This is an optimization exercise on Yosys and OpenROAD, whose aim is small area, not a production implementation. The RTL was checked by simulation tests, not by an equivalence proof against the original design. The series may have gaps, and a smaller design here may also do less where the tests do not look. Power and IR-drop figures of this design are not reliable: the tool's default activity estimate is inflated in some of its runs.

**flow/config.mk**
```make
export PLATFORM = sky130hd
export DESIGN_NAME = top
export DESIGN_NICKNAME = top
export VERILOG_FILES = /design/flow/design.v
export SDC_FILE = /design/flow/constraint.sdc
export NUM_CORES = 4
export LEC_CHECK = 0
export CAP_MARGIN = 20
export CORE_MARGIN = 2
export CORE_UTILIZATION = 40
export SLEW_MARGIN = 20
```
**flow/constraint.sdc**
```tcl
create_clock -name core_clock -period 10.0 [get_ports {clk}]
set_input_delay 2.0000 -clock core_clock [delete_from_list [all_inputs] [get_ports {clk}]]
set_output_delay 2.0000 -clock core_clock [all_outputs]
set_load 0.01 [all_outputs]
```
**flow/design.v**
```verilog
`timescale 1ns/1ns
`default_nettype none
module top (input wire clk,
	    input wire rst,
	    input wire mic_data_1,
	    input wire mic_data_2,
            output wire serial_tx,
	    output wire mic_clk_1,
	    output wire mic_clk_2,
            output wire serial_split);
wire [17:0] CIC_to_correlator_1;
wire [17:0] CIC_to_correlator_2;
wire correlated_data;
wire load_data_1;
wire load_data_2;
wire clk_3MHz;
wire pdm_ce;
assign mic_clk_1 = clk_3MHz;
assign mic_clk_2 = clk_3MHz;
assign serial_tx = correlated_data;
assign serial_split = correlated_data;
divider #(4) PDM1 ( .clk_in(clk), .rst(rst), .clk_out(clk_3MHz), .rise(pdm_ce));
CICfilter #(64) CIC1 ( .clk(clk), .ce(pdm_ce), .rst(rst), .d_in(mic_data_1), .d_out(CIC_to_correlator_1), .load(load_data_1));
CICfilter #(64) CIC2 ( .clk(clk), .ce(pdm_ce), .rst(rst), .d_in(mic_data_2), .d_out(CIC_to_correlator_2), .load(load_data_2));
lagcorrelator LAG1 ( .clk_in(clk), .rst(rst), .d_in_1(CIC_to_correlator_1), .d_in_2(CIC_to_correlator_2), .sample_ready(load_data_1), .data_out(correlated_data));
endmodule
module CICfilter #(parameter width = 64)
		       (input wire        clk,
			input wire        ce,
			input wire        rst,
			input wire        d_in,
			output reg [17:0] d_out,
		        output reg        load);
parameter decimation_ratio = 64;  
reg [width-1:0] d_tmp, d_d_tmp;
reg [width-1:0] d1;
reg [width-1:0] d2;
reg [width-1:0] d3;
reg [width-1:0] d4;
reg [width-1:0] d5;
reg [width-1:0] d6, d_d6;
reg [width-1:0] d7, d_d7;
reg [width-1:0] d8, d_d8;
reg [width-1:0] d9, d_d9;
reg [width-1:0] d10;
reg [15:0] count;
reg v_comb;   
always @(posedge clk)
begin
  if (rst)
  begin
    d1 <= 0;
    d2 <= 0;
    d3 <= 0;
    d4 <= 0;
    d5 <= 0;
    d_tmp <= 0;
    count <= 16'b0;
    load <= 1'b1;
    v_comb <= 1'b0;
  end else if (ce)
  begin
  d1 <= d1 + d_in;
  d2 <= d1 + d2;
  d3 <= d2 + d3;
  d4 <= d3 + d4;
  d5 <= d4 + d5;
  if (count == decimation_ratio - 1)
  begin
    count <= 16'b0;
    d_tmp <= d5;
    load <= 1'b0;  
    v_comb <= 1'b1;
  end else
  begin
    load <= 1'b1;
    count <= count + 16'd1;
    v_comb <= 1'b0;
  end
  end
end
always @(posedge clk)   
begin
  if (rst)
  begin
    d6 <= 0;
    d7 <= 0;
    d8 <= 0;
    d9 <= 0;
    d10 <= 0;
    d_d_tmp <= 0;
    d_d6 <= 0;
    d_d7 <= 0;
    d_d8 <= 0;
    d_d9 <= 0;
    d_out <= 18'b0;
  end else if (ce)
  begin
    if (v_comb)
    begin
      d_d_tmp <= d_tmp;
      d6 <= d_tmp - d_d_tmp;
      d_d6 <= d6;
      d7 <= d6 - d_d6;
      d_d7 <= d7;
      d8 <= d7 - d_d7;
      d_d8 <= d8;
      d9 <= d8 - d_d8;
      d_d9 <= d9;
      d10 <= d9 - d_d9;
      d_out <= d10[17:0];
    end
  end
end								
endmodule
module lagcorrelator( input  wire        clk_in,
		      input  wire        rst,
	              input  wire [17:0] d_in_1,
		      input  wire [17:0] d_in_2,
		      input  wire  sample_ready,
		      output wire      data_out);
reg [17:0] hold_1;
reg [17:0] hold_2;
reg [17:0] d1_1;
reg [17:0] d1_2;
reg [17:0] d1_3;
reg [17:0] d1_4;
reg [17:0] d1_5;
reg [17:0] d2_1;
reg [17:0] d2_2;
reg [17:0] d2_3;
reg [17:0] d2_4;
reg [17:0] d2_5;
reg [35:0] prod0;
reg [35:0] prod1;
reg [35:0] prod2;
reg [35:0] prod3;
reg [35:0] prod4;
reg [35:0] prod5;
reg [35:0] prod6;
reg [35:0] prod7;
reg [35:0] prod8;
reg [35:0] prod9;
reg [63:0] lags0;
reg [63:0] lags1;
reg [63:0] lags2;
reg [63:0] lags3;
reg [63:0] lags4;
reg [63:0] lags5;
reg [63:0] lags6;
reg [63:0] lags7;
reg [63:0] lags8;
reg [63:0] lags9;
reg [639:0] lagbuffer;
reg loaded;
reg [7:0] counter;  
reg [11:0] sample_counter;  
reg transfer_active;          
reg [9:0] transfer_counter;  
always @(posedge clk_in)
if (rst)
begin
  hold_1 <= 18'b0;
  hold_2 <= 18'b0;
  d1_1 <= 18'b0;
  d1_2 <= 18'b0;
  d1_3 <= 18'b0;
  d1_4 <= 18'b0;
  d1_5 <= 18'b0;
  d2_1 <= 18'b0;
  d2_2 <= 18'b0;
  d2_3 <= 18'b0;
  d2_4 <= 18'b0;
  d2_5 <= 18'b0;
  prod0 <= 36'b0;
  prod1 <= 36'b0;
  prod2 <= 36'b0;
  prod3 <= 36'b0;
  prod4 <= 36'b0;
  prod5 <= 36'b0;
  prod6 <= 36'b0;
  prod7 <= 36'b0;
  prod8 <= 36'b0;
  prod9 <= 36'b0;
  lags0 <= 64'b0;
  lags1 <= 64'b0;
  lags2 <= 64'b0;
  lags3 <= 64'b0;
  lags4 <= 64'b0;
  lags5 <= 64'b0;
  lags6 <= 64'b0;
  lags7 <= 64'b0;
  lags8 <= 64'b0;
  lags9 <= 64'b0;
  lagbuffer <= 640'b0;
  loaded <= 1'b0;
  counter <= 8'b0;
  sample_counter <= 12'b0;
  transfer_active <= 1'b0;
  transfer_counter <= 10'b0;
end else
begin
  counter <= counter + 1;
  if (sample_ready == 0 && loaded == 0)
  begin
    counter <= 0;  
    sample_counter <= sample_counter + 1;  
    hold_1 <= d_in_1;
    hold_2 <= d_in_2;
    loaded <= 1;
  end else if (counter == 1)
  begin
    d1_5 <= d1_4;
    d1_4 <= d1_3;
    d1_3 <= d1_2;
    d1_2 <= d1_1;
    d1_1 <= hold_1;
  end else if (counter == 2)
  begin
    prod9 <= d1_1 * d2_5;
    prod7 <= d1_2 * d2_4;
    prod5 <= d1_3 * d2_3;
    prod3 <= d1_4 * d2_2;
    prod1 <= d1_5 * d2_1;
  end else if (counter == 3)
  begin
    d2_5 <= d2_4;
    d2_4 <= d2_3;
    d2_3 <= d2_2;
    d2_2 <= d2_1;
    d2_1 <= hold_2;
  end else if (counter == 4)
  begin
    prod8 <= d1_1 * d2_5;
    prod6 <= d1_2 * d2_4;
    prod4 <= d1_3 * d2_3;
    prod2 <= d1_4 * d2_2;
    prod0 <= d1_5 * d2_1;
  end else if (counter == 5)
  begin
    lags9 <= lags9 + prod9;
    lags8 <= lags8 + prod8;
    lags7 <= lags7 + prod7;
    lags6 <= lags6 + prod6;
    lags5 <= lags5 + prod5;
    lags4 <= lags4 + prod4;
    lags3 <= lags3 + prod3;
    lags2 <= lags2 + prod2;
    lags1 <= lags1 + prod1;
    lags0 <= lags0 + prod0;
  end else if (counter == 100)
  begin
    loaded <= 0;
  end
  if (counter == 6 && sample_counter == 3125)  
  begin
    lagbuffer[639:576] <= lags9;
    lagbuffer[575:512] <= lags8;
    lagbuffer[511:448] <= lags7;
    lagbuffer[447:384] <= lags6;
    lagbuffer[383:320] <= lags5;
    lagbuffer[319:256] <= lags4;
    lagbuffer[255:192] <= lags3;
    lagbuffer[191:128] <= lags2;
    lagbuffer[127:64] <= lags1;
    lagbuffer[63:0] <= lags0;
  end else if (counter == 7 && sample_counter == 3125)
  begin
    lags9 <= 0;
    lags8 <= 0;
    lags7 <= 0;
    lags6 <= 0;
    lags5 <= 0;
    lags4 <= 0;
    lags3 <= 0;
    lags2 <= 0;
    lags1 <= 0;
    lags0 <= 0;
  end
  if (counter == 7 && sample_counter == 3125)
  begin
    transfer_active <= 1'b1;
    transfer_counter <= 1'b0;
  end
  if (transfer_active == 1)
  begin
    transfer_counter <= transfer_counter + 1;
  end
  if (transfer_counter == 640)
  begin
    transfer_active <= 0;
    transfer_counter <= 0;
    sample_counter <= 0;
  end
end
assign data_out = (transfer_active == 1 && transfer_counter < 640) ? lagbuffer[transfer_counter] : 1;
endmodule
module divider(input wire clk_in, input wire rst, output wire clk_out, output wire rise);
parameter M = 104;
localparam N = $clog2(M);
reg [N-1:0] divcounter;
always @(posedge clk_in)
  if (rst)
    divcounter <= 0;
  else
    divcounter <= (divcounter == M - 1) ? 0 : divcounter + 1;
assign clk_out = divcounter[N-1];
assign rise = (divcounter == (1 << (N-1)) - 1);
endmodule
```
**flow/run.sh**
```bash
#!/bin/bash
# synth_recipe.tcl (not shown) runs the flow's synth.tcl, then flattens the netlist and writes it again
# the make line also repeats each setting of config.mk as NAME=value (left out here)
make -C /OpenROAD-flow-scripts/flow DESIGN_CONFIG=/design/flow/config.mk WORK_HOME=/design/flow/orfs CLKGATE_MAP_FILE= SYNTH_SCRIPT=/design/flow/synth_recipe.tcl finish
```
**Run 1: M2 wires**

(1 px per µm)
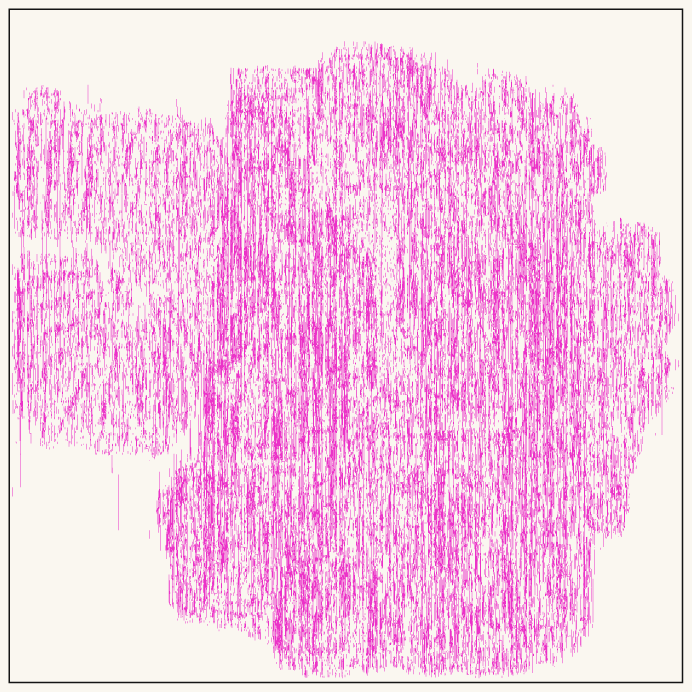
The longest straight run is 174 µm. The layer holds 45% of the routed length. 18,568 nets have wire on it. The wires run mostly vertical. The layer carries 219 mm of wire.
total wire length: 492,000 µm
Vias: 144,000
grt met2 use: 0.342

**Run 1: layout detail**

Region (323, 323) to (348, 348) µm. Cells in grey, sequential cells in the stronger grey; small squares are vias.
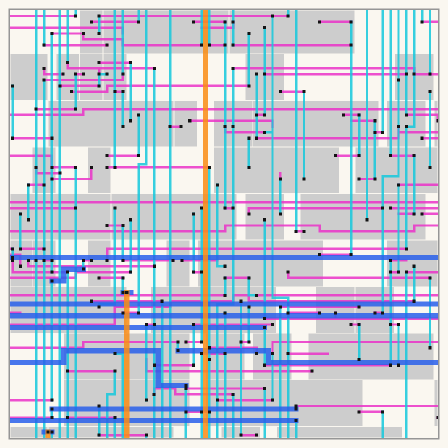
Key: cyan = metal 2; blue = metal 3; magenta = metal 1; orange = metal 4
Most frequent: fa_1 (15), and2_1 (9), nand2_1 (8). Sequential cells in the window: 0. 36 logic cells have their middle in the window.

**Run 1: finished layout with every layer on**

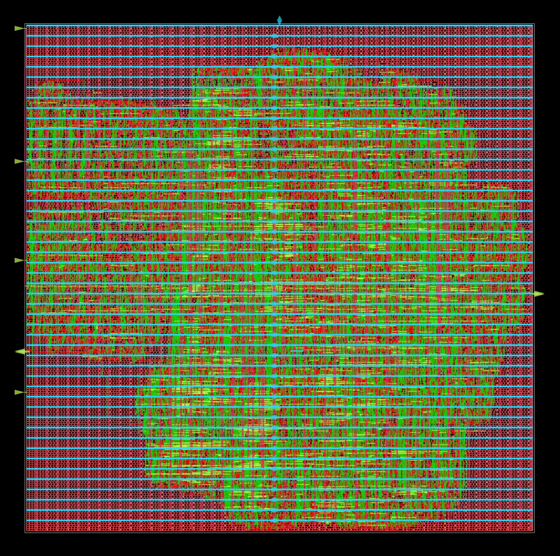
row cnt: 245
die height: 672 µm
final core occ: 0.434
design area: 0.193 mm²
Die W: 672 µm

**Run 1: routed metal per tile**

(0.5 px per µm) The die is cut into 34 by 34 equal tiles; white is low, dark blue is high, scaled to the fullest tile. Values are wire area over tile area, all layers added.
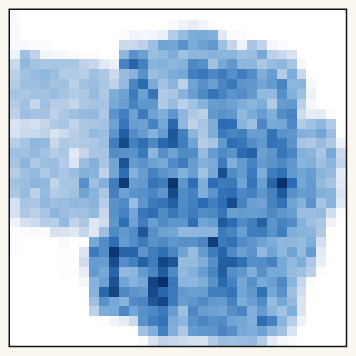
The emptiest ninth of the die: bottom left. 23% of the tiles are nearly empty. The fullest tile reaches 0.47.
drt wl/cell: 18.0 µm
overall routing resource usage: 0.213

==> out/metrics.cfg, run 1 <==
[drt]
drt-initial-drc-count = 10100
drt_pass1_iterations = 8
drcViolationCount = 0
ant_nets = 0
viasPerCell = 5.28

[floorplan]
dieArea_mm2 = 0.451
core_mm2 = 0.444
initial_core_util = 0.401
pin_count = 8

[cells_and_area]
area_delta_synth_final_pct = 8.19
layout_commonest_cell = nand2_1
nets = 23700
multi_input_area_mm2 = 0.116
mostFrequentLayoutCells = nand2_1 (4,867), dfxtp_1 (2,532), a21oi_1 (2,371)
layout-drive-gt1-share = 0.0444
fillers = 44600
seq_area_mm2 = 0.0508

[yosys]
synth_ff_type = dfxtp_1
synth_top_area_share = 0.285
avgSynthCellArea_um2 = 8.15
syn_area_mm2 = 0.178
syn_nets = 24400
synth.largest_area_cell = dfxtp_1
yosys-top-cells-area = dfxtp_1 (28%), fa_1 (15%), nand2_1 (10%), ha_1 (8.6%), a21oi_1 (6.7%)
synth_edf_count = 0
async_flop_share = 0
yosysWarnings = 3
yosys.cell_types.count = 92
yosysSeqAreaShare = 0.285
synthCells = 21900
synth_seq_cells = 2537

[setup_path]
crit_path_frequent_cell = a211oi_1
startpoint_type = register
slowest_stage = a311oi_1
crit_type = reg -> out
slowest_delay_ns = 0.81
critPathCaptureType = primary output
cp_cell_sequence = buf_12, mux4_2, nor2b_1, a211oi_1, a311oi_1, a211oi_2, nor4_1, a211oi_1, o31ai_1, clkdlybuf4s50_1
path_max_fanout = 49
required_ns = 8.00
crit_arrival_ns = 6.07

[sta]
hold_viol_final = 0
tightest_slew_ns = 1.38
max_freq_ghz = 0.124
finalCriticalPeriod_ns = 8.07
finalSetupViolCount = 0
clock_skew_ns = 0.0914
fin_crit_sh = 0.807
slew_viol_final = 0
rsz0062_at_grt = false
finalSetupTns_ns = 0
relSlewSlack = 0.0802

[clock_network]
clk_latency_ns = 0.95
clkSinkCount = 2537
postCtsSetupBuffers = 0
clkTransAtPathRegs_ns = 0.06
postCtsResizedCells = 0
cts-root-buf = clkbuf_16
tritoncts = yes
htreeDepth = 5
clockBufferDepth = 4
cts_made_buffers = 302
cts_hold_buf = 0

[placed_design]
port_buffers = 7
gp_congestion = 0.893
place_hpwl_um = 346000

[global_route]
first_global_vias = 140000
grt_overflow = 0
antenna_found_initial = 6
grt_pass1_wl_um = 783000
grt_max_degree = 212

[status]
status = no timing/DRC/antenna violations

[run]
maxCapViolCount = 0

[worst_hold_path]
hold_path_class = reg -> reg

[run 1: worst max-delay path, delay by kind of cell (launching register included)]
family / cells / cell delay, ns
flops: 1 / 0.80
buf+inv: 2 / 1.19
mux: 1 / 0.32
simple gates: 2 / 0.66
compound gates: 5 / 2.04
[run 1: through the flow]
step                      cell area (µm²)  hold WS (ns)  worst slack (ns)  instances
after floorplan                    178000         0.429              3.46      21900
after global placement             183000         0.434              2.79      26700
after detailed placement           183000         0.440              2.77      26700
after CTS                          193000         0.408              1.83      27300
after global routing               193000         0.419              1.69      27300
final                              193000         0.416              1.93      27300
[run 1: synthesized netlist by cell type (88+ instances only)]
| cell | number |
|---|---|
| nand4_1 | 129 |
| inv_1 | 1910 |
| nor3_1 | 240 |
| a211oi_1 | 182 |
| xor2_1 | 336 |
| o21a_1 | 102 |
| nand2_1 | 4872 |
| xnor2_1 | 584 |
| nand2b_1 | 88 |
| fa_1 | 1308 |
| a21oi_1 | 2371 |
| o21ai_0 | 503 |
| nor2_1 | 1126 |
| a21o_1 | 367 |
| mux2i_1 | 205 |
| or3_1 | 117 |
| a31oi_1 | 127 |
| and2_1 | 748 |
| ha_1 | 1232 |
| dfxtp_1 | 2537 |
| and3_1 | 166 |
| clkbuf_1 | 1139 |
| mux4_2 | 167 |
| nor2b_1 | 147 |
| nand3_1 | 335 |
[run 1: cell type report]
| class | instances | share of cell area |
|---|---|---|
| Multi-Input combinational cell | 16200 | 0.600 |
| Sequential cell | 2537 | 0.263 |
| Clock buffer | 424 | 0.0452 |
| Tap cell | 5928 | 0.0384 |
| Inverter | 1910 | 0.0372 |
| Timing Repair Buffer | 170 | 0.00772 |
| Clock inverter | 119 | 0.00755 |
| Antenna cell | 10 | 0.000130 |
[run 1: layer usage]
metal,GRT usage,up-vias,routed length (µm)
li1,-,70300,-
met1,0.298,69800,229000
met2,0.342,3483,219000
met3,0.0283,654,28400
met4,0.0617,2,14700
met5,0,-,13
[run 1: registers in the layout, indices dropped and copies added, names as in the netlist, 64 cells and up]
| signal | cells |
|---|---|
| LAG1.lags2 | 64 |
| LAG1.lags0 | 64 |
| LAG1.lags3 | 64 |
| LAG1.lags8 | 64 |
| LAG1.lags7 | 64 |
| LAG1.lags4 | 64 |
| LAG1.lags6 | 64 |
| LAG1.lags1 | 64 |
| LAG1.lagbuffer | 640 |
| LAG1.lags9 | 64 |
| LAG1.lags5 | 64 |
[run 1: final timing paths]
check / from / to / slack (ns) / cells after the start
setup / recovery: LAG1.transfer_counter[0]$_SDFFE_PP0P_ / serial_split / 1.93 / 10
hold / removal: CIC2.d10[14]$_SDFFE_PP0P_ / CIC2.d_out[14]$_SDFFE_PP0P_ / 0.42 / 2
setup reg to reg: LAG1.d2_3[3]$_SDFFE_PP0P_ / LAG1.prod5[34]$_SDFFE_PP0P_ / 2.70 / 22
hold reg to reg: CIC2.d10[14]$_SDFFE_PP0P_ / CIC2.d_out[14]$_SDFFE_PP0P_ / 0.42 / 2
[run 1: cell families after synthesis]
kind of cell,after synthesis,synth area share
AO/OA/AOI/OAI,4163,0.137
flip-flops,2537,0.285
XOR/XNOR,920,0.0452
adder cells (fa/ha/maj),2540,0.233
AND/OR/NAND/NOR,8192,0.201
multiplexers,376,0.0328
buffers and inverters,3146,0.0665
## Run 2: files that changed since run 1, shown whole
==> flow/design.v <==
`timescale 1ns/1ns
`default_nettype none
module top (input wire clk,
            input wire rst,
            input wire mic_data_1,
            input wire mic_data_2,
            output wire serial_tx,
            output wire mic_clk_1,
            output wire mic_clk_2,
            output wire serial_split);
localparam [11:0] NSAMP = 12'd3125;
reg [7:0] cnt;
always @(posedge clk)
  if (rst) cnt <= 8'd0;
  else     cnt <= cnt + 8'd1;
reg fresh;   
always @(posedge clk)
  if (rst) fresh <= 1'b1;
  else if (cnt == 8'd255) fresh <= 1'b0;
assign mic_clk_1 = cnt[1];
assign mic_clk_2 = cnt[1];
wire [1:0] ph = cnt[1:0] - 2'd1;   
wire snap  = (cnt >= 8'd253) || (cnt == 8'd0);  
wire ifresh = fresh && (cnt[7:2] == 6'd0);       
wire win   = (cnt >= 8'd2) && (cnt < 8'd20);  
wire bfirst = (cnt == 8'd2);
wire [17:0] dout1, dout2;
wire so1, so2;
cic18 CIC1 (.clk(clk), .snap(snap), .win(win), .bfirst(bfirst), .ifresh(ifresh),
            .fresh(fresh), .ph(ph), .d_in(mic_data_1), .d_out(dout1), .so(so1));
cic18 CIC2 (.clk(clk), .snap(snap), .win(win), .bfirst(bfirst), .ifresh(ifresh),
            .fresh(fresh), .ph(ph), .d_in(mic_data_2), .d_out(dout2), .so(so2));
reg [17:0] a1, a2, a3, a4;
reg [17:0] b1, b2, b3, b4, b5, b6, b7;
wire fz = ~fresh;
always @(posedge clk)
  if (win) begin
    a1 <= {so1, a1[17:1]};
    a2 <= {a1[0] & fz, a2[17:1]};
    a3 <= {a2[0] & fz, a3[17:1]};
    a4 <= {a3[0] & fz, a4[17:1]};
    b1 <= {so2, b1[17:1]};
    b2 <= {b1[0] & fz, b2[17:1]};
    b3 <= {b2[0] & fz, b3[17:1]};
    b4 <= {b3[0] & fz, b4[17:1]};
    b5 <= {b4[0] & fz, b5[17:1]};
    b6 <= {b5[0] & fz, b6[17:1]};
    b7 <= {b6[0] & fz, b7[17:1]};
  end
reg [4:0]  bi0, bi1;
reg        op0, op1;
reg [17:0] bs0, bs1;
reg [17:0] pa0, pa1;
always @* begin
  op0 = 1'b0; bi0 = 5'd0; bs0 = dout2; pa0 = a4;
  if (cnt >= 8'd24 && cnt < 8'd42)        begin op0 = 1'b1; bi0 = cnt - 8'd24;  bs0 = dout2; end
  else if (cnt >= 8'd72 && cnt < 8'd90)   begin op0 = 1'b1; bi0 = cnt - 8'd72;  bs0 = b1; end
  else if (cnt >= 8'd120 && cnt < 8'd138) begin op0 = 1'b1; bi0 = cnt - 8'd120; bs0 = b2; end
  else if (cnt >= 8'd168 && cnt < 8'd186) begin op0 = 1'b1; bi0 = cnt - 8'd168; bs0 = b3; end
  else if (cnt >= 8'd216 && cnt < 8'd234) begin op0 = 1'b1; bi0 = cnt - 8'd216; bs0 = b3; pa0 = a3; end
  op1 = 1'b0; bi1 = 5'd0; bs1 = b4; pa1 = a2;
  if (cnt >= 8'd140 && cnt < 8'd158)      begin op1 = 1'b1; bi1 = cnt - 8'd140; bs1 = b4; pa1 = a3; end
  else if (cnt >= 8'd188 && cnt < 8'd206) begin op1 = 1'b1; bi1 = cnt - 8'd188; bs1 = b4; end
  else if (cnt >= 8'd236 && cnt < 8'd254) begin op1 = 1'b1; bi1 = cnt - 8'd236; bs1 = b5; end
  else if (cnt >= 8'd28 && cnt < 8'd46)   begin op1 = 1'b1; bi1 = cnt - 8'd28;  bs1 = b6; end
  else if (cnt >= 8'd76 && cnt < 8'd94)   begin op1 = 1'b1; bi1 = cnt - 8'd76;  bs1 = b7; end
end
wire mb0 = op0 & bs0[bi0];
wire mb1 = op1 & bs1[bi1];
reg  [17:0] s0, s1;
wire [18:0] sum0 = {1'b0, s0} + (mb0 ? {1'b0, pa0} : 19'd0);
wire [18:0] sum1 = {1'b0, s1} + (mb1 ? {1'b0, pa1} : 19'd0);
always @(posedge clk)
  if (rst) begin
    s0 <= 18'd0; s1 <= 18'd0;
  end else begin
    s0 <= sum0[18:1];
    s1 <= sum1[18:1];
  end
wire p0 = sum0[0];
wire p1 = sum1[0];
reg [11:0] sc;       
reg        act;      
reg [1:0]  q;        
wire [7:0] u  = cnt - 8'd7;
wire [3:0] tl = {q, u[7:6]};           
wire [5:0] ti = u[5:0];                
wire       tend = act && q == 2'd2 && u[7];    
always @(posedge clk)
  if (rst) begin
    sc <= 12'd0; act <= 1'b0; q <= 2'd0;
  end else begin
    if (cnt == 8'd254) sc <= sc + 12'd1;
    if (cnt == 8'd6) begin
      if (sc == NSAMP) begin act <= 1'b1; q <= 2'd0; end
      else if (act) q <= q + 2'd1;
    end
    if (tend) begin act <= 1'b0; sc <= 12'd0; end
  end
wire sending = act && !tend && (ti < 6'd48);
reg [255:0] r0, r1;
reg         c0, c1;
wire [9:0] clr;
genvar g;
generate
  for (g = 0; g < 10; g = g + 1) begin : gclr
    assign clr[g] = sending && (tl == g);
  end
endgenerate
wire [1:0] add0 = {1'b0, r0[0] & ~fresh} + {1'b0, p0} + {1'b0, c0};
wire [1:0] add1 = {1'b0, r1[0] & ~fresh} + {1'b0, p1} + {1'b0, c1};
reg [255:0] n0, n1;
always @* begin
  n0 = {add0[0], r0[255:1]};
  n1 = {add1[0], r1[255:1]};
  if (clr[0]) n0[16]  = 1'b0;
  if (clr[1]) n0[0]   = 1'b0;
  if (clr[2]) n0[240] = 1'b0;
  if (clr[3]) n0[224] = 1'b0;
  if (clr[4]) n0[208] = 1'b0;
  if (clr[5]) n1[68]  = 1'b0;
  if (clr[6]) n1[52]  = 1'b0;
  if (clr[7]) n1[36]  = 1'b0;
  if (clr[8]) n1[20]  = 1'b0;
  if (clr[9]) n1[4]   = 1'b0;
end
always @(posedge clk) begin
  r0 <= n0;
  r1 <= n1;
end
always @(posedge clk)
  if (rst) begin c0 <= 1'b0; c1 <= 1'b0; end
  else begin c0 <= add0[1]; c1 <= add1[1]; end
reg tb;
always @* begin
  case (tl)
    4'd0: tb = r0[17];
    4'd1: tb = r0[1];
    4'd2: tb = r0[241];
    4'd3: tb = r0[225];
    4'd4: tb = r0[209];
    4'd5: tb = r1[69];
    4'd6: tb = r1[53];
    4'd7: tb = r1[37];
    4'd8: tb = r1[21];
    default: tb = r1[5];
  endcase
end
wire tx = !(act && !tend) | (sending & tb);
assign serial_tx = tx;
assign serial_split = tx;
endmodule
module cic18 (input wire clk, input wire snap, input wire win,
              input wire bfirst, input wire ifresh, input wire fresh,
              input wire [1:0] ph, input wire d_in,
              output wire [17:0] d_out, output wire so);
reg [19:0] i1, i2, i3, i4, i5;
reg        c1, c2, c3, c4, c5;
reg [17:0] dt, ddt;
reg [17:0] d6, dd6, d7, dd7, d8, dd8, d9, dd9, d10;
wire       first = (ph == 2'd0);
wire [4:0] h1 = ifresh ? 5'd0 : i1[4:0];
wire [4:0] h2 = ifresh ? 5'd0 : i2[4:0];
wire [4:0] h3 = ifresh ? 5'd0 : i3[4:0];
wire [4:0] h4 = ifresh ? 5'd0 : i4[4:0];
wire [4:0] h5 = ifresh ? 5'd0 : i5[4:0];
wire [5:0] s1 = {1'b0, h1} + {5'd0, first ? d_in : c1 & ~ifresh};
wire [5:0] s2 = {1'b0, h2} + {1'b0, h1} + {5'd0, ~first & ~ifresh & c2};
wire [5:0] s3 = {1'b0, h3} + {1'b0, h2} + {5'd0, ~first & ~ifresh & c3};
wire [5:0] s4 = {1'b0, h4} + {1'b0, h3} + {5'd0, ~first & ~ifresh & c4};
wire [5:0] s5 = {1'b0, h5} + {1'b0, h4} + {5'd0, ~first & ~ifresh & c5};
always @(posedge clk) begin
  i1 <= {s1[4:0], i1[19:5]};
  i2 <= {s2[4:0], i2[19:5]};
  i3 <= {s3[4:0], i3[19:5]};
  i4 <= {s4[4:0], i4[19:5]};
  i5 <= {s5[4:0], i5[19:5]};
  c1 <= s1[5]; c2 <= s2[5]; c3 <= s3[5]; c4 <= s4[5]; c5 <= s5[5];
end
reg [17:0] dout;
wire dt0 = dt[0] & ~fresh;
always @(posedge clk)
  if (snap) begin
    case (ph)
      2'd0: dt[4:0]   <= h5;
      2'd1: dt[9:5]   <= h5;
      2'd2: dt[14:10] <= h5;
      default: dt[17:15] <= h5[2:0];
    endcase
  end else if (win) dt <= {1'b0, dt[17:1]};
wire x0 = dt0,        y0 = ddt[0] & ~fresh;
wire x1 = d6[0] & ~fresh, y1 = dd6[0] & ~fresh;
wire x2 = d7[0] & ~fresh, y2 = dd7[0] & ~fresh;
wire x3 = d8[0] & ~fresh, y3 = dd8[0] & ~fresh;
wire x4 = d9[0] & ~fresh, y4 = dd9[0] & ~fresh;
wire x5 = d10[0] & ~fresh;
reg  [4:0] bw;                      
wire [4:0] xs = {x4, x3, x2, x1, x0};
wire [4:0] ys = {y4, y3, y2, y1, y0};
wire [4:0] bin = bfirst ? 5'd0 : bw;
wire [4:0] df = xs ^ ys ^ bin;
wire [4:0] bo = (~xs & ys) | (~(xs ^ ys) & bin);
always @(posedge clk)
  if (win) begin
    bw   <= bo;
    ddt  <= {x0, ddt[17:1]};
    d6   <= {df[0], d6[17:1]};  dd6 <= {x1, dd6[17:1]};
    d7   <= {df[1], d7[17:1]};  dd7 <= {x2, dd7[17:1]};
    d8   <= {df[2], d8[17:1]};  dd8 <= {x3, dd8[17:1]};
    d9   <= {df[3], d9[17:1]};  dd9 <= {x4, dd9[17:1]};
    d10  <= {df[4], d10[17:1]};
    dout <= {x5, dout[17:1]};
  end
assign d_out = dout;
assign so = dout[0] & ~fresh;
endmodule
**Run 2: M2 wires**

(1.5 px per µm)
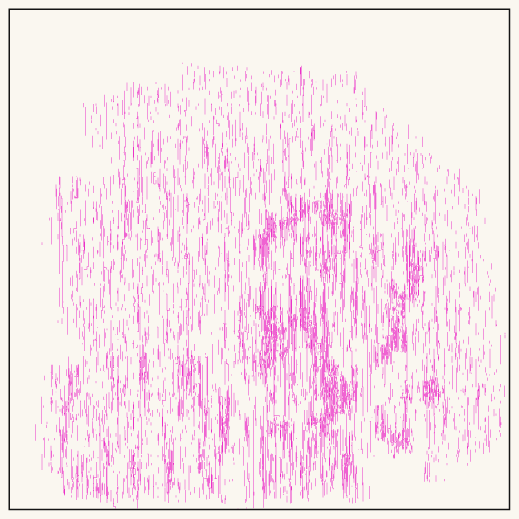
The layer holds 44% of the routed length. The longest straight run is 67.7 µm.
grt met2 use: 0.172
Vias: 19,900
total wire length: 64,600 µm

**Run 2: finished layout with every layer on**

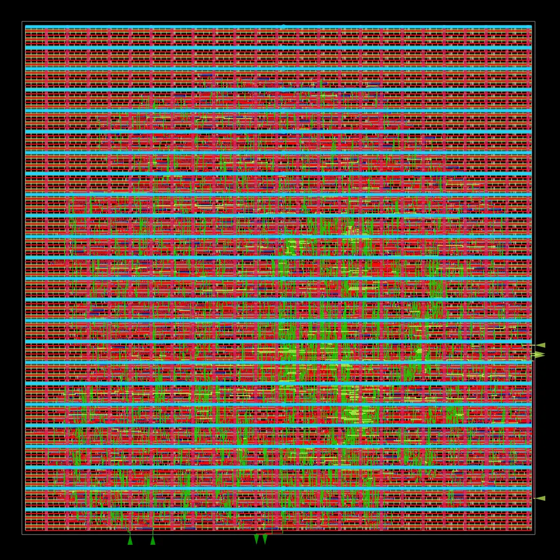
row cnt: 120
I/O Pins: 8
die height: 333 µm
Die W: 333 µm

==> run 2 against run 1 <==
Still clean on timing, DRC and antenna. Worst setup slack gained 0.71 ns. Sequential cell count decreased by 1113. Synthesized cell count is 88% lower. Global-route usage is 9.4 points lower. Critical path type is now reg -> reg. Largest cell class is now sequential cells.
==> out/metrics.cfg, run 2 <==
[clock_network]
cts_hold_buf = 0
cts_made_buffers = 137
cts-root-buf = clkbuf_16
postCtsSetupBuffers = 0
clkTransAtPathRegs_ns = 0.06
postCtsResizedCells = 0
clockBufferDepth = 3
clk_latency_ns = 0.71
clkSinkCount = 1424
htreeDepth = 4

[setup_path]
critPathCaptureType = register
startpoint_type = register
crit_type = reg -> reg
critPathTopFamily = compound AO/OA/AOI/OAI gates
required_ns = 10.60
slowest_stage = a32o_1
path_buf_inv = 1
crit_cells = 21
slowest_delay_ns = 0.79
crit_arrival_ns = 7.96
path_max_fanout = 20
cp_cell_sequence = inv_2, ha_1, a211oi_1, a32o_1, nor2_1, a31oi_2, mux2i_1, a31oi_1, a311oi_1, nand4_2, a21oi_1, ha_1, o21a_1, a21oi_1, o21ai_0, a211oi_1, nor3_1, a2111oi_0, o21bai_1, a31oi_1, mux2_2
rr_worst_depth = 21

[worst_hold_path]
hold_depth = 0
hold_path_class = reg -> reg

[cells_and_area]
seq_area_mm2 = 0.0349
area_delta_synth_final_pct = 14.7
layout_commonest_cell = dfxtp_1
reg_top3 = r0 (256), r1 (256)
diodes = 0
fillers = 8982
mostFrequentLayoutCells = dfxtp_1 (781), edfxtp_1 (640), clkbuf_16 (146)
multi_input_area_mm2 = 0.00775
nets = 2842

[sta]
finalCriticalPeriod_ns = 7.36
finalSetupTns_ns = 0
finalSetupViolCount = 0
rsz0062_at_grt = false
relSlewSlack = 0.248
fin_crit_sh = 0.736
slew_viol_final = 0
worst_slack_ns = 2.64
clock_skew_ns = 0.0250

[yosys]
yosysWarnings = 2
yosysSeqAreaShare = 0.809
yosys.cell_count.top_type = dfxtp_1
yosys-top-cells-area = edfxtp_1 (45%), dfxtp_1 (36%), ha_1 (2.7%), fa_1 (1.4%), mux2i_1 (1.2%)
yosys.area_share.adder = 0.0409
async_flop_share = 0
synth.largest_area_cell = edfxtp_1
synth-simple-area-share = 0.0571
synth_edf_count = 640
syn_area_mm2 = 0.0432
synth_top_family_by_area = simple AND/OR/NAND/NOR gates
syn_nets = 2746
synth_compound_area_frac = 0.0502
synth_xor_area_frac = 0.0136
synth.cells.most_frequent = dfxtp_1 (784), edfxtp_1 (640), nand2_1 (135)
synth_ff_type = dfxtp_1
synth_top_area_share = 0.445

[global_route]
grt_overflow = 0
grtUsageTotal = 0.118
first_global_vias = 20100
antenna_found_initial = 0
grt_max_degree = 197

[drt]
drcViolationCount = 0
met1Wirelength_um = 31600
wl_met3_um = 3070
drt-initial-drc-count = 1598
avgRoutedWirePerCell_um = 15.3
drt_pass1_iterations = 8
viasPerCell = 4.71

[placed_design]
gp_congestion = 0.851
place_hpwl_um = 36800
dp_worst_setup_slack_ns = 2.77

[floorplan]
dieArea_mm2 = 0.111
initial_core_util = 0.403
core_mm2 = 0.107

[run]
maxCapViolCount = 0

[status]
status = no timing/DRC/antenna violations

**Run 2: metal layers overlaid**

(1 px per µm) Two of the layers only.
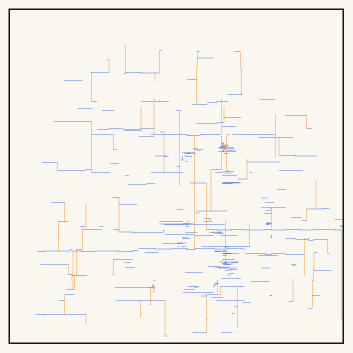
Key: blue = metal 3 [wire length 3,070 µm]; orange = metal 4 [wire length 1,640 µm]

run 2: worst register-to-register path, stage by stage, from the launching register on:
cell       delay, ns
dfxtp_2         0.54
inv_2           0.17
ha_1            0.27
a211oi_1        0.36
a32o_1          0.79
nor2_1          0.34
a31oi_2         0.59
mux2i_1         0.35
a31oi_1         0.12
a311oi_1        0.32
nand4_2         0.49
a21oi_1         0.36
ha_1            0.32
o21a_1          0.20
a21oi_1         0.19
o21ai_0         0.21
a211oi_1        0.42
nor3_1          0.12
a2111oi_0       0.39
o21bai_1        0.16
a31oi_1         0.21
mux2_2          0.35
run 2: cell type report:
cell class	instances	share of cell area
tap	1403	0.0354
timing repair buffer	23	0.00432
inverter	72	0.00553
sequential	1424	0.705
clock buffer	199	0.0822
clock inverter	52	0.0111
multi-input combinational	1057	0.156
run 2: per-stage QoR:
| stage | std cells | utilization | area (µm²) | hold WS (ns) |
|---|---|---|---|---|
| floorplan | 2619 | - | 43300 | 0.310 |
| global placement | 3979 | 0.419 | 44900 | 0.310 |
| detailed placement | 3979 | 0.419 | 44900 | 0.312 |
| CTS | 4230 | 0.463 | 49500 | 0.313 |
| global route | 4230 | 0.463 | 49500 | 0.321 |
| finish | 4230 | 0.463 | 49500 | 0.311 |
run 2: metal layers:
metal | track usage | up-vias
met2 | 0.172 | 453
met4 | 0.0472 | 0
met5 | 0 | -
met3 | 0.0274 | 145
met1 | 0.171 | 9779
li1 | - | 9530
run 2: worst paths after layout:
check / start / end / slack, ns
max reg2reg: cnt[2]$_SDFF_PP0_ / s0[16]$_SDFF_PP0_ / 2.64
min: r0[44]$_DFF_P_ / r0[43]$_DFF_P_ / 0.31
max: cnt[2]$_SDFF_PP0_ / s0[16]$_SDFF_PP0_ / 2.64
min reg2reg: r0[44]$_DFF_P_ / r0[43]$_DFF_P_ / 0.31
run 2: cell families (layout without fill, tap and decap cells):
| kind of cell | after synthesis | in the layout |
|---|---|---|
| xor+xnor | 67 | 67 |
| buf+inv | 138 | 346 |
| fa+ha+maj | 123 | 123 |
| simple gates | 503 | 503 |
| flops | 1424 | 1424 |
| mux | 63 | 63 |
| compound gates | 301 | 301 |
--- run 3 (changed files replaced; the others as in run 2) ---
==> flow/design.v <==
`timescale 1ns/1ns
`default_nettype none
module top (input wire clk,
            input wire rst,
            input wire mic_data_1,
            input wire mic_data_2,
            output wire serial_tx,
            output wire mic_clk_1,
            output wire mic_clk_2,
            output wire serial_split);
localparam [11:0] NSAMP = 12'd3125;
reg [7:0] cnt;
always @(posedge clk)
  if (rst) cnt <= 8'd0;
  else     cnt <= cnt + 8'd1;
reg fresh;   
always @(posedge clk)
  if (rst) fresh <= 1'b1;
  else if (cnt == 8'd255) fresh <= 1'b0;
assign mic_clk_1 = cnt[1];
assign mic_clk_2 = cnt[1];
wire [1:0] ph = cnt[1:0] - 2'd1;   
wire snap  = (cnt >= 8'd253) || (cnt == 8'd0);  
wire ifresh = fresh && (cnt[7:2] == 6'd0);       
wire win   = (cnt >= 8'd2) && (cnt < 8'd20);  
wire bfirst = (cnt == 8'd2);
wire so1, so2;
cicint CIC1 (.clk(clk), .snap(snap), .win(win), .ifresh(ifresh), .ph(ph),
             .d_in(mic_data_1), .so(so1));
cicint CIC2 (.clk(clk), .snap(snap), .win(win), .ifresh(ifresh), .ph(ph),
             .d_in(mic_data_2), .so(so2));
wire zero = fresh;   
wire [237:0] qa, qb;
combring RA (.clk(clk), .win(win), .bfirst(bfirst), .zero(zero), .x(so1 & ~fresh), .q(qa));
combring RB (.clk(clk), .win(win), .bfirst(bfirst), .zero(zero), .x(so2 & ~fresh), .q(qb));
reg [118:0] rc;
reg [118:0] nc;
integer kc;
always @* begin
  nc = {rc[0], rc[118:1]};
  if (win) begin
    nc[107] = qb[0];
    if (zero)
      for (kc = 0; kc < 6; kc = kc + 1) nc[18*kc+17] = 1'b0;
  end
end
always @(posedge clk) rc <= nc;
reg [17:0] a2, a3, a4;
wire fz = ~fresh;
always @(posedge clk)
  if (win) begin
    a2 <= {qa[18] & fz, a2[17:1]};
    a3 <= {a2[0] & fz, a3[17:1]};
    a4 <= {a3[0] & fz, a4[17:1]};
  end
reg        mb0, mb1;
reg [17:0] pa0, pa1;
always @* begin
  mb0 = 1'b0; pa0 = a4;
  if (cnt >= 8'd24 && cnt < 8'd42)        mb0 = qb[32];     
  else if (cnt >= 8'd72 && cnt < 8'd90)   mb0 = qb[204];    
  else if (cnt >= 8'd120 && cnt < 8'd138) mb0 = qb[138];    
  else if (cnt >= 8'd168 && cnt < 8'd186) mb0 = rc[61];     
  else if (cnt >= 8'd216 && cnt < 8'd234) begin mb0 = rc[13]; pa0 = a3; end
  mb1 = 1'b0; pa1 = a2;
  if (cnt >= 8'd140 && cnt < 8'd158)      begin mb1 = rc[71]; pa1 = a3; end   
  else if (cnt >= 8'd188 && cnt < 8'd206) mb1 = rc[23];     
  else if (cnt >= 8'd236 && cnt < 8'd254) mb1 = rc[76];     
  else if (cnt >= 8'd28 && cnt < 8'd46)   mb1 = rc[28];     
  else if (cnt >= 8'd76 && cnt < 8'd94)   mb1 = rc[81];     
end
reg  [17:0] s0, s1;
wire [18:0] sum0 = {1'b0, s0} + (mb0 ? {1'b0, pa0} : 19'd0);
wire [18:0] sum1 = {1'b0, s1} + (mb1 ? {1'b0, pa1} : 19'd0);
always @(posedge clk)
  if (rst) begin
    s0 <= 18'd0; s1 <= 18'd0;
  end else begin
    s0 <= sum0[18:1];
    s1 <= sum1[18:1];
  end
wire p0 = sum0[0];
wire p1 = sum1[0];
reg [11:0] sc;       
reg        act;      
reg [1:0]  q;        
wire [7:0] u  = cnt - 8'd7;
wire [3:0] tl = {q, u[7:6]};           
wire [5:0] ti = u[5:0];                
wire       tend = act && q == 2'd2 && u[7];    
always @(posedge clk)
  if (rst) begin
    sc <= 12'd0; act <= 1'b0; q <= 2'd0;
  end else begin
    if (cnt == 8'd254) sc <= sc + 12'd1;
    if (cnt == 8'd6) begin
      if (sc == NSAMP) begin act <= 1'b1; q <= 2'd0; end
      else if (act) q <= q + 2'd1;
    end
    if (tend) begin act <= 1'b0; sc <= 12'd0; end
  end
wire sending = act && !tend && (ti < 6'd48);
reg [255:0] r0, r1;
reg         c0, c1;
wire [9:0] clr;
genvar g;
generate
  for (g = 0; g < 10; g = g + 1) begin : gclr
    assign clr[g] = sending && (tl == g);
  end
endgenerate
wire [1:0] add0 = {1'b0, r0[0] & ~fresh} + {1'b0, p0} + {1'b0, c0};
wire [1:0] add1 = {1'b0, r1[0] & ~fresh} + {1'b0, p1} + {1'b0, c1};
reg [255:0] n0, n1;
always @* begin
  n0 = {add0[0], r0[255:1]};
  n1 = {add1[0], r1[255:1]};
  if (clr[0]) n0[16]  = 1'b0;
  if (clr[1]) n0[0]   = 1'b0;
  if (clr[2]) n0[240] = 1'b0;
  if (clr[3]) n0[224] = 1'b0;
  if (clr[4]) n0[208] = 1'b0;
  if (clr[5]) n1[68]  = 1'b0;
  if (clr[6]) n1[52]  = 1'b0;
  if (clr[7]) n1[36]  = 1'b0;
  if (clr[8]) n1[20]  = 1'b0;
  if (clr[9]) n1[4]   = 1'b0;
end
always @(posedge clk) begin
  r0 <= n0;
  r1 <= n1;
end
always @(posedge clk)
  if (rst) begin c0 <= 1'b0; c1 <= 1'b0; end
  else begin c0 <= add0[1]; c1 <= add1[1]; end
reg tb;
always @* begin
  case (tl)
    4'd0: tb = r0[17];
    4'd1: tb = r0[1];
    4'd2: tb = r0[241];
    4'd3: tb = r0[225];
    4'd4: tb = r0[209];
    4'd5: tb = r1[69];
    4'd6: tb = r1[53];
    4'd7: tb = r1[37];
    4'd8: tb = r1[21];
    default: tb = r1[5];
  endcase
end
wire tx = !(act && !tend) | (sending & tb);
assign serial_tx = tx;
assign serial_split = tx;
endmodule
module cicint (input wire clk, input wire snap, input wire win,
               input wire ifresh, input wire [1:0] ph, input wire d_in,
               output wire so);
reg [19:0] i1, i2, i3, i4, i5;
reg        c1, c2, c3, c4, c5;
reg [17:0] dt;
wire       first = (ph == 2'd0);
wire [4:0] h1 = ifresh ? 5'd0 : i1[4:0];
wire [4:0] h2 = ifresh ? 5'd0 : i2[4:0];
wire [4:0] h3 = ifresh ? 5'd0 : i3[4:0];
wire [4:0] h4 = ifresh ? 5'd0 : i4[4:0];
wire [4:0] h5 = ifresh ? 5'd0 : i5[4:0];
wire [5:0] s1 = {1'b0, h1} + {5'd0, first ? d_in : c1 & ~ifresh};
wire [5:0] s2 = {1'b0, h2} + {1'b0, h1} + {5'd0, ~first & ~ifresh & c2};
wire [5:0] s3 = {1'b0, h3} + {1'b0, h2} + {5'd0, ~first & ~ifresh & c3};
wire [5:0] s4 = {1'b0, h4} + {1'b0, h3} + {5'd0, ~first & ~ifresh & c4};
wire [5:0] s5 = {1'b0, h5} + {1'b0, h4} + {5'd0, ~first & ~ifresh & c5};
always @(posedge clk) begin
  i1 <= {s1[4:0], i1[19:5]};
  i2 <= {s2[4:0], i2[19:5]};
  i3 <= {s3[4:0], i3[19:5]};
  i4 <= {s4[4:0], i4[19:5]};
  i5 <= {s5[4:0], i5[19:5]};
  c1 <= s1[5]; c2 <= s2[5]; c3 <= s3[5]; c4 <= s4[5]; c5 <= s5[5];
end
always @(posedge clk)
  if (snap) begin
    case (ph)
      2'd0: dt[4:0]   <= h5;
      2'd1: dt[9:5]   <= h5;
      2'd2: dt[14:10] <= h5;
      default: dt[17:15] <= h5[2:0];
    endcase
  end else if (win) dt <= {1'b0, dt[17:1]};
assign so = dt[0];
endmodule
module combring (input wire clk, input wire win, input wire bfirst,
                 input wire zero, input wire x, output wire [237:0] q);
reg  [237:0] r;
reg  [4:0]   bw;
wire [4:0] xs = {r[90], r[126], r[162], r[198], x};
wire [4:0] ys = {r[72], r[108], r[144], r[180], r[216]};
wire [4:0] bin = bfirst ? 5'd0 : bw;
wire [4:0] df  = xs ^ ys ^ bin;
wire [4:0] bo  = (~xs & ys) | (~(xs ^ ys) & bin);
reg  [237:0] n;
integer k;
always @* begin
  n = {r[0], r[237:1]};
  if (win) begin
    n[233] = x;
    n[215] = df[0];
    n[179] = df[1];
    n[143] = df[2];
    n[107] = df[3];
    n[71]  = df[4];
    if (zero)
      for (k = 0; k < 13; k = k + 1) n[18*k+17] = 1'b0;
  end
end
always @(posedge clk) begin
  r <= n;
  if (win) bw <= bo;
end
assign q = r;
endmodule
==> flow/config.mk <==
export PLATFORM = sky130hd
export DESIGN_NAME = top
export DESIGN_NICKNAME = top
export VERILOG_FILES = /design/flow/design.v
export SDC_FILE = /design/flow/constraint.sdc
export NUM_CORES = 4
export LEC_CHECK = 0
export CAP_MARGIN = 20
export CORE_MARGIN = 2
export CORE_UTILIZATION = 60
export CTS_BUF_LIST = sky130_fd_sc_hd__clkbuf_8
export PLACE_DENSITY = 0.7
export SLEW_MARGIN = 20
**Run 3: routed metal per tile**

(1.5 px per µm) The die is cut into 25 by 25 equal tiles; white is low, dark blue is high, scaled to the fullest tile. Values are wire area over tile area, all layers added.
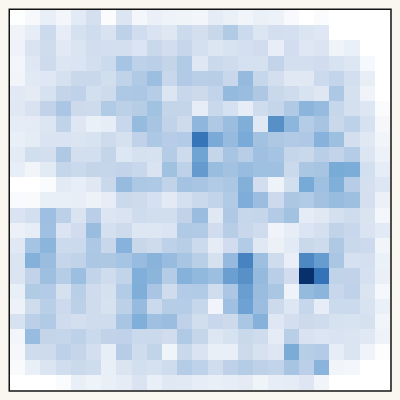
The fullest tile reaches 0.54. The mean over all tiles is 0.12. 2.2% of the tiles are over half the peak. 4.3% of the tiles are nearly empty.
Vias: 16,900
overall routing resource usage: 0.166
total wire length: 50,900 µm
drt wl/cell: 14.0 µm

**Run 3: M2 wires**

(2 px per µm)
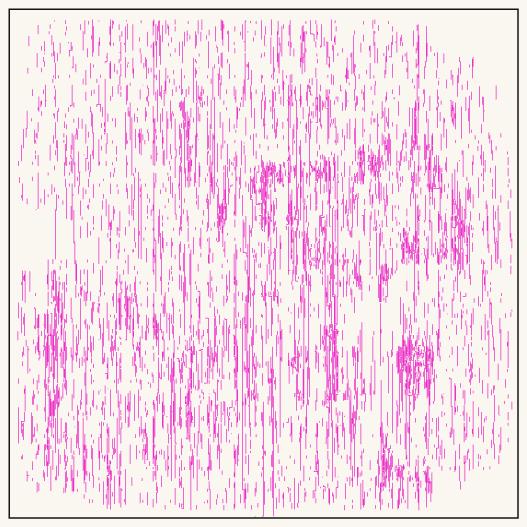
The longest straight run is 85.6 µm. The layer holds 44% of the routed length. The layer carries 22.6 mm of wire. The wires run mostly vertical. 2,438 nets have wire on it.

==> run 3 against run 2 <==
Still clean on timing, DRC and antenna. Final area shrank 14%. First-iteration DRC count is 55% lower. Via count decreased by 15%. Core utilization increased by 23 points. Critical path type is now reg -> out. Critical endpoint is now serial_tx. Largest cell class unchanged.
==> out/metrics.cfg, run 3 <==
[status]
status = no timing/DRC/antenna violations

[yosys]
syn_area_mm2 = 0.0374
async_flop_share = 0
synth_ff_type = dfxtp_1
synth_top_area_share = 0.739
synth_edf_count = 100
yosys-top-cells-area = dfxtp_1 (74%), edfxtp_1 (8.0%), ha_1 (2.8%), fa_1 (1.6%), a21o_1 (1.4%)
synth.largest_area_cell = dfxtp_1
synth_seq_cells = 1479
avgSynthCellArea_um2 = 15.3
yosys.cell_count.top_type = dfxtp_1
yosysSeqAreaShare = 0.819

[drt]
drcViolationCount = 0
drt-initial-drc-count = 724
drt_pass1_iterations = 7
viasPerCell = 4.66

[setup_path]
crit_start = cnt[1]$_SDFF_PP0_
crit_type = reg -> out
r2r-start = cnt[6]$_SDFF_PP0_
critPathCaptureType = primary output
path_max_fanout = 13
startpoint_type = register

[clock_network]
clockBufferDepth = 3
clkSinkCount = 1479
postCtsSetupBuffers = 0
clkTransAtPathRegs_ns = 0.06
htreeDepth = 4
cts_made_buffers = 203

[sta]
finalSetupTns_ns = 0
slew_viol_final = 0
relSlewSlack = 0.288
clock_skew_ns = 0.0444
rsz0062_at_grt = false
hold_viol_final = 0
finalSetupViolCount = 0
fin_crit_sh = 0.588
tightest_slew_ns = 1.06

[cells_and_area]
layout-drive-gt1-share = 0.126
mostFrequentLayoutCells = dfxtp_1 (1,379), clkbuf_8 (264), nand2_1 (134)
layout_commonest_cell = dfxtp_1
reg_top3 = r0 (256), r1 (256)
area_delta_synth_final_pct = 14.4
nets = 2743

[global_route]
grt_max_degree = 76
antenna_found_initial = 1
grt_pass1_wl_um = 84900
grt_overflow = 0
first_global_vias = 17500

[run]
maxCapViolCount = 0

[worst_hold_path]
hold_path_class = reg -> reg
hold_start = RB.r[114]$_DFF_P_

[placed_design]
gp_congestion = 0.856
placed_cell_area_mm2 = 0.0383

[floorplan]
pin_count = 8
initial_core_util = 0.607
dieWidth_um = 254
row_count = 91
fp.dieH_um = 254
dieArea_mm2 = 0.0643
core_mm2 = 0.0616

**Run 3: finished layout with every layer on**

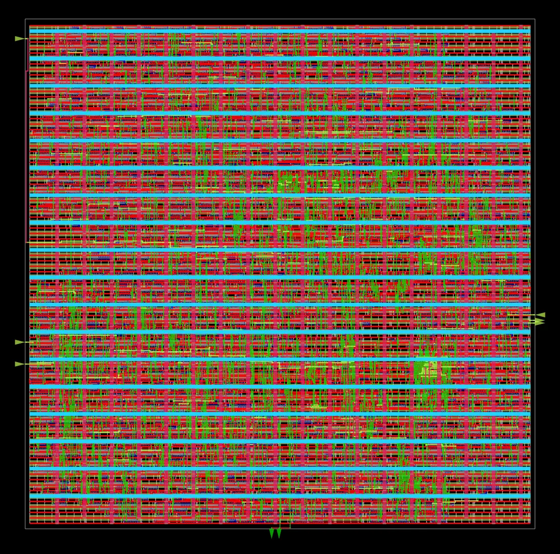
Non-Filler Instances: 3,626
design area: 0.0427 mm²

==> run 3: final cells by class <==
type | instances | area (µm²)
Multi-Input combinational cell | 867 | 6310
Clock buffer | 264 | 3630
Sequential cell | 1479 | 30600
Antenna cell | 1 | 2.50
Tap cell | 837 | 1050
Timing Repair Buffer | 13 | 110
Inverter | 61 | 229
Clock inverter | 104 | 805
Fill cell | 4060 | 18900
==> run 3: worst paths after layout <==
path | endpoint | cells after the start | slack, ns
worst max register to register | s0[17]$_SDFF_PP0_ | 15 | 5.57
worst max-delay path | serial_tx | 8 | 4.12
worst min register to register | RB.r[113]$_DFF_P_ | 0 | 0.29
worst min-delay path | RB.r[113]$_DFF_P_ | 0 | 0.29
==> run 3: routing by layer <==
metal | GRT usage | up-vias | share of wire
met5 | 0 | - | 0
met4 | 0.0808 | 0 | 0.026
met3 | 0.0448 | 113 | 0.037
met2 | 0.248 | 273 | 0.44
met1 | 0.225 | 8047 | 0.49
li1 | - | 8458 | -
==> run 3: critical path, stage by stage (launching register included) <==
cell,delay [ns]
dfxtp_1,0.62
ha_1,0.33
a21o_1,0.26
nor3_4,0.07
xor2_2,0.39
mux2i_1,0.28
o22ai_1,0.11
a41oi_1,0.38
clkdlybuf4s50_1,0.61
==> run 3: logic make-up (layout without fill, tap and decap cells) <==
| logic type | after synthesis | in the layout | synth area share |
|---|---|---|---|
| flip-flops | 1479 | 1479 | 0.819 |
| AND/OR/NAND/NOR | 409 | 409 | 0.0560 |
| AO/OA/AOI/OAI | 265 | 265 | 0.0491 |
| adder cells (fa/ha/maj) | 114 | 114 | 0.0442 |
| buffers and inverters | 102 | 442 | 0.0123 |
| XOR/XNOR | 67 | 67 | 0.0159 |
| multiplexers | 12 | 12 | 0.00348 |
| other | 0 | 1 | 0 |
==> run 3: through the flow <==
stage          hold WS (ns)  worst slack [ns]  instances  utilization
4_1_cts               0.288              4.02       3625        0.694
6_report              0.292              4.12       3626        0.694
3_3_place_gp          0.310              5.02       3257        0.622
3_5_place_dp          0.312              4.93       3257        0.622
5_1_grt               0.295              3.79       3626        0.694
2_1_floorplan         0.310              5.72       2448            -
==> run 3 -> run 4 <==
--- a/flow/config.mk
+++ b/flow/config.mk
@@ -8,6 +8,7 @@
 export CAP_MARGIN = 20
 export CORE_MARGIN = 2
 export CORE_UTILIZATION = 60
-export CTS_BUF_LIST = sky130_fd_sc_hd__clkbuf_8
+export CTS_BUF_LIST = sky130_fd_sc_hd__clkbuf_4
+export CTS_CLUSTER_SIZE = 30
 export PLACE_DENSITY = 0.7
 export SLEW_MARGIN = 20
**Run 4: finished layout with every layer on**

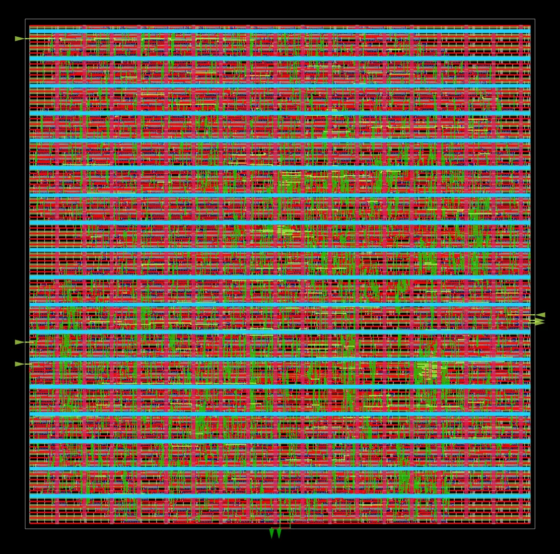
final core occ: 0.689
die height: 254 µm
design area: 0.0424 mm²
Die ar.: 0.0643 mm²

**Run 4: layout detail**

Region (114, 114) to (139, 139) µm. Cells in grey, sequential cells in the stronger grey; small squares are vias.
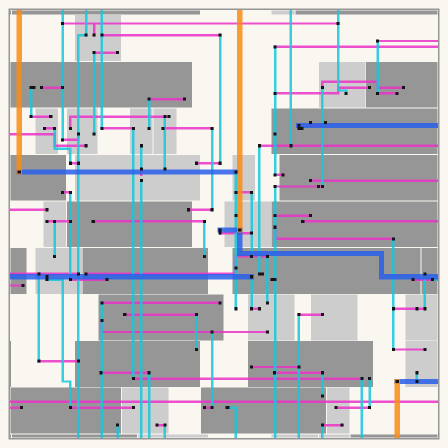
Key: magenta = metal 1; blue = metal 3; orange = metal 4; cyan = metal 2
Most frequent: dfxtp_1 (7), clkbuf_4 (7), edfxtp_1 (5). 29 logic cells have their middle in the window. Netlist names of flops here include `RB.r` (5), `RA.r` (2), `a2` (2). Sequential cells in the window: 12.

==> run 4 against run 3 <==
First-iteration DRC count is 6.2% lower. Global-route usage is 0.20 points higher. Via count is 5.2% higher. Die area stayed put. Final area is 0.74% lower. Clock-buffer cell count is 230 higher. Non-clock buffer count stayed put. Sequential cell count stayed put. Routed wire length is 0.21% higher. Critical path type unchanged. Largest cell class unchanged. Highest routed layer unchanged.
==> out/metrics.cfg, run 4 <==
[drt]
num_vias = 17800
drt-initial-drc-count = 679
ant_nets = 0
drt_pass1_iterations = 5
drt-total-wl_um = 51000
drcViolationCount = 0
viasPerCell = 4.62
avgRoutedWirePerCell_um = 13.2

[sta]
hold_viol_final = 0
finalSetupTns_ns = 0
max_freq_ghz = 0.163
rsz0062_at_grt = false
tightest_slew_ns = 1.11
finalSetupViolCount = 0
finalCriticalPeriod_ns = 6.15
clock_skew_ns = 0.104
slew_viol_final = 0
fin_crit_sh = 0.615
relSlewSlack = 0.258

[yosys]
synth_top_area_share = 0.739
yosys.cell_types.count = 76
synth.largest_area_cell = dfxtp_1
synth_ff_type = dfxtp_1
async_flop_share = 0
yosys.cell_count.top_type = dfxtp_1
synth_edf_count = 100
synthCells = 2448
syn_area_mm2 = 0.0374
synth_seq_cells = 1479
syn_nets = 2566
yosys-top-cells-area = dfxtp_1 (74%), edfxtp_1 (8.0%), ha_1 (2.8%), fa_1 (1.6%), a21o_1 (1.4%)
avgSynthCellArea_um2 = 15.3
yosysSeqAreaShare = 0.819
synth.cells.most_frequent = dfxtp_1 (1,379), nand2_1 (134), edfxtp_1 (100)

[clock_network]
cts_made_buffers = 351
clkSinkCount = 1479
htreeDepth = 5
postCtsResizedCells = 0
clk_latency_ns = 1.11
postCtsSetupBuffers = 0
tritoncts = yes
clkTransAtPathRegs_ns = 0.07
cts_hold_buf = 0
clockBufferDepth = 4
cts-root-buf = clkbuf_4

[placed_design]
port_buffers = 7
placed_cell_area_mm2 = 0.0383
gp_congestion = 0.856
place_hpwl_um = 28900

[global_route]
grt_max_degree = 76
first_global_vias = 18800
antenna_found_initial = 2
grtUsageTotal = 0.168
grt_pass1_wl_um = 86500
grt_overflow = 0

[setup_path]
required_ns = 8.00
startpoint_type = register
path_max_fanout = 13
crit_arrival_ns = 4.15
cp_cell_sequence = ha_1, a21o_1, nor3_4, xor2_2, mux2i_1, o22ai_1, a41oi_1, clkdlybuf4s50_1
slowest_delay_ns = 0.63
crit_type = reg -> out
critPathCaptureType = primary output

[floorplan]
core_mm2 = 0.0616
pin_count = 8
dieWidth_um = 254
initial_core_util = 0.607
row_count = 91

[cells_and_area]
reg_top3 = r0 (256), r1 (256)
nets = 2891
layout_commonest_cell = dfxtp_1
area_delta_synth_final_pct = 13.5
mostFrequentLayoutCells = dfxtp_1 (1,379), clkbuf_4 (494), nand2_1 (134)
layout-drive-gt1-share = 0.185

[run]
maxCapViolCount = 0

[status]
status = no timing/DRC/antenna violations

[worst_hold_path]
hold_path_class = reg -> reg

**Run 4: metal layers overlaid**

(1.5 px per µm) Two of the layers only.
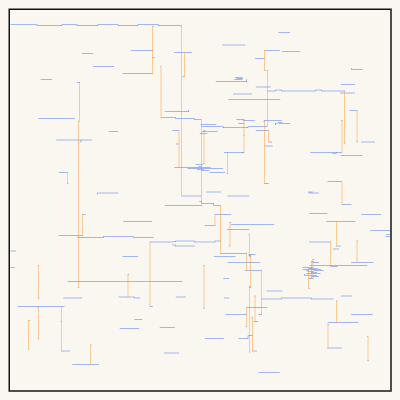
Key: orange = metal 4 [wire length 1,230 µm]; blue = metal 3 [wire length 1,840 µm]

-- run 4: cell type report --
cell class,count,area [µm²]
well taps,837,1050
fillers,4279,19200
repair buffers,13,110
clock buffers,494,3710
flip-flops and latches,1479,30600
clock inverters,94,402
inverters,61,229
multi-input cells,867,6310
diodes,5,12.5
-- run 4: critical path: cells and delay by family, from the launching register on --
kind	cells	cell delay (ns)
buf+inv	1	0.61
flops	1	0.63
simple gates	1	0.07
fa+ha+maj	1	0.33
mux	1	0.27
compound gates	3	0.74
xor+xnor	1	0.40
-- run 4: cells by family (layout without fill, tap and decap cells) --
kind of cell               after synthesis  in the layout  synth area share
other                                    0              5                 0
buffers and inverters                  102            662            0.0123
xor gates and xnor gates                67             67            0.0159
adders and majority gates              114            114            0.0442
AOI/OAI and AO/OA                      265            265            0.0491
muxes                                   12             12           0.00348
and+or+nand+nor                        409            409            0.0560
DFF                                   1479           1479             0.819
-- run 4: metal layers --
layer | wire [µm] | GRT usage | vias up
met2 | 23100 | 0.247 | 302
met4 | 1230 | 0.100 | 0
met1 | 24800 | 0.220 | 8418
met5 | 0 | 0 | -
met3 | 1840 | 0.0503 | 111
li1 | - | - | 8943
-- run 4: through the flow --
| stage | setup WS, ns | cells | util | hold slack (ns) |
|---|---|---|---|---|
| after floorplan | 5.72 | 2448 | - | 0.310 |
| final | 3.85 | 3850 | 0.689 | 0.263 |
| after global routing | 3.52 | 3850 | 0.689 | 0.248 |
| after CTS | 3.72 | 3845 | 0.689 | 0.253 |
| after global placement | 5.02 | 3257 | 0.622 | 0.310 |
| after detailed placement | 4.93 | 3257 | 0.622 | 0.312 |
-- run 4: final timing paths --
kind,start,to,slack [ns],depth (start not counted)
worst max-delay path,cnt[1]$_SDFF_PP0_,serial_tx,3.85,8
worst min-delay path,RB.r[135]$_DFF_P_,RB.r[134]$_DFF_P_,0.26,0
worst max register to register,cnt[5]$_SDFF_PP0_,s0[17]$_SDFF_PP0_,5.57,15
worst min register to register,RB.r[135]$_DFF_P_,RB.r[134]$_DFF_P_,0.26,0
==> run 4 -> run 5 <==
==> flow/config.mk (replaced) <==
export PLATFORM = sky130hd
export DESIGN_NAME = top
export DESIGN_NICKNAME = top
export VERILOG_FILES = /design/flow/design.v
export SDC_FILE = /design/flow/constraint.sdc
export NUM_CORES = 4
export LEC_CHECK = 0
export CAP_MARGIN = 20
export CORE_MARGIN = 2
export CORE_UTILIZATION = 40
export SLEW_MARGIN = 20
**Run 5: M2 wires**

(1.5 px per µm)
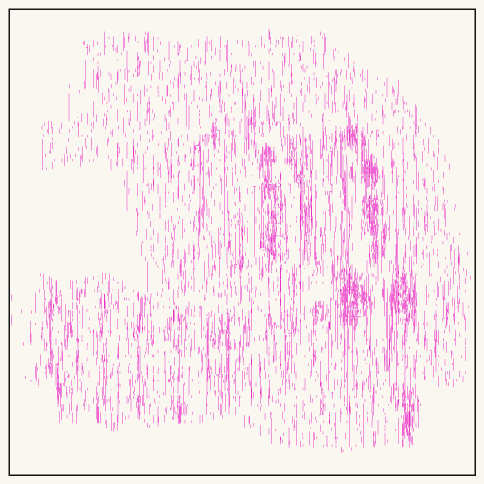
2,317 nets have wire on it. The longest straight run is 77.5 µm. The layer holds 42% of the routed length. The wires run mostly vertical. The layer carries 20.5 mm of wire.

**Run 5: metal layers overlaid**

(1 px per µm) Two of the layers only.
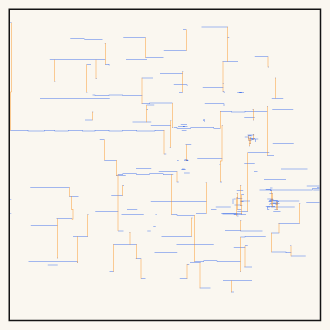
Key: orange = metal 4 [wire length 1,450 µm]; blue = metal 3 [wire length 2,270 µm]

==> run 5 against run 4 <==
Synthesized area unchanged. Sequential cell count is the same. Clock-buffer cell count is 309 lower. Largest cell class unchanged. Routed wire length decreased by 3.6%.
==> out/metrics.cfg, run 5 <==
[status]
status = no timing/DRC/antenna violations

[sta]
relSlewSlack = 0.302
clock_skew_ns = 0.0259
fin_crit_sh = 0.584
finalSetupTns_ns = 0
finalSetupViolCount = 0
hold_viol_final = 0
tightest_slew_ns = 1.05
finalCriticalPeriod_ns = 5.84
slew_viol_final = 0
worst_slack_ns = 4.16
hold_ws_ns = 0.306
max_freq_ghz = 0.171
rsz0062_at_grt = false

[clock_network]
cts-root-buf = clkbuf_16
cts_made_buffers = 136
cts_hold_buf = 0
postCtsResizedCells = 0
clkTransAtPathRegs_ns = 0.06
tritoncts = yes
postCtsSetupBuffers = 0
clockBufferDepth = 3
clk_latency_ns = 0.71
clkSinkCount = 1479
htreeDepth = 4

[yosys]
synth_ff_type = dfxtp_1
async_flop_share = 0
syn_area_mm2 = 0.0374
yosys.cell_types.count = 76
yosys.cell_count.top_type = dfxtp_1
syn_nets = 2566
synth.largest_area_cell = dfxtp_1
synth_top_area_share = 0.739
yosysSeqAreaShare = 0.819
synthCells = 2448
yosysWarnings = 3
synth_edf_count = 100
synth.cells.most_frequent = dfxtp_1 (1,379), nand2_1 (134), edfxtp_1 (100)
avgSynthCellArea_um2 = 15.3
synth_seq_cells = 1479
yosys-top-cells-area = dfxtp_1 (74%), edfxtp_1 (8.0%), ha_1 (2.8%), fa_1 (1.6%), a21o_1 (1.4%)

[cells_and_area]
diodes = 0
reg_top3 = r0 (256), r1 (256)
fillers = 7831
mostFrequentLayoutCells = dfxtp_1 (1,379), clkbuf_16 (139), nand2_1 (134)
nets = 2675
layout-drive-gt1-share = 0.103
finalInstanceArea_mm2 = 0.0435
area_delta_synth_final_pct = 16.4
layout_commonest_cell = dfxtp_1

[setup_path]
required_ns = 8.00
startpoint_type = register
crit_type = reg -> out
critPathCaptureType = primary output
path_max_fanout = 18
crit_arrival_ns = 3.84

[placed_design]
dp_worst_setup_slack_ns = 5.01
port_buffers = 7
gp_congestion = 0.805
placed_cell_area_mm2 = 0.0388
place_hpwl_um = 28000
dp.cells = 3673

[drt]
drt_pass1_iterations = 5
avgRoutedWirePerCell_um = 12.5
drt-initial-drc-count = 952
num_vias = 16600
viasPerCell = 4.23
drcViolationCount = 0
ant_nets = 0

[floorplan]
row_count = 112
dieArea_mm2 = 0.0959
pin_count = 8
core_mm2 = 0.0929
initial_core_util = 0.402

[global_route]
first_global_vias = 16900
antenna_found_initial = 0
grt_pass1_wl_um = 83300
grt_overflow = 0
grtUsageTotal = 0.107
grt_max_degree = 86

[worst_hold_path]
hold_path_class = reg -> reg

[run]
maxCapViolCount = 0

**Run 5: finished layout with every layer on**

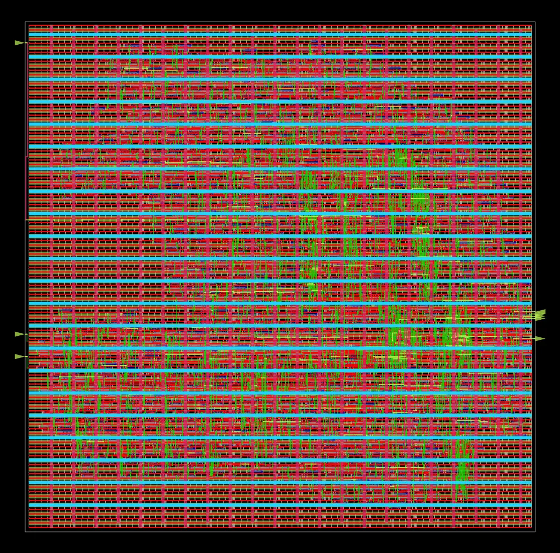
Non-Filler Instances: 3,921
Die W: 310 µm
total wire length: 49,200 µm

==> run 5: cell counts after synthesis <==
No cell type changed its count.
==> run 5: kinds of logic (layout without fill, tap and decap cells) <==
group,count (synthesis),count (layout),share of synthesized area
adder cells (fa/ha/maj),114,114,0.0442
AO/OA/AOI/OAI,265,265,0.0491
AND/OR/NAND/NOR,409,409,0.0560
buffers and inverters,102,321,0.0123
flip-flops,1479,1479,0.819
multiplexers,12,12,0.00348
XOR/XNOR,67,67,0.0159
==> run 5: metrics by stage <==
step / util
after floorplan: -
after global placement: 0.418
after detailed placement: 0.418
after CTS: 0.468
after global routing: 0.468
final: 0.468
==> run 5: layer usage <==
layer	track usage	wire length (µm)	vias to the layer above
met2	0.156	20500	304
met1	0.147	25000	7842
met3	0.0301	2270	148
met5	0	0	-
li1	-	-	8286
met4	0.0509	1450	0
==> run 5: worst max-delay path, stage by stage (launching register included) <==
cell and delay, ns:
dfxtp_1 0.79, nor2_1 0.19, nand3_2 0.13, xor2_1 0.65, and3_1 0.26, o21ai_0 0.12
a41oi_1 0.37, clkdlybuf4s50_1 0.61
==> run 5: worst paths after layout <==
path | startpoint | endpoint | slack (ns) | cells after the start
max | cnt[5]$_SDFF_PP0_ | serial_tx | 4.16 | 7
min | CIC1.i1[15]$_DFF_P_ | CIC1.i1[10]$_DFF_P_ | 0.31 | 0
max reg2reg | cnt[5]$_SDFF_PP0_ | s1[15]$_SDFF_PP0_ | 5.70 | 14
min reg2reg | CIC1.i1[15]$_DFF_P_ | CIC1.i1[10]$_DFF_P_ | 0.31 | 0
==> run 5: layout make-up <==
cell class	count	area, µm²	share of cell area
Clock buffer	185	3960	0.0911
Sequential cell	1479	30600	0.704
Multi-Input combinational cell	867	6310	0.145
Timing Repair Buffer	12	105	0.00242
Tap cell	1254	1570	0.0361
Inverter	61	229	0.00526
Clock inverter	63	707	0.0163
## Run 6: files that changed since run 5, shown whole
==> flow/design.v <==
`timescale 1ns/1ns
`default_nettype none
module top (input wire clk,
            input wire rst,
            input wire mic_data_1,
            input wire mic_data_2,
            output wire serial_tx,
            output wire mic_clk_1,
            output wire mic_clk_2,
            output wire serial_split);
localparam [11:0] NSAMP = 12'd3125;
reg [7:0] cnt;
always @(posedge clk)
  if (rst) cnt <= 8'd0;
  else     cnt <= cnt + 8'd1;
reg fresh;   
always @(posedge clk)
  if (rst) fresh <= 1'b1;
  else if (cnt == 8'd255) fresh <= 1'b0;
assign mic_clk_1 = cnt[1];
assign mic_clk_2 = cnt[1];
wire [1:0] ph = cnt[1:0] - 2'd1;                  
wire snap   = (cnt >= 8'd253) || (cnt == 8'd0);   
wire ifresh = fresh && (cnt[7:2] == 6'd0);        
wire win    = (cnt >= 8'd122) && (cnt < 8'd140);  
wire bfirst = (cnt == 8'd122);
wire zero   = fresh;                               
wire so1, so2;
cicint CIC1 (.clk(clk), .snap(snap), .win(win), .ifresh(ifresh), .ph(ph),
             .d_in(mic_data_1), .so(so1));
cicint CIC2 (.clk(clk), .snap(snap), .win(win), .ifresh(ifresh), .ph(ph),
             .d_in(mic_data_2), .so(so2));
wire [237:0] qa, qb;
combring RA (.clk(clk), .win(win), .bfirst(bfirst), .zero(zero), .x(so1),
             .ext(1'b1), .xin(qb[0]), .q(qa));
combring RB (.clk(clk), .win(win), .bfirst(bfirst), .zero(zero), .x(so2),
             .ext(1'b0), .xin(1'b0), .q(qb));
reg [17:0] a1, a2, a3;
always @(posedge clk)
  if (win) begin
    a1 <= {qa[54] & ~zero, a1[17:1]};
    a2 <= {a1[0] & ~zero, a2[17:1]};
    a3 <= {a2[0] & ~zero, a3[17:1]};
  end
reg        mb0, mb1;
reg [17:0] pa1;
always @* begin
  mb0 = 1'b0;
  if (cnt >= 8'd56 && cnt < 8'd74)        mb0 = qb[138];
  else if (cnt >= 8'd104 && cnt < 8'd122) mb0 = qb[72];
  else if (cnt >= 8'd152 && cnt < 8'd170) mb0 = qb[24];
  else if (cnt >= 8'd200 && cnt < 8'd218) mb0 = qb[196];
  else if (cnt >= 8'd248 || cnt < 8'd10)  mb0 = qb[130];
  mb1 = 1'b0; pa1 = a1;
  if (cnt >= 8'd140 && cnt < 8'd158)      begin mb1 = qa[36];  pa1 = a3; end
  else if (cnt >= 8'd188 && cnt < 8'd206) begin mb1 = qa[226]; pa1 = a2; end
  else if (cnt >= 8'd236 && cnt < 8'd254) begin mb1 = qa[160]; pa1 = a2; end
  else if (cnt >= 8'd28 && cnt < 8'd46)   mb1 = qa[112];
  else if (cnt >= 8'd76 && cnt < 8'd94)   mb1 = qa[46];
end
reg  [17:0] s0, s1;
wire [18:0] sum0 = {1'b0, s0} + ((mb0 & ~fresh) ? {1'b0, a3}  : 19'd0);
wire [18:0] sum1 = {1'b0, s1} + ((mb1 & ~fresh) ? {1'b0, pa1} : 19'd0);
always @(posedge clk)
  if (rst) begin
    s0 <= 18'd0; s1 <= 18'd0;
  end else begin
    s0 <= sum0[18:1];
    s1 <= sum1[18:1];
  end
wire p0 = sum0[0];
wire p1 = sum1[0];
reg [11:0] sc;       
reg        act;      
reg [1:0]  q;        
wire [7:0] u  = cnt - 8'd7;
wire [3:0] tl = {q, u[7:6]};           
wire [5:0] ti = u[5:0];                
wire       tend = act && q == 2'd2 && u[7];    
always @(posedge clk)
  if (rst) begin
    sc <= 12'd0; act <= 1'b0; q <= 2'd0;
  end else begin
    if (cnt == 8'd254) sc <= sc + 12'd1;
    if (cnt == 8'd6) begin
      if (sc == NSAMP) begin act <= 1'b1; q <= 2'd0; end
      else if (act) q <= q + 2'd1;
    end
    if (tend) begin act <= 1'b0; sc <= 12'd0; end
  end
wire sending = act && !tend && (ti < 6'd48);
reg [255:0] r0, r1;
reg         c0, c1;
wire [9:0] clr;
genvar g;
generate
  for (g = 0; g < 10; g = g + 1) begin : gclr
    assign clr[g] = sending && (tl == g);
  end
endgenerate
wire [1:0] add0 = {1'b0, r0[0] & ~fresh} + {1'b0, p0} + {1'b0, c0};
wire [1:0] add1 = {1'b0, r1[0] & ~fresh} + {1'b0, p1} + {1'b0, c1};
reg [255:0] n0, n1;
always @* begin
  n0 = {add0[0], r0[255:1]};
  n1 = {add1[0], r1[255:1]};
  if (clr[0]) n0[48]  = 1'b0;
  if (clr[1]) n0[32]  = 1'b0;
  if (clr[2]) n0[16]  = 1'b0;
  if (clr[3]) n0[0]   = 1'b0;
  if (clr[4]) n0[240] = 1'b0;
  if (clr[5]) n1[68]  = 1'b0;
  if (clr[6]) n1[52]  = 1'b0;
  if (clr[7]) n1[36]  = 1'b0;
  if (clr[8]) n1[20]  = 1'b0;
  if (clr[9]) n1[4]   = 1'b0;
end
always @(posedge clk) begin
  r0 <= n0;
  r1 <= n1;
end
always @(posedge clk)
  if (rst) begin c0 <= 1'b0; c1 <= 1'b0; end
  else begin c0 <= add0[1]; c1 <= add1[1]; end
reg tb;
always @* begin
  case (tl)
    4'd0: tb = r0[49];
    4'd1: tb = r0[33];
    4'd2: tb = r0[17];
    4'd3: tb = r0[1];
    4'd4: tb = r0[241];
    4'd5: tb = r1[69];
    4'd6: tb = r1[53];
    4'd7: tb = r1[37];
    4'd8: tb = r1[21];
    default: tb = r1[5];
  endcase
end
wire tx = !(act && !tend) | (sending & tb);
assign serial_tx = tx;
assign serial_split = tx;
endmodule
module cicint (input wire clk, input wire snap, input wire win,
               input wire ifresh, input wire [1:0] ph, input wire d_in,
               output wire so);
reg [19:0] i1, i2, i3, i4, i5;
reg        c1, c2, c3, c4, c5;
reg [17:0] dt;
wire       first = (ph == 2'd0);
wire [4:0] h1 = ifresh ? 5'd0 : i1[4:0];
wire [4:0] h2 = ifresh ? 5'd0 : i2[4:0];
wire [4:0] h3 = ifresh ? 5'd0 : i3[4:0];
wire [4:0] h4 = ifresh ? 5'd0 : i4[4:0];
wire [4:0] h5 = ifresh ? 5'd0 : i5[4:0];
wire [5:0] s1 = {1'b0, h1} + {5'd0, first ? d_in : c1 & ~ifresh};
wire [5:0] s2 = {1'b0, h2} + {1'b0, h1} + {5'd0, ~first & ~ifresh & c2};
wire [5:0] s3 = {1'b0, h3} + {1'b0, h2} + {5'd0, ~first & ~ifresh & c3};
wire [5:0] s4 = {1'b0, h4} + {1'b0, h3} + {5'd0, ~first & ~ifresh & c4};
wire [5:0] s5 = {1'b0, snap ? 5'd0 : h5} + {1'b0, h4} + {5'd0, ~first & ~ifresh & c5};
always @(posedge clk) begin
  i1 <= {s1[4:0], i1[19:5]};
  i2 <= {s2[4:0], i2[19:5]};
  i3 <= {s3[4:0], i3[19:5]};
  i4 <= {s4[4:0], i4[19:5]};
  i5 <= {s5[4:0], i5[19:5]};
  c1 <= s1[5]; c2 <= s2[5]; c3 <= s3[5]; c4 <= s4[5]; c5 <= s5[5];
end
always @(posedge clk)
  if (snap) begin
    case (ph)
      2'd0: dt[4:0]   <= h5;
      2'd1: dt[9:5]   <= h5;
      2'd2: dt[14:10] <= h5;
      default: dt[17:15] <= h5[2:0];
    endcase
  end else if (win) dt <= {1'b0, dt[17:1]};
assign so = dt[0];
endmodule
module combring (input wire clk, input wire win, input wire bfirst,
                 input wire zero, input wire x, input wire ext,
                 input wire xin, output wire [237:0] q);
reg  [237:0] r;
reg  [3:0]   bw;
wire [3:0] xs = {r[108], r[144], r[180], r[216]};
wire [3:0] ys = {r[90],  r[126], r[162], r[198]};
wire [3:0] bin = bfirst ? 4'd0 : bw;
wire [3:0] df  = xs ^ ys ^ bin;
wire [3:0] bo  = (~xs & ys) | (~(xs ^ ys) & bin);
reg  [237:0] n;
integer k;
always @* begin
  n = {r[0], r[237:1]};
  if (win) begin
    n[233] = x;
    n[197] = df[0];
    n[161] = df[1];
    n[125] = df[2];
    n[89]  = df[3];
    if (ext) n[53] = xin;
    if (zero)
      for (k = 0; k < 13; k = k + 1) n[18*k+17] = 1'b0;
  end
end
always @(posedge clk) begin
  r <= n;
  if (win) bw <= bo;
end
assign q = r;
endmodule
==> flow/config.mk <==
export PLATFORM = sky130hd
export DESIGN_NAME = top
export DESIGN_NICKNAME = top
export VERILOG_FILES = /design/flow/design.v
export SDC_FILE = /design/flow/constraint.sdc
export NUM_CORES = 4
export LEC_CHECK = 0
export CAP_MARGIN = 20
export CORE_MARGIN = 2
export CORE_UTILIZATION = 60
export CTS_BUF_LIST = sky130_fd_sc_hd__clkbuf_4
export CTS_CLUSTER_SIZE = 30
export PLACE_DENSITY = 0.7
export SLEW_MARGIN = 20
**Run 6: layout detail**

Region (110, 110) to (135, 135) µm. Cells in grey, sequential cells in the stronger grey; small squares are vias.
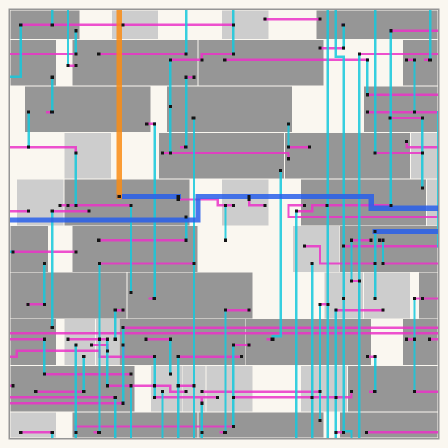
Key: orange = metal 4; magenta = metal 1; blue = metal 3; cyan = metal 2
Sequential cells in the window: 22. Most frequent: dfxtp_1 (21), clkbuf_4 (11). 38 logic cells have their middle in the window. Netlist names of flops here include `RA.r` (13), `RB.r` (8).

**Run 6: static IR drop**

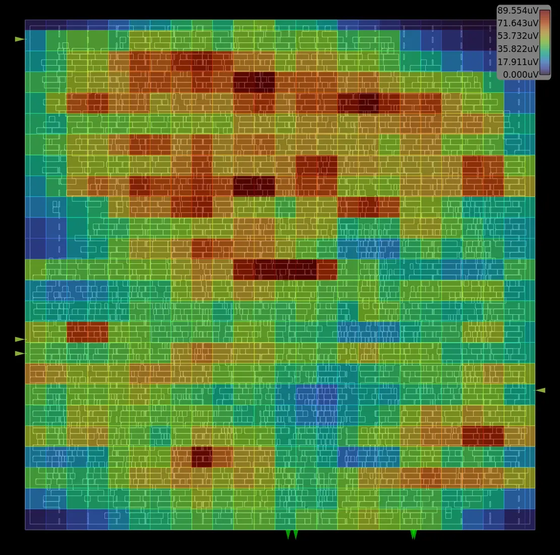

==> run 6 against run 5 <==
Still clean on timing, DRC and antenna. Register-to-register slack lost 0.23 ns. Non-clock buffer count grew 5. Clock-buffer cell count grew 279. Synthesized area shrank 6.8%. Synthesized cell count shrank 5.6%. Die area shrank 37%. Final cell count shrank 8.6%. Sequential share of layout area grew 0.88 points. Worst hold slack lost 0.041 ns. Via count grew 2.5%. Critical path depth grew 1. Worst setup slack lost 0.27 ns.
==> out/metrics.cfg, run 6 <==
[setup_path]
crit_type = reg -> out
rr_worst_depth = 13
required_ns = 8.00
r2r_end = s1[14]$_SDFF_PP0_
crit_arrival_ns = 4.11
startpoint_type = register
endpoint = serial_split
path_max_fanout = 14
reg2reg_slack_ns = 5.47
r2r-start = cnt[3]$_SDFF_PP0_

[drt]
viasPerCell = 4.74
drt_pass1_iterations = 6
drcViolationCount = 0
avgRoutedWirePerCell_um = 13.4

[yosys]
syn_nets = 2427
yosysSeqAreaShare = 0.809
yosysWarnings = 3
synthCells = 2311
yosys.cell_count.top_type = dfxtp_1
yosys-top-cells-area = dfxtp_1 (72%), edfxtp_1 (8.5%), ha_1 (3.0%), a21o_1 (1.6%), fa_1 (1.6%)
synth_seq_cells = 1358
synth.largest_area_cell = dfxtp_1
syn_area_mm2 = 0.0348
async_flop_share = 0

[placed_design]
place_hpwl_um = 27000
dp.cells = 3045
port_buffers = 7

[worst_hold_path]
hold_path_class = reg -> reg

[cells_and_area]
stdcell_count = 3584
layout-drive-gt1-share = 0.182
postLayoutCoreUtil = 0.688
layout_commonest_cell = dfxtp_1
area_delta_synth_final_pct = 13.6
reg_top3 = r0 (256), r1 (256)
nets = 2724
mostFrequentLayoutCells = dfxtp_1 (1,260), clkbuf_4 (464), nor2_1 (119)

[sta]
slew_viol_final = 0
fin_crit_sh = 0.611
finalCriticalPeriod_ns = 6.11
tightest_slew_ns = 1.03
hold_viol_final = 0
relSlewSlack = 0.310

[floorplan]
row_count = 88
pin_count = 8
dieWidth_um = 245
initial_core_util = 0.606
core_mm2 = 0.0575
fp.dieH_um = 245

[clock_network]
clockBufferDepth = 4
postCtsResizedCells = 0
postCtsSetupBuffers = 0
tritoncts = yes
clkTransAtPathRegs_ns = 0.07
htreeDepth = 5
cts_hold_buf = 0

[global_route]
first_global_vias = 17900
grtUsageTotal = 0.171
grt_pass1_wl_um = 82800
grt_max_degree = 80
grt_overflow = 0

[status]
status = no timing/DRC/antenna violations

**Run 6: M2 wires**

(2 px per µm)
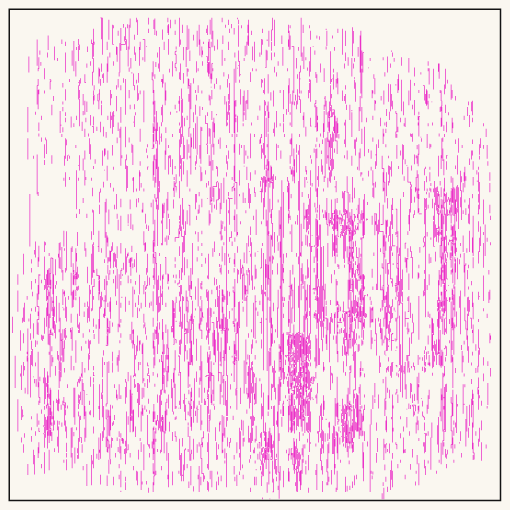
The layer holds 45% of the routed length. The wires run mostly vertical. 2,456 nets have wire on it. The longest straight run is 98.9 µm. The layer carries 21.9 mm of wire.
total wire length: 48,200 µm
grt met2 use: 0.255
Vias: 17,000

## run 6: cell types whose count changed after synthesis, moves of 9 or more
cell      before   now
dfxtp_1     1379  1260
clkbuf_1      15    30
nand2_1      134    78
a21oi_1       54    43
a222oi_1       0    17
inv_1         60    69
nand3_1       15    24
nor2_1        85   119
o21a_1        12     2
a22o_1        18     0
## run 6: worst max-delay path, stage by stage (launching register included)
cell and delay (ns):
dfxtp_1 0.45, ha_1 0.37, a2111oi_2 0.50, xnor2_1 0.27, a221oi_1 0.32, a211oi_1 0.12, o41ai_2 0.36, nand3_1 0.16
clkdlybuf4s50_1 0.51
## run 6: area by class of cell
class / instances / area (µm²)
well taps: 765 / 957
fillers: 4036 / 17900
clock buffers: 464 / 3480
clock inverters: 72 / 330
flip-flops and latches: 1358 / 28200
diodes: 2 / 5.00
multi-input cells: 835 / 6180
inverters: 71 / 267
repair buffers: 17 / 144
## run 6: per-stage QoR
step	cell area, µm²	hold WS [ns]	setup WS (ns)
6_report	39500	0.265	3.89
5_1_grt	39500	0.266	3.53
4_1_cts	39500	0.263	3.75
3_5_place_dp	35700	0.312	5.04
3_3_place_gp	35700	0.310	5.11
2_1_floorplan	34800	0.310	5.72
## run 6: how the worst min path moves through the flow
| stage | endpoint | slack (ns) | cells past startpoint | from |
|---|---|---|---|---|
| after CTS | r1[231]$_DFF_P_ | 0.26 | 0 | r1[232]$_DFF_P_ |
| final | r1[231]$_DFF_P_ | 0.27 | 0 | r1[232]$_DFF_P_ |
| after global placement | r1[34]$_DFF_P_ | 0.31 | 0 | r1[35]$_DFF_P_ |
| after floorplan | CIC1.i1[0]$_DFF_P_ | 0.31 | 0 | CIC1.i1[5]$_DFF_P_ |
| after global routing | r1[223]$_DFF_P_ | 0.27 | 0 | r1[224]$_DFF_P_ |
| after detailed placement | RB.r[70]$_DFF_P_ | 0.31 | 0 | RB.r[71]$_DFF_P_ |
## run 6: cell families after synthesis
family	after synthesis	synth area share
flip-flops	1358	0.809
AND/OR/NAND/NOR	383	0.0552
AO/OA/AOI/OAI	259	0.0535
buffers and inverters	118	0.0138
adder cells (fa/ha/maj)	112	0.0463
XOR/XNOR	72	0.0192
multiplexers	9	0.00288
## run 6: routing by layer
layer / vias up / global-route usage / routed length, µm
met5: - / 0 / 0
met1: 8090 / 0.219 / 22900
met2: 375 / 0.255 / 21900
li1: 8426 / - / -
met4: 0 / 0.109 / 1300
met3: 111 / 0.0505 / 2050
==> run 6 -> run 7 <==
--- a/flow/design.v
+++ b/flow/design.v
@@ -61,15 +61,12 @@
 reg  [17:0] s0, s1;
 wire [18:0] sum0 = {1'b0, s0} + ((mb0 & ~fresh) ? {1'b0, a3}  : 19'd0);
 wire [18:0] sum1 = {1'b0, s1} + ((mb1 & ~fresh) ? {1'b0, pa1} : 19'd0);
-always @(posedge clk)
-  if (rst) begin
-    s0 <= 18'd0; s1 <= 18'd0;
-  end else begin
-    s0 <= sum0[18:1];
-    s1 <= sum1[18:1];
-  end
-wire p0 = sum0[0];
-wire p1 = sum1[0];
+always @(posedge clk) begin
+  s0 <= sum0[18:1];
+  s1 <= sum1[18:1];
+end
+wire p0 = sum0[0] & ~fresh;
+wire p1 = sum1[0] & ~fresh;
 reg [11:0] sc;       
 reg        act;      
 reg [1:0]  q;        
@@ -98,8 +95,8 @@
     assign clr[g] = sending && (tl == g);
   end
 endgenerate
-wire [1:0] add0 = {1'b0, r0[0] & ~fresh} + {1'b0, p0} + {1'b0, c0};
-wire [1:0] add1 = {1'b0, r1[0] & ~fresh} + {1'b0, p1} + {1'b0, c1};
+wire [1:0] add0 = {1'b0, r0[0] & ~fresh} + {1'b0, p0} + {1'b0, c0 & ~fresh};
+wire [1:0] add1 = {1'b0, r1[0] & ~fresh} + {1'b0, p1} + {1'b0, c1 & ~fresh};
 reg [255:0] n0, n1;
 always @* begin
   n0 = {add0[0], r0[255:1]};
@@ -119,9 +116,10 @@
   r0 <= n0;
   r1 <= n1;
 end
-always @(posedge clk)
-  if (rst) begin c0 <= 1'b0; c1 <= 1'b0; end
-  else begin c0 <= add0[1]; c1 <= add1[1]; end
+always @(posedge clk) begin
+  c0 <= add0[1];
+  c1 <= add1[1];
+end
 reg tb;
 always @* begin
   case (tl)
@@ -166,15 +164,18 @@
   i5 <= {s5[4:0], i5[19:5]};
   c1 <= s1[5]; c2 <= s2[5]; c3 <= s3[5]; c4 <= s4[5]; c5 <= s5[5];
 end
-always @(posedge clk)
-  if (snap) begin
+reg [17:0] dn;
+always @* begin
+  dn = {dt[0], dt[17:1]};
+  if (snap)
     case (ph)
-      2'd0: dt[4:0]   <= h5;
-      2'd1: dt[9:5]   <= h5;
-      2'd2: dt[14:10] <= h5;
-      default: dt[17:15] <= h5[2:0];
+      2'd0: begin dn[16] = h5[0]; dn[17] = h5[1]; dn[0] = h5[2]; dn[1] = h5[3]; dn[2] = h5[4]; end
+      2'd1: begin dn[2] = h5[0]; dn[3] = h5[1]; dn[4] = h5[2]; dn[5] = h5[3]; dn[6] = h5[4]; end
+      2'd2: begin dn[6] = h5[0]; dn[7] = h5[1]; dn[8] = h5[2]; dn[9] = h5[3]; dn[10] = h5[4]; end
+      default: begin dn[10] = h5[0]; dn[11] = h5[1]; dn[12] = h5[2]; end
     endcase
-  end else if (win) dt <= {1'b0, dt[17:1]};
+end
+always @(posedge clk) dt <= dn;
 assign so = dt[0];
 endmodule
 module combring (input wire clk, input wire win, input wire bfirst,
@@ -204,7 +205,7 @@
 end
 always @(posedge clk) begin
   r <= n;
-  if (win) bw <= bo;
+  bw <= bo;
 end
 assign q = r;
 endmodule
--- a/flow/config.mk
+++ b/flow/config.mk
@@ -8,7 +8,8 @@
 export CAP_MARGIN = 20
 export CORE_MARGIN = 2
 export CORE_UTILIZATION = 60
-export CTS_BUF_LIST = sky130_fd_sc_hd__clkbuf_4
+export CTS_BUF_LIST = sky130_fd_sc_hd__clkbuf_16
+export CTS_CLUSTER_DIAMETER = 60
 export CTS_CLUSTER_SIZE = 30
 export PLACE_DENSITY = 0.7
 export SLEW_MARGIN = 20
**Run 7: finished layout with every layer on**

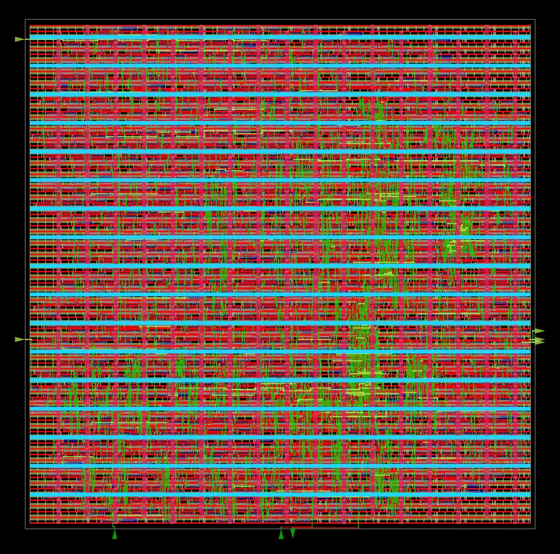
row cnt: 87
final core occ: 0.653
Non-Filler Instances: 3,092
Die W: 242 µm

**Run 7: layout detail**

Region (109, 109) to (134, 134) µm. Cells in grey, sequential cells in the stronger grey; small squares are vias.
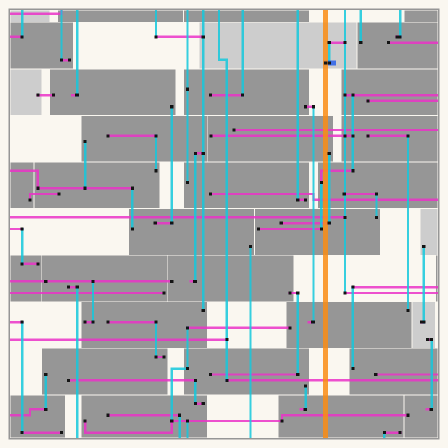
Key: cyan = metal 2; orange = metal 4; blue = metal 3; magenta = metal 1
Sequential cells in the window: 21. Most frequent: dfxtp_1 (21), inv_1 (1), clkbuf_16 (1). 23 logic cells have their middle in the window. Netlist names of flops here include `RA.r` (12), `RB.r` (9).

==> run 7 against run 6 <==
First-iteration DRC count shrank 36%. Sequential share of layout area grew 4.2 points. Critical path depth grew 1. Register-to-register slack lost 0.13 ns. Via count shrank 13%. Non-clock buffer count shrank 4. Global-route usage shrank 2.1 points. Clock skew shrank 0.047 ns. Critical path type unchanged.
==> out/metrics.cfg, run 7 <==
[cells_and_area]
reg_top3 = r0 (256), r1 (256)
layout-drive-gt1-share = 0.0441
mostFrequentLayoutCells = dfxtp_1 (1,304), nand2_1 (99), nor2_1 (90)
layout_commonest_cell = dfxtp_1
nets = 2427
area_delta_synth_final_pct = 7.84

[placed_design]
gp_congestion = 0.846
dp.cells = 3009
dp_worst_setup_slack_ns = 4.88

[clock_network]
cts_made_buffers = 57
clkTransAtPathRegs_ns = 0.10
cts_hold_buf = 0
clkSinkCount = 1358
cts-root-buf = clkbuf_16
clk_latency_ns = 0.66
tritoncts = yes
clockBufferDepth = 3

[sta]
rsz0062_at_grt = false
fin_crit_sh = 0.583
clock_skew_ns = 0.0183
finalCriticalPeriod_ns = 5.83
finalSetupTns_ns = 0
relSlewSlack = 0.337
slew_viol_final = 0
finalSetupViolCount = 0
max_freq_ghz = 0.171
hold_viol_final = 0

[floorplan]
core_mm2 = 0.0563
dieArea_mm2 = 0.0587
initial_core_util = 0.606

[yosys]
yosys.cell_types.count = 64
async_flop_share = 0
synth.largest_area_cell = dfxtp_1
synthCells = 2281
synth_top_area_share = 0.766
synth_top_family_by_area = simple AND/OR/NAND/NOR gates
yosys.area_share.adder = 0.0469
synth_compound_area_frac = 0.0484
synth-simple-area-share = 0.0516
yosys.cell_count.top_type = dfxtp_1
syn_nets = 2396
synth_mux_area_frac = 0.00782
yosysWarnings = 3
yosysSeqAreaShare = 0.813
synth_xor_area_frac = 0.0195
avgSynthCellArea_um2 = 14.9
synth_edf_count = 54

[global_route]
first_global_vias = 14700
antenna_found_initial = 1
grt_pass1_wl_um = 72400
grt_overflow = 0
grt_max_degree = 77

[drt]
drt-total-wl_um = 43000
avgRoutedWirePerCell_um = 13.9
ant_nets = 0
viasPerCell = 4.76
drt_pass1_iterations = 5
drt-initial-drc-count = 693
drcViolationCount = 0

[worst_hold_path]
hold_path_class = reg -> reg
hold_start = CIC1.i1[19]$_DFF_P_

[setup_path]
required_ns = 8.00
critPathCaptureType = primary output
crit_start = cnt[1]$_SDFF_PP0_
path_max_fanout = 10
crit_arrival_ns = 3.83
r2r-start = cnt[4]$_SDFF_PP0_
startpoint_type = register

[status]
status = no timing/DRC/antenna violations

**Run 7: static IR drop**

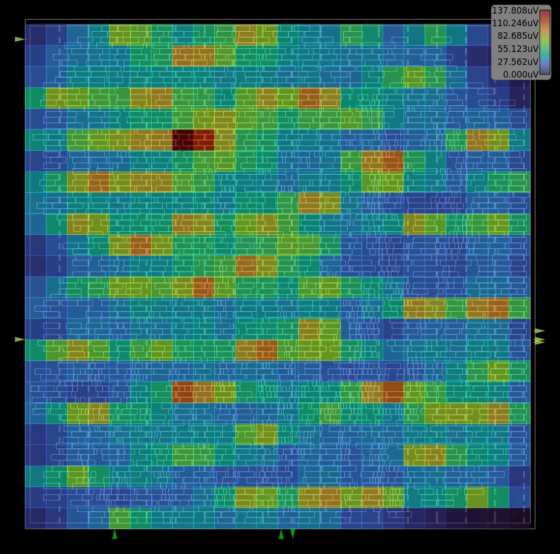

[run 7: changes by cell type in the layout (fill, tap and decap cells not counted), moves of 21 or more]
cell,before,now
clkbuf_16,0,57
a21o_1,75,35
nand2_1,78,99
nor2_1,119,90
edfxtp_1,98,54
dfxtp_1,1260,1304
clkbuf_4,464,0
clkinv_1,59,0
[run 7: critical path, cell delays in order, from the launching register on]
cell             delay, ns
dfxtp_1               0.55
ha_1                  0.42
a2111oi_4             0.14
xnor2_2               0.44
mux2_2                0.40
a221oi_1              0.32
nor2_1                0.09
o21ai_1               0.13
nand3_1               0.16
clkdlybuf4s50_1       0.52
[run 7: final cells by class]
| type | instances | area, µm² |
|---|---|---|
| Timing Repair Buffer | 13 | 115 |
| Multi-Input combinational cell | 818 | 5960 |
| Clock inverter | 25 | 355 |
| Fill cell | 3959 | 19500 |
| Sequential cell | 1358 | 27700 |
| Antenna cell | 1 | 2.50 |
| Tap cell | 756 | 946 |
| Clock buffer | 57 | 1430 |
| Inverter | 64 | 240 |
[run 7: stage by stage]
| step | hold WS [ns] | utilization | instance area (µm²) |
|---|---|---|---|
| after detailed placement | 0.312 | 0.622 | 35000 |
| after CTS | 0.313 | 0.653 | 36800 |
| after global routing | 0.316 | 0.653 | 36800 |
| after floorplan | 0.310 | - | 34100 |
| final | 0.314 | 0.653 | 36800 |
| after global placement | 0.310 | 0.622 | 35000 |
[run 7: worst paths after layout]
| path | endpoint | slack (ns) | depth (start not counted) |
|---|---|---|---|
| worst min-delay path | CIC1.i1[14]$_DFF_P_ | 0.31 | 0 |
| worst min register to register | CIC1.i1[14]$_DFF_P_ | 0.31 | 0 |
| worst max register to register | s1[17]$_DFF_P_ | 5.34 | 18 |
| worst max-delay path | serial_split | 4.17 | 9 |
[run 7: routing by layer]
metal  track usage  vias to the layer above  part of all wire
met2         0.227                      190              0.43
met4        0.0472                        0             0.024
met1         0.219                     6965              0.51
li1              -                     7490                 -
met5             0                        -                 0
met3        0.0276                       79             0.036
[run 7: cells by family (layout without fill, tap and decap cells)]
| logic type | after synthesis | in the layout |
|---|---|---|
| AO/OA/AOI/OAI | 249 | 249 |
| XOR/XNOR | 75 | 75 |
| adder cells (fa/ha/maj) | 111 | 111 |
| buffers and inverters | 105 | 159 |
| flip-flops | 1358 | 1358 |
| multiplexers | 26 | 26 |
| other | 0 | 1 |
| AND/OR/NAND/NOR | 357 | 357 |
==> run 7 -> run 8 <==
--- a/flow/config.mk
+++ b/flow/config.mk
@@ -8,8 +8,8 @@
 export CAP_MARGIN = 20
 export CORE_MARGIN = 2
 export CORE_UTILIZATION = 60
-export CTS_BUF_LIST = sky130_fd_sc_hd__clkbuf_16
-export CTS_CLUSTER_DIAMETER = 60
-export CTS_CLUSTER_SIZE = 30
+export CTS_BUF_LIST = sky130_fd_sc_hd__clkbuf_4 sky130_fd_sc_hd__clkbuf_8
+export CTS_CLUSTER_DIAMETER = 50
+export CTS_CLUSTER_SIZE = 20
 export PLACE_DENSITY = 0.7
 export SLEW_MARGIN = 20
**Run 8: M2 wires**

(2 px per µm)
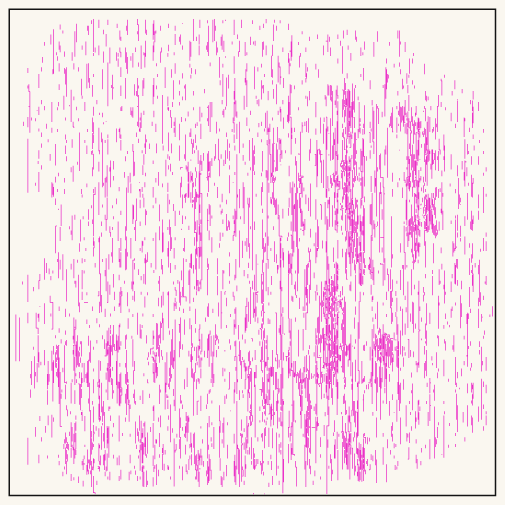
2,128 nets have wire on it. The wires run mostly vertical.

**Run 8: layout detail**

Region (109, 109) to (134, 134) µm. Cells in grey, sequential cells in the stronger grey; small squares are vias.
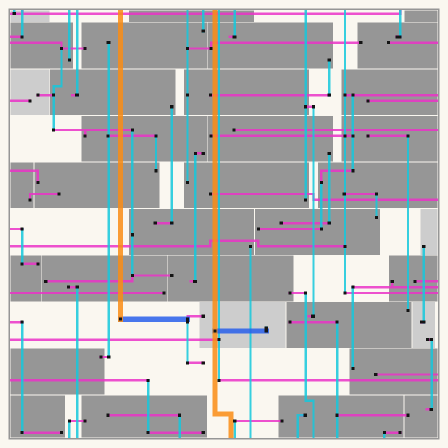
Key: cyan = metal 2; blue = metal 3; magenta = metal 1; orange = metal 4
Most frequent: dfxtp_1 (21), inv_1 (1), clkbuf_8 (1). Sequential cells in the window: 21. 23 logic cells have their middle in the window. Netlist names of flops here include `RA.r` (13), `RB.r` (8).

==> run 8 against run 7 <==
Global-route usage is 0.086 points higher. Critical path depth is the same. Still clean on timing, DRC and antenna.
==> out/metrics.cfg, run 8 <==
[global_route]
grt_max_degree = 77
antenna_found_initial = 1
grt_pass1_wl_um = 72500
grt_overflow = 0

[setup_path]
path_max_fanout = 10
required_ns = 8.00
startpoint_type = register
critPathCaptureType = primary output
crit_arrival_ns = 3.88
rr_worst_depth = 18

[floorplan]
fp.dieH_um = 242
pin_count = 8
core_mm2 = 0.0563
initial_core_util = 0.606
row_count = 87

[clock_network]
tritoncts = yes
htreeDepth = 3
cts-root-buf = clkbuf_8
clk_latency_ns = 0.72
cts_hold_buf = 0
postCtsResizedCells = 0
clkTransAtPathRegs_ns = 0.10
postCtsSetupBuffers = 0
clkSinkCount = 1358

[drt]
ant_nets = 0
drt_pass1_iterations = 5
drcViolationCount = 0
drt-initial-drc-count = 793
viasPerCell = 4.73

[placed_design]
place_hpwl_um = 25900
gp_congestion = 0.846
dp.cells = 3009
port_buffers = 7

[yosys]
synth.cells.most_frequent = dfxtp_1 (1,304), nand2_1 (99), nor2_1 (90)
yosysWarnings = 3
syn_nets = 2396
synth_edf_count = 54
yosys.cell_types.count = 64
synth.largest_area_cell = dfxtp_1
synthCells = 2281
async_flop_share = 0
synth_top_area_share = 0.766
synth_seq_cells = 1358
avgSynthCellArea_um2 = 14.9
yosys.cell_count.top_type = dfxtp_1
yosysSeqAreaShare = 0.813

[cells_and_area]
postLayoutCoreUtil = 0.652
layout-drive-gt1-share = 0.0662
mostFrequentLayoutCells = dfxtp_1 (1,304), nand2_1 (99), clkbuf_8 (93)
nets = 2457
area_delta_synth_final_pct = 7.64
layout_commonest_cell = dfxtp_1
reg_top3 = r0 (256), r1 (256)

[worst_hold_path]
hold_depth = 0
hold_path_class = reg -> reg

[sta]
rsz0062_at_grt = false
slew_viol_final = 0
max_freq_ghz = 0.170
relSlewSlack = 0.336
clock_skew_ns = 0.0350
hold_viol_final = 0
tightest_slew_ns = 0.989
finalSetupTns_ns = 0
finalSetupViolCount = 0

[status]
status = no timing/DRC/antenna violations

**Run 8: routed metal per tile**

(1.5 px per µm) The die is cut into 24 by 24 equal tiles; white is low, dark blue is high, scaled to the fullest tile. Values are wire area over tile area, all layers added.
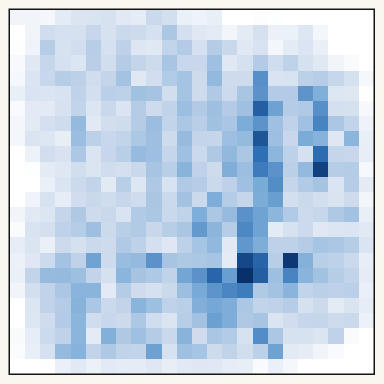
The fullest tile reaches 0.44. The mean over all tiles is 0.12. The densest ninth of the die: bottom middle. 7.3% of the tiles are over half the peak. 6.9% of the tiles are nearly empty.
overall routing resource usage: 0.151
total wire length: 43,200 µm
Vias: 14,900
drt wl/cell: 13.7 µm

run 8: cell type report:
type | instances | area (µm²) | share of cell area
sequential | 1358 | 27700 | 0.755
multi-input combinational | 818 | 5960 | 0.162
antenna | 3 | 7.51 | 0.000205
clock inverter | 32 | 368 | 0.0100
clock buffer | 101 | 1340 | 0.0365
tap | 756 | 946 | 0.0258
timing repair buffer | 13 | 115 | 0.00314
inverter | 64 | 240 | 0.00655
run 8: per-layer routing:
| layer | GRT usage | wire length (µm) | vias to the layer above |
|---|---|---|---|
| met5 | 0 | 0 | - |
| met4 | 0.0546 | 1190 | 0 |
| met3 | 0.0335 | 1560 | 103 |
| met2 | 0.225 | 18300 | 209 |
| met1 | 0.217 | 22100 | 7006 |
| li1 | - | - | 7561 |
run 8: critical path, cell delays in order (launching register included):
cell and delay (ns):
dfxtp_1 0.55, ha_1 0.43, a2111oi_4 0.14, xnor2_2 0.44, mux2_2 0.40, a221oi_1 0.31
nor2_1 0.09, o21ai_1 0.13, nand3_1 0.17, clkdlybuf4s50_1 0.52
run 8: path summary, 6_finish.rpt:
check / end / from / slack (ns)
max: serial_split / cnt[1]$_SDFF_PP0_ / 4.12
min: r1[122]$_DFF_P_ / r1[123]$_DFF_P_ / 0.32
max reg2reg: s1[17]$_DFF_P_ / cnt[4]$_SDFF_PP0_ / 5.34
min reg2reg: r1[122]$_DFF_P_ / r1[123]$_DFF_P_ / 0.32
run 8: cell families (layout without fill, tap and decap cells):
kind of cell    count (synthesis)  after routing  synth area share
xor+xnor                       75             75            0.0195
compound gates                249            249            0.0484
fa+ha+maj                     111            111            0.0469
simple gates                  357            357            0.0516
buf+inv                       105            210            0.0127
mux                            26             26           0.00782
other cells                     0              3                 0
flops                        1358           1358             0.813
run 8: metrics by stage:
step                      hold slack (ns)  worst slack (ns)  area [µm²]
final                               0.320              4.12       36700
after global routing                0.321              3.85       36700
after CTS                           0.319              4.08       36700
after detailed placement            0.312              4.88       35000
after global placement              0.310              4.99       35000
after floorplan                     0.310              5.49       34100
==> run 8 -> run 9 <==
--- a/flow/config.mk
+++ b/flow/config.mk
@@ -8,7 +8,7 @@
 export CAP_MARGIN = 20
 export CORE_MARGIN = 2
 export CORE_UTILIZATION = 60
-export CTS_BUF_LIST = sky130_fd_sc_hd__clkbuf_4 sky130_fd_sc_hd__clkbuf_8
+export CTS_BUF_LIST = sky130_fd_sc_hd__clkbuf_8
 export CTS_CLUSTER_DIAMETER = 50
 export CTS_CLUSTER_SIZE = 20
 export PLACE_DENSITY = 0.7
**Run 9: M2 wires**

(2 px per µm)
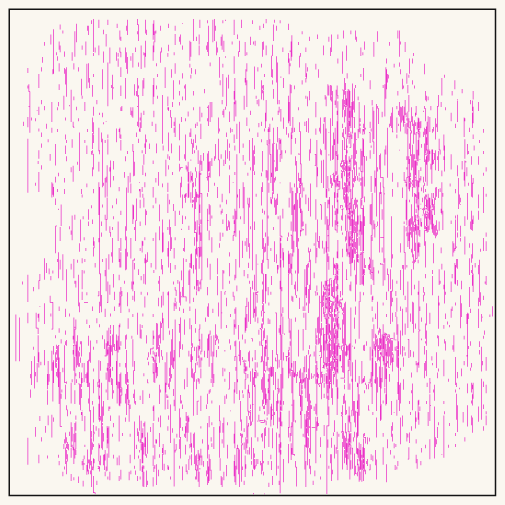
The layer holds 42% of the routed length. The wires run mostly vertical.

**Run 9: metal layers overlaid**

(1.5 px per µm) Two of the layers only.
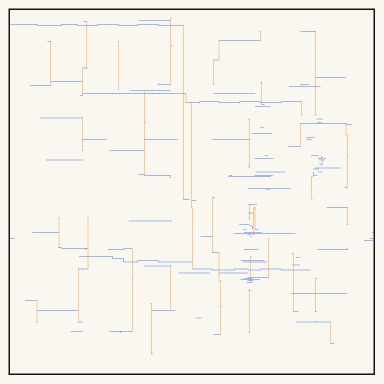
Key: orange = metal 4 [wire length 1,200 µm]; blue = metal 3 [wire length 1,590 µm]
Vias: 14,900
drt wl/cell: 13.7 µm
overall routing resource usage: 0.151
total wire length: 43,200 µm

==> run 9 against run 8 <==
Die area unchanged. Synthesized cell count unchanged. Via count up 0.14%. First-iteration DRC count down 2.3%. Core utilization down 0.053 points. Worst setup slack about the same. Routed wire length about the same. Worst hold slack about the same. Sequential share of layout area up 0.062 points. Maximum frequency about the same. Clock-buffer cell count down 8. Critical endpoint unchanged. Highest routed layer unchanged.
==> out/metrics.cfg, run 9 <==
[setup_path]
crit_start = cnt[1]$_SDFF_PP0_
crit_type = reg -> out
required_ns = 8.00
slowest_delay_ns = 0.55
path_max_fanout = 10
r2r_end = s1[17]$_DFF_P_
critPathCaptureType = primary output
r2r-start = cnt[4]$_SDFF_PP0_

[cells_and_area]
mostFrequentLayoutCells = dfxtp_1 (1,304), nand2_1 (99), clkbuf_8 (93)
nets = 2457
layout_commonest_cell = dfxtp_1

[yosys]
syn_area_mm2 = 0.0341
synth-simple-area-share = 0.0516
synth_top_area_share = 0.766
synth_compound_area_frac = 0.0484
synth_mux_area_frac = 0.00782
yosys.cell_types.count = 64
synth_seq_cells = 1358
yosys-top-cells-area = dfxtp_1 (77%), edfxtp_1 (4.8%), ha_1 (3.0%), fa_1 (1.6%), and2_1 (1.3%)
synth_edf_count = 54
yosysSeqAreaShare = 0.813
synth.cells.most_frequent = dfxtp_1 (1,304), nand2_1 (99), nor2_1 (90)
synth_xor_area_frac = 0.0195
synth_ff_type = dfxtp_1
yosys.area_share.adder = 0.0469
yosysWarnings = 3

[drt]
ant_nets = 0
drt_pass1_iterations = 5

[sta]
clock_skew_ns = 0.0343
worst_slack_ns = 4.12
tightest_slew_ns = 0.990
finalCriticalPeriod_ns = 5.88
rsz0062_at_grt = false
hold_ws_ns = 0.320

[clock_network]
clk_latency_ns = 0.72
cts-root-buf = clkbuf_8
postCtsResizedCells = 0
cts_made_buffers = 87
cts_hold_buf = 0
clkTransAtPathRegs_ns = 0.10
clockBufferDepth = 3

[placed_design]
dp.cells = 3009

[worst_hold_path]
hold_path_class = reg -> reg
hold_depth = 0

[status]
status = no timing/DRC/antenna violations

[global_route]
first_global_vias = 14800
grt_max_degree = 77
antenna_found_initial = 1

[floorplan]
row_count = 87
pin_count = 8

**Run 9: finished layout with every layer on**

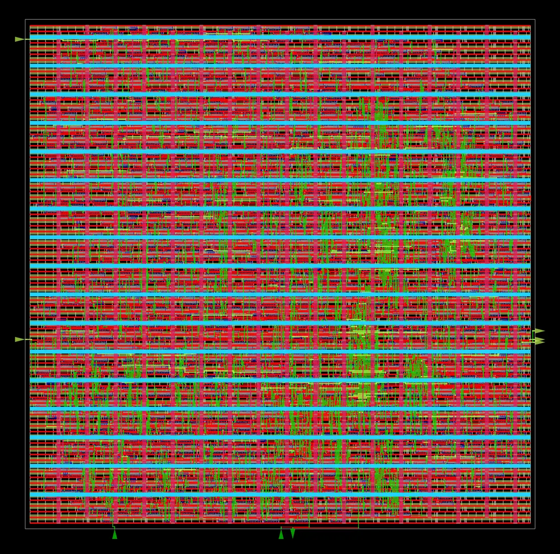
Die ar.: 0.0587 mm²
final core occ: 0.652

## run 9: cell counts after synthesis
No cell type changed its count.
## run 9: cell type report
cell class / count / area, µm²
antenna: 3 / 7.51
clock buffer: 93 / 1280
clock inverter: 40 / 398
fill: 3991 / 19600
inverter: 64 / 240
multi-input combinational: 818 / 5960
sequential: 1358 / 27700
tap: 756 / 946
timing repair buffer: 13 / 115
## run 9: worst max-delay path, delay by kind of cell, from the launching register on
family          cells  cell delay [ns]
xor+xnor            1             0.44
flops               1             0.55
fa+ha+maj           1             0.43
buf+inv             1             0.52
mux                 1             0.40
compound gates      3             0.58
simple gates        2             0.26
## run 9: through the flow
step,area (µm²)
finish,36700
global route,36700
CTS,36700
detailed placement,35000
global placement,35000
floorplan,34100
## run 9: layer usage
metal	routed length, µm	global-route usage	share of wire	vias up
li1	-	-	-	7564
met2	18300	0.225	0.42	219
met3	1590	0.0335	0.037	106
met1	22100	0.217	0.51	7011
met5	0	0	0	-
met4	1200	0.0548	0.028	0
## run 9: worst max path at each step
stage,endpoint,slack (ns),cells after the start
2_1_floorplan,serial_tx,5.49,10
3_3_place_gp,serial_tx,4.99,9
3_5_place_dp,serial_split,4.88,9
4_1_cts,serial_split,4.08,9
5_1_grt,serial_tx,3.85,9
6_report,serial_split,4.12,9
## run 9: kinds of logic (layout without fill, tap and decap cells)
logic type | after synthesis | after routing
AOI/OAI and AO/OA | 249 | 249
xor gates and xnor gates | 75 | 75
adders and majority gates | 111 | 111
buffers and inverters | 105 | 210
DFF | 1358 | 1358
muxes | 26 | 26
other | 0 | 3
and+or+nand+nor | 357 | 357
==> run 10: too many edits to list; what changed since run 9 <==
flow/design.v: 211 -> 203 lines; modules unchanged: 2
  top: edited, 139 -> 131 lines
**Run 10: static IR drop**

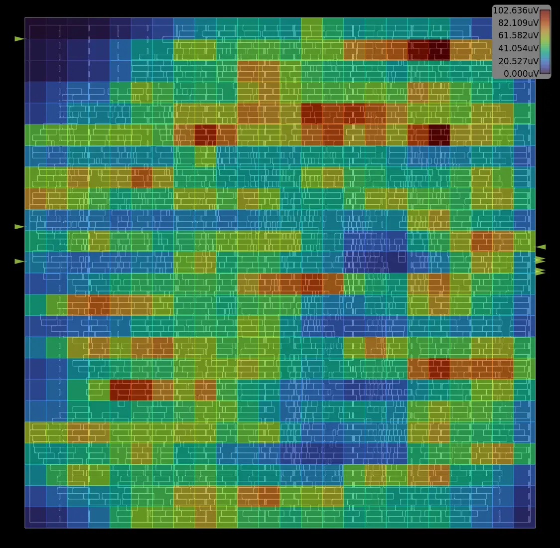

**Run 10: finished layout with every layer on**

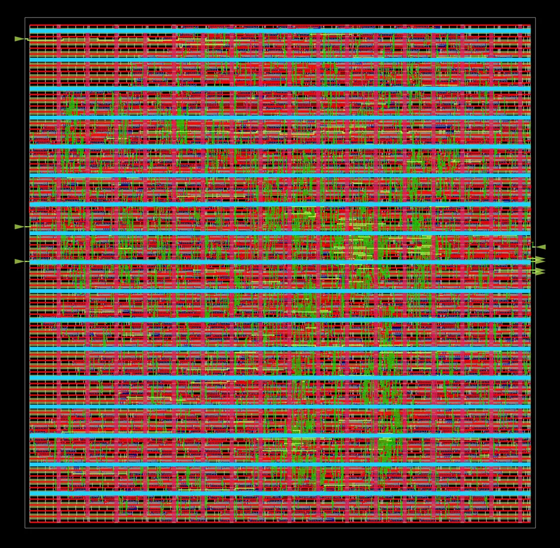
Non-Filler Instances: 3,121
Die W: 240 µm
total wire length: 42,900 µm
final core occ: 0.656

==> run 10 against run 9 <==
Clock-buffer cell count down 1. Sequential cell count down 36. Global-route usage up 0.64 points. First-iteration DRC count down 9.7%. Worst setup slack worse by 0.20 ns. Sequential share of layout area down 0.88 points. Critical endpoint is now serial_tx. Critical path type unchanged. Clock skew down 0.0059 ns. Synthesized cell count down 0.92%. Register-to-register slack worse by 0.63 ns. Core utilization up 0.44 points.
==> out/metrics.cfg, run 10 <==
[yosys]
yosys.cell_count.top_type = dfxtp_1
avgSynthCellArea_um2 = 14.8
synth_edf_count = 54
yosysSeqAreaShare = 0.807
yosysWarnings = 3
synth_seq_cells = 1322

[floorplan]
pin_count = 8
core_mm2 = 0.0551
initial_core_util = 0.608

[cells_and_area]
reg_top3 = r0 (256), r1 (256)
mostFrequentLayoutCells = dfxtp_1 (1,268), nand2_1 (112), clkbuf_8 (92)
area_delta_synth_final_pct = 7.95

[setup_path]
critPathCaptureType = primary output
required_ns = 8.00
startpoint_type = register

[clock_network]
clkSinkCount = 1322
clk_latency_ns = 0.70
htreeDepth = 3
clockBufferDepth = 3
postCtsResizedCells = 0
cts-root-buf = clkbuf_8
cts_made_buffers = 87

[drt]
ant_nets = 0
drt_pass1_iterations = 7
drcViolationCount = 0
drt-initial-drc-count = 700

[sta]
finalSetupTns_ns = 0
rsz0062_at_grt = false
fin_crit_sh = 0.608
tightest_slew_ns = 0.917

[global_route]
first_global_vias = 14900
grt_pass1_wl_um = 72700
grt_max_degree = 74

[worst_hold_path]
hold_path_class = reg -> reg

[status]
status = no timing/DRC/antenna violations

[placed_design]
gp_congestion = 0.807
place_hpwl_um = 26300

[run]
maxCapViolCount = 0

**Run 10: routed metal per tile**

(1.5 px per µm) The die is cut into 24 by 24 equal tiles; white is low, dark blue is high, scaled to the fullest tile. Values are wire area over tile area, all layers added.
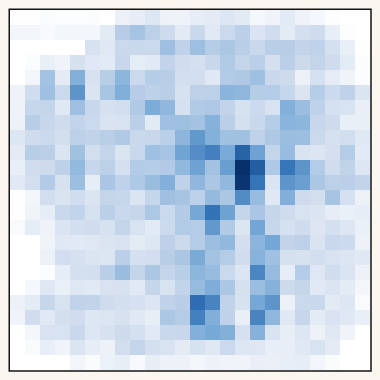
The fullest tile reaches 0.51. 7.1% of the tiles are nearly empty. 5.6% of the tiles are over half the peak. The mean over all tiles is 0.12. The emptiest ninth of the die: bottom left. The densest ninth of the die: middle.
Vias: 14,800
overall routing resource usage: 0.157
drt wl/cell: 13.7 µm

==> run 10: cell count changes after synthesis, moves of 6 or more <==
cell      delta
a211oi_1     -8
nor2_1       -6
and2_1      -31
a21oi_1      +7
nor2b_1     +34
a211oi_2    +10
nand2_1     +13
o21a_1       -7
dfxtp_1     -36
xnor2_1     +10
nand3b_1    -12
nand3_1     +18
o21ai_1      +8
==> run 10: worst max-delay path, delay by kind of cell, from the launching register on <==
family                   cells  cell delay, ns
multiplexers                 1            0.58
AO/OA/AOI/OAI                3            0.60
buffers and inverters        1            0.52
flip-flops                   1            0.56
adder cells (fa/ha/maj)      1            0.34
AND/OR/NAND/NOR              2            0.20
XOR/XNOR                     1            0.58
==> run 10: layout make-up <==
class	instances	area (µm²)	area share
inverter	59	221	0.00613
sequential	1322	27000	0.747
timing repair buffer	10	92.6	0.00256
tap	748	936	0.0259
clock inverter	48	556	0.0154
multi-input combinational	841	6060	0.168
antenna	1	2.50	0.0000692
clock buffer	92	1270	0.0350
==> run 10: layer usage <==
metal	part of all wire	up-vias	track usage	wire length (µm)
met5	0	-	0	0
li1	-	7510	-	-
met2	0.42	219	0.238	18100
met3	0.039	100	0.0334	1660
met1	0.51	6971	0.223	22000
met4	0.026	0	0.0587	1100
==> run 10: through the flow <==
step / hold WS, ns / worst slack (ns) / instances / instance area, µm²
final: 0.317 / 3.92 / 3121 / 36100
after CTS: 0.310 / 3.88 / 3120 / 36100
after global routing: 0.321 / 3.56 / 3121 / 36100
after floorplan: 0.310 / 5.31 / 2260 / 33500
after detailed placement: 0.312 / 4.56 / 2980 / 34300
after global placement: 0.309 / 4.74 / 2980 / 34300
==> run 10: cell families after synthesis <==
family                   Yosys count  share of synthesized area
flip-flops                      1322                      0.807
multiplexers                      23                    0.00766
XOR/XNOR                          79                     0.0207
AO/OA/AOI/OAI                    251                     0.0491
buffers and inverters             97                     0.0127
AND/OR/NAND/NOR                  376                     0.0555
adder cells (fa/ha/maj)          112                     0.0476
==> run 10: path summary, 6_finish.rpt <==
| check | from | end | slack [ns] | depth (start not counted) |
|---|---|---|---|---|
| setup / recovery | cnt[0]$_SDFF_PP0_ | serial_tx | 3.92 | 9 |
| hold / removal | RA.r[21]$_DFF_P_ | RA.r[20]$_DFF_P_ | 0.32 | 0 |
| setup reg to reg | cnt[1]$_SDFF_PP0_ | e0$_DFF_P_ | 4.71 | 19 |
| hold reg to reg | RA.r[21]$_DFF_P_ | RA.r[20]$_DFF_P_ | 0.32 | 0 |
==> run 10 -> run 11 <==
--- a/flow/design.v
+++ b/flow/design.v
@@ -9,6 +9,7 @@
             output wire mic_clk_2,
             output wire serial_split);
 localparam [11:0] NSAMP = 12'd3125;
+localparam [11:0] NCMP  = NSAMP - 12'd1;
 reg [7:0] cnt;
 always @(posedge clk)
   if (rst) cnt <= 8'd0;
@@ -58,23 +59,24 @@
   else if (cnt >= 8'd46 && cnt < 8'd64)   mb1 = qa[112];
   else if (cnt >= 8'd94 && cnt < 8'd112)  mb1 = qa[46];
 end
-reg [11:0] sc;       
 reg        act;      
 reg [1:0]  q;        
+reg        scclr;    
+reg        sceq;     
 wire [7:0] u  = cnt - 8'd7;
 wire [3:0] tl = {q, u[7:6]};           
 wire [5:0] ti = u[5:0];                
 wire       tend = act && q == 2'd2 && u[7];    
 always @(posedge clk)
   if (rst) begin
-    sc <= 12'd0; act <= 1'b0; q <= 2'd0;
+    act <= 1'b0; q <= 2'd0; scclr <= 1'b0;
   end else begin
-    if (cnt == 8'd254) sc <= sc + 12'd1;
     if (cnt == 8'd6) begin
-      if (sc == NSAMP) begin act <= 1'b1; q <= 2'd0; end
+      if (sceq && !fresh) begin act <= 1'b1; q <= 2'd0; end
       else if (act) q <= q + 2'd1;
     end
-    if (tend) begin act <= 1'b0; sc <= 12'd0; end
+    if (tend) begin act <= 1'b0; scclr <= 1'b1; end
+    else if (cnt == 8'd68) scclr <= 1'b0;
   end
 wire sending = act && !tend && (ti < 6'd48);
 reg [255:0] r0, r1;
@@ -88,13 +90,19 @@
 endgenerate
 wire        in0 = r0[18] & ~clr[3] & ~fresh;
 wire        in1 = r1[18] & ~fresh;
-wire [19:0] t0  = {1'b0, e0 & ~fresh, r0[17:0]} + ((mb0 & ~fresh) ? {2'b0, a3}  : 20'd0);
+wire        inc = (cnt == 8'd57);       
+wire [19:0] t0  = {1'b0, e0 & ~fresh, r0[17:0]} + ((mb0 & ~fresh) ? {2'b0, a3}  : 20'd0) + {19'd0, inc};
 wire [19:0] t1  = {1'b0, e1 & ~fresh, r1[17:0]} + ((mb1 & ~fresh) ? {2'b0, pa1} : 20'd0);
 wire [18:0] w0  = t0[19:1] + {in0, 17'd0};
 wire [18:0] w1  = t1[19:1] + {in1, 17'd0};
+wire        scw = (cnt >= 8'd57) && (cnt < 8'd69);    
+wire        o0  = (scw && scclr) ? inc : t0[0] & ~fresh;
+wire [3:0]  scb = cnt[3:0] - 4'd9;                     
+always @(posedge clk)
+  if (scw) sceq <= (inc | sceq) & (o0 == NCMP[scb]);
 reg [255:0] n0, n1;
 always @* begin
-  n0 = {t0[0] & ~fresh, r0[255:19], w0[17:0]};
+  n0 = {o0, r0[255:19], w0[17:0]};
   n1 = {t1[0] & ~fresh, r1[255:19], w1[17:0]};
   if (clr[0]) n0[65]  = 1'b0;
   if (clr[1]) n0[49]  = 1'b0;
**Run 11: layout detail**

Region (107, 107) to (132, 132) µm. Cells in grey, sequential cells in the stronger grey; small squares are vias.
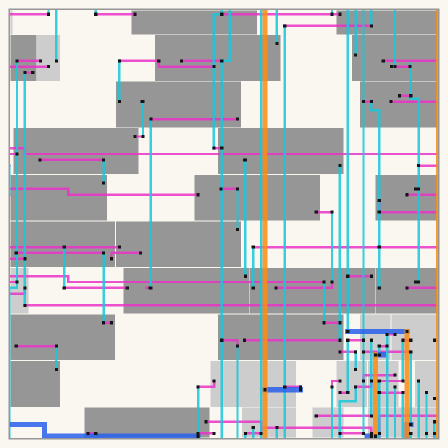
Key: cyan = metal 2; blue = metal 3; magenta = metal 1; orange = metal 4
Most frequent: dfxtp_1 (14). Netlist names of flops here include `RA.r` (13). Sequential cells in the window: 15. 27 logic cells have their middle in the window.

**Run 11: finished layout with every layer on**

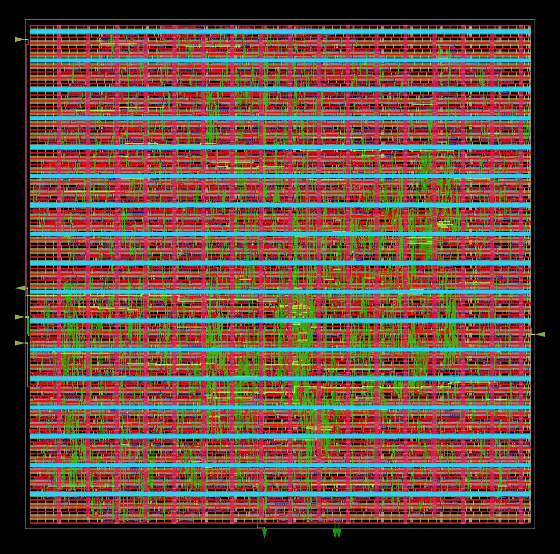
Die W: 240 µm
design area: 0.0360 mm²
total wire length: 43,400 µm
Die ar.: 0.0574 mm²

==> run 11 against run 10 <==
Synthesized cell count down 0.93%. First-iteration DRC count increased by 9.7%. Via count rose by 0.36%. Final cell count fell by 0.51%. Core utilization fell by 0.17 points. Die area down 0.57%. Critical endpoint unchanged.
==> out/metrics.cfg, run 11 <==
[status]
status = no timing/DRC/antenna violations

[setup_path]
reg2reg_slack_ns = 4.99
critPathCaptureType = primary output
path_max_fanout = 11
required_ns = 8.00
r2r_end = e0$_DFF_P_

[drt]
drcViolationCount = 0
viasPerCell = 4.78

[cells_and_area]
seq_area_mm2 = 0.0268
bufAreaShareNonClock = 0.00299
area_delta_synth_final_pct = 8.08
num-nonclk-inverters = 58
reg_top3 = r0 (256), r1 (256)
seq_cell_count = 1312
multi_input_area_mm2 = 0.00603
nNonClkBuffers = 12
layout_commonest_cell = dfxtp_1

[yosys]
synthCells = 2239
synth.cells.most_frequent = dfxtp_1 (1,257), nand2_1 (118), nor2_1 (85)
synth_seq_cells = 1312
syn_nets = 2352
avgSynthCellArea_um2 = 14.9
syn_area_mm2 = 0.0333

[sta]
hold_viol_final = 0
tightest_slew_ns = 0.884
relSlewSlack = 0.411
finalSetupViolCount = 0
fin_crit_sh = 0.565
rsz0062_at_grt = false
clock_skew_ns = 0.0224
slew_viol_final = 0

[worst_hold_path]
hold_path_class = reg -> reg

[clock_network]
clkTransAtPathRegs_ns = 0.10
cts_made_buffers = 89
clkSinkCount = 1312

[global_route]
grtUsageMet2 = 0.246
top_usage_layer = met2
use_met3 = 0.0333
grtUsageTotal = 0.160
first_global_vias = 15100
grt_overflow = 0

[placed_design]
place_hpwl_um = 26600

[floorplan]
n_tap_cell = 748
row_count = 86

**Run 11: routed metal per tile**

(1.5 px per µm) The die is cut into 24 by 24 equal tiles; white is low, dark blue is high, scaled to the fullest tile. Values are wire area over tile area, all layers added.
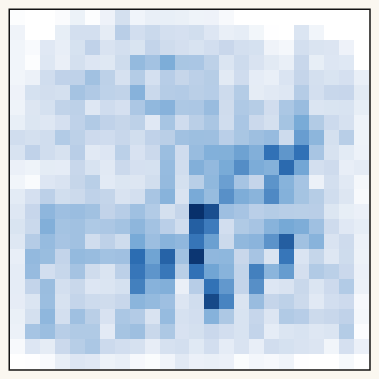
The mean over all tiles is 0.12. 6.8% of the tiles are over half the peak. The emptiest ninth of the die: top right. The densest ninth of the die: middle.

run 11: changes by cell type in the layout (fill, tap and decap cells not counted), moves of 6 or more:
cell / delta
nor2b_1: -36
and2_1: +29
nand3_1: -23
xnor2_1: -15
nand3b_1: +12
dfxtp_1: -11
a21o_1: +9
xor2_1: +9
o21ai_0: -7
nand2_1: +6
run 11: worst max-delay path, cell delays in order, from the launching register on:
cell	delay, ns
dfxtp_1	0.52
ha_1	0.53
a21boi_4	0.14
xnor2_2	0.36
mux2_4	0.22
nand2_1	0.04
a21oi_1	0.19
a21oi_2	0.05
a31oi_1	0.29
clkdlybuf4s50_1	0.60
run 11: per-stage QoR:
step	worst slack, ns	area (µm²)	std cells
after detailed placement	5.00	34100	2961
after CTS	4.26	36000	3104
final	4.35	36000	3105
after floorplan	5.58	33300	2239
after global routing	4.07	36000	3105
after global placement	5.19	34100	2961
run 11: cells by family (layout without fill, tap and decap cells):
group,after synthesis,count (layout),synth area share
flops,1312,1312,0.806
simple gates,364,364,0.0539
compound gates,263,263,0.0535
fa+ha+maj,109,109,0.0471
buf+inv,96,213,0.0132
xor+xnor,75,75,0.0205
mux,20,20,0.00616
other cells,0,1,0
run 11: worst min-delay path by stage:
stage	from	cells after the start	end
after global placement	r1[204]$_DFF_P_	0	r1[203]$_DFF_P_
after global routing	CIC2.i4[10]$_DFF_P_	0	CIC2.i4[5]$_DFF_P_
final	CIC2.i4[10]$_DFF_P_	0	CIC2.i4[5]$_DFF_P_
after floorplan	CIC1.dt[14]$_DFF_P_	0	CIC1.dt[13]$_DFF_P_
after CTS	CIC2.i4[10]$_DFF_P_	0	CIC2.i4[5]$_DFF_P_
after detailed placement	RA.r[28]$_DFF_P_	0	RA.r[27]$_DFF_P_

==> what the ideal ports hide <==
Ports are ideal in the flow. The routed layouts listed here were re-timed in OpenROAD.
Step 1 assumes that a clkbuf_16 drives the clock port and a buf_2 every other input.
Step 2 moves the port delays by t, midway between the first and last clock arrival at a register: inputs arrive t later, outputs are due t later. That takes back most of the time a late clock gives input paths.
Three values: ideal, step 1, step 2; two values: the first two.
| run | shift t [ns] | setup WS [ns] | slew at the worst register clock pin (ns) | cell pins on the clock port's net |
|---|---|---|---|---|
| run 1 | 1.025 | 1.931 / 1.812 / 2.704 | 0.07 / 0.07 | 1 |
| run 2 | 0.768 | 2.638 / 2.638 / 2.638 | 0.07 / 0.07 | 1 |
| run 3 | 0.861 | 4.120 / 4.069 / 4.931 | 0.07 / 0.07 | 1 |
| run 4 | 1.114 | 3.849 / 3.792 / 4.906 | 0.08 / 0.08 | 1 |
| run 5 | 0.759 | 4.159 / 4.100 / 4.859 | 0.07 / 0.07 | 1 |
| run 6 | 1.099 | 3.890 / 3.834 / 4.934 | 0.07 / 0.07 | 1 |
| run 7 | 0.710 | 4.167 / 4.110 / 4.820 | 0.11 / 0.11 | 1 |
| run 8 | 0.761 | 4.122 / 4.065 / 4.826 | 0.12 / 0.12 | 1 |
| run 9 | 0.761 | 4.122 / 4.065 / 4.826 | 0.12 / 0.12 | 1 |
| run 10 | 0.741 | 3.922 / 3.867 / 4.608 | 0.11 / 0.11 | 1 |
| run 11 | 0.746 | 4.348 / 4.296 / 4.994 | 0.12 / 0.12 | 1 |
After both steps setup and hold are still met in every run listed.
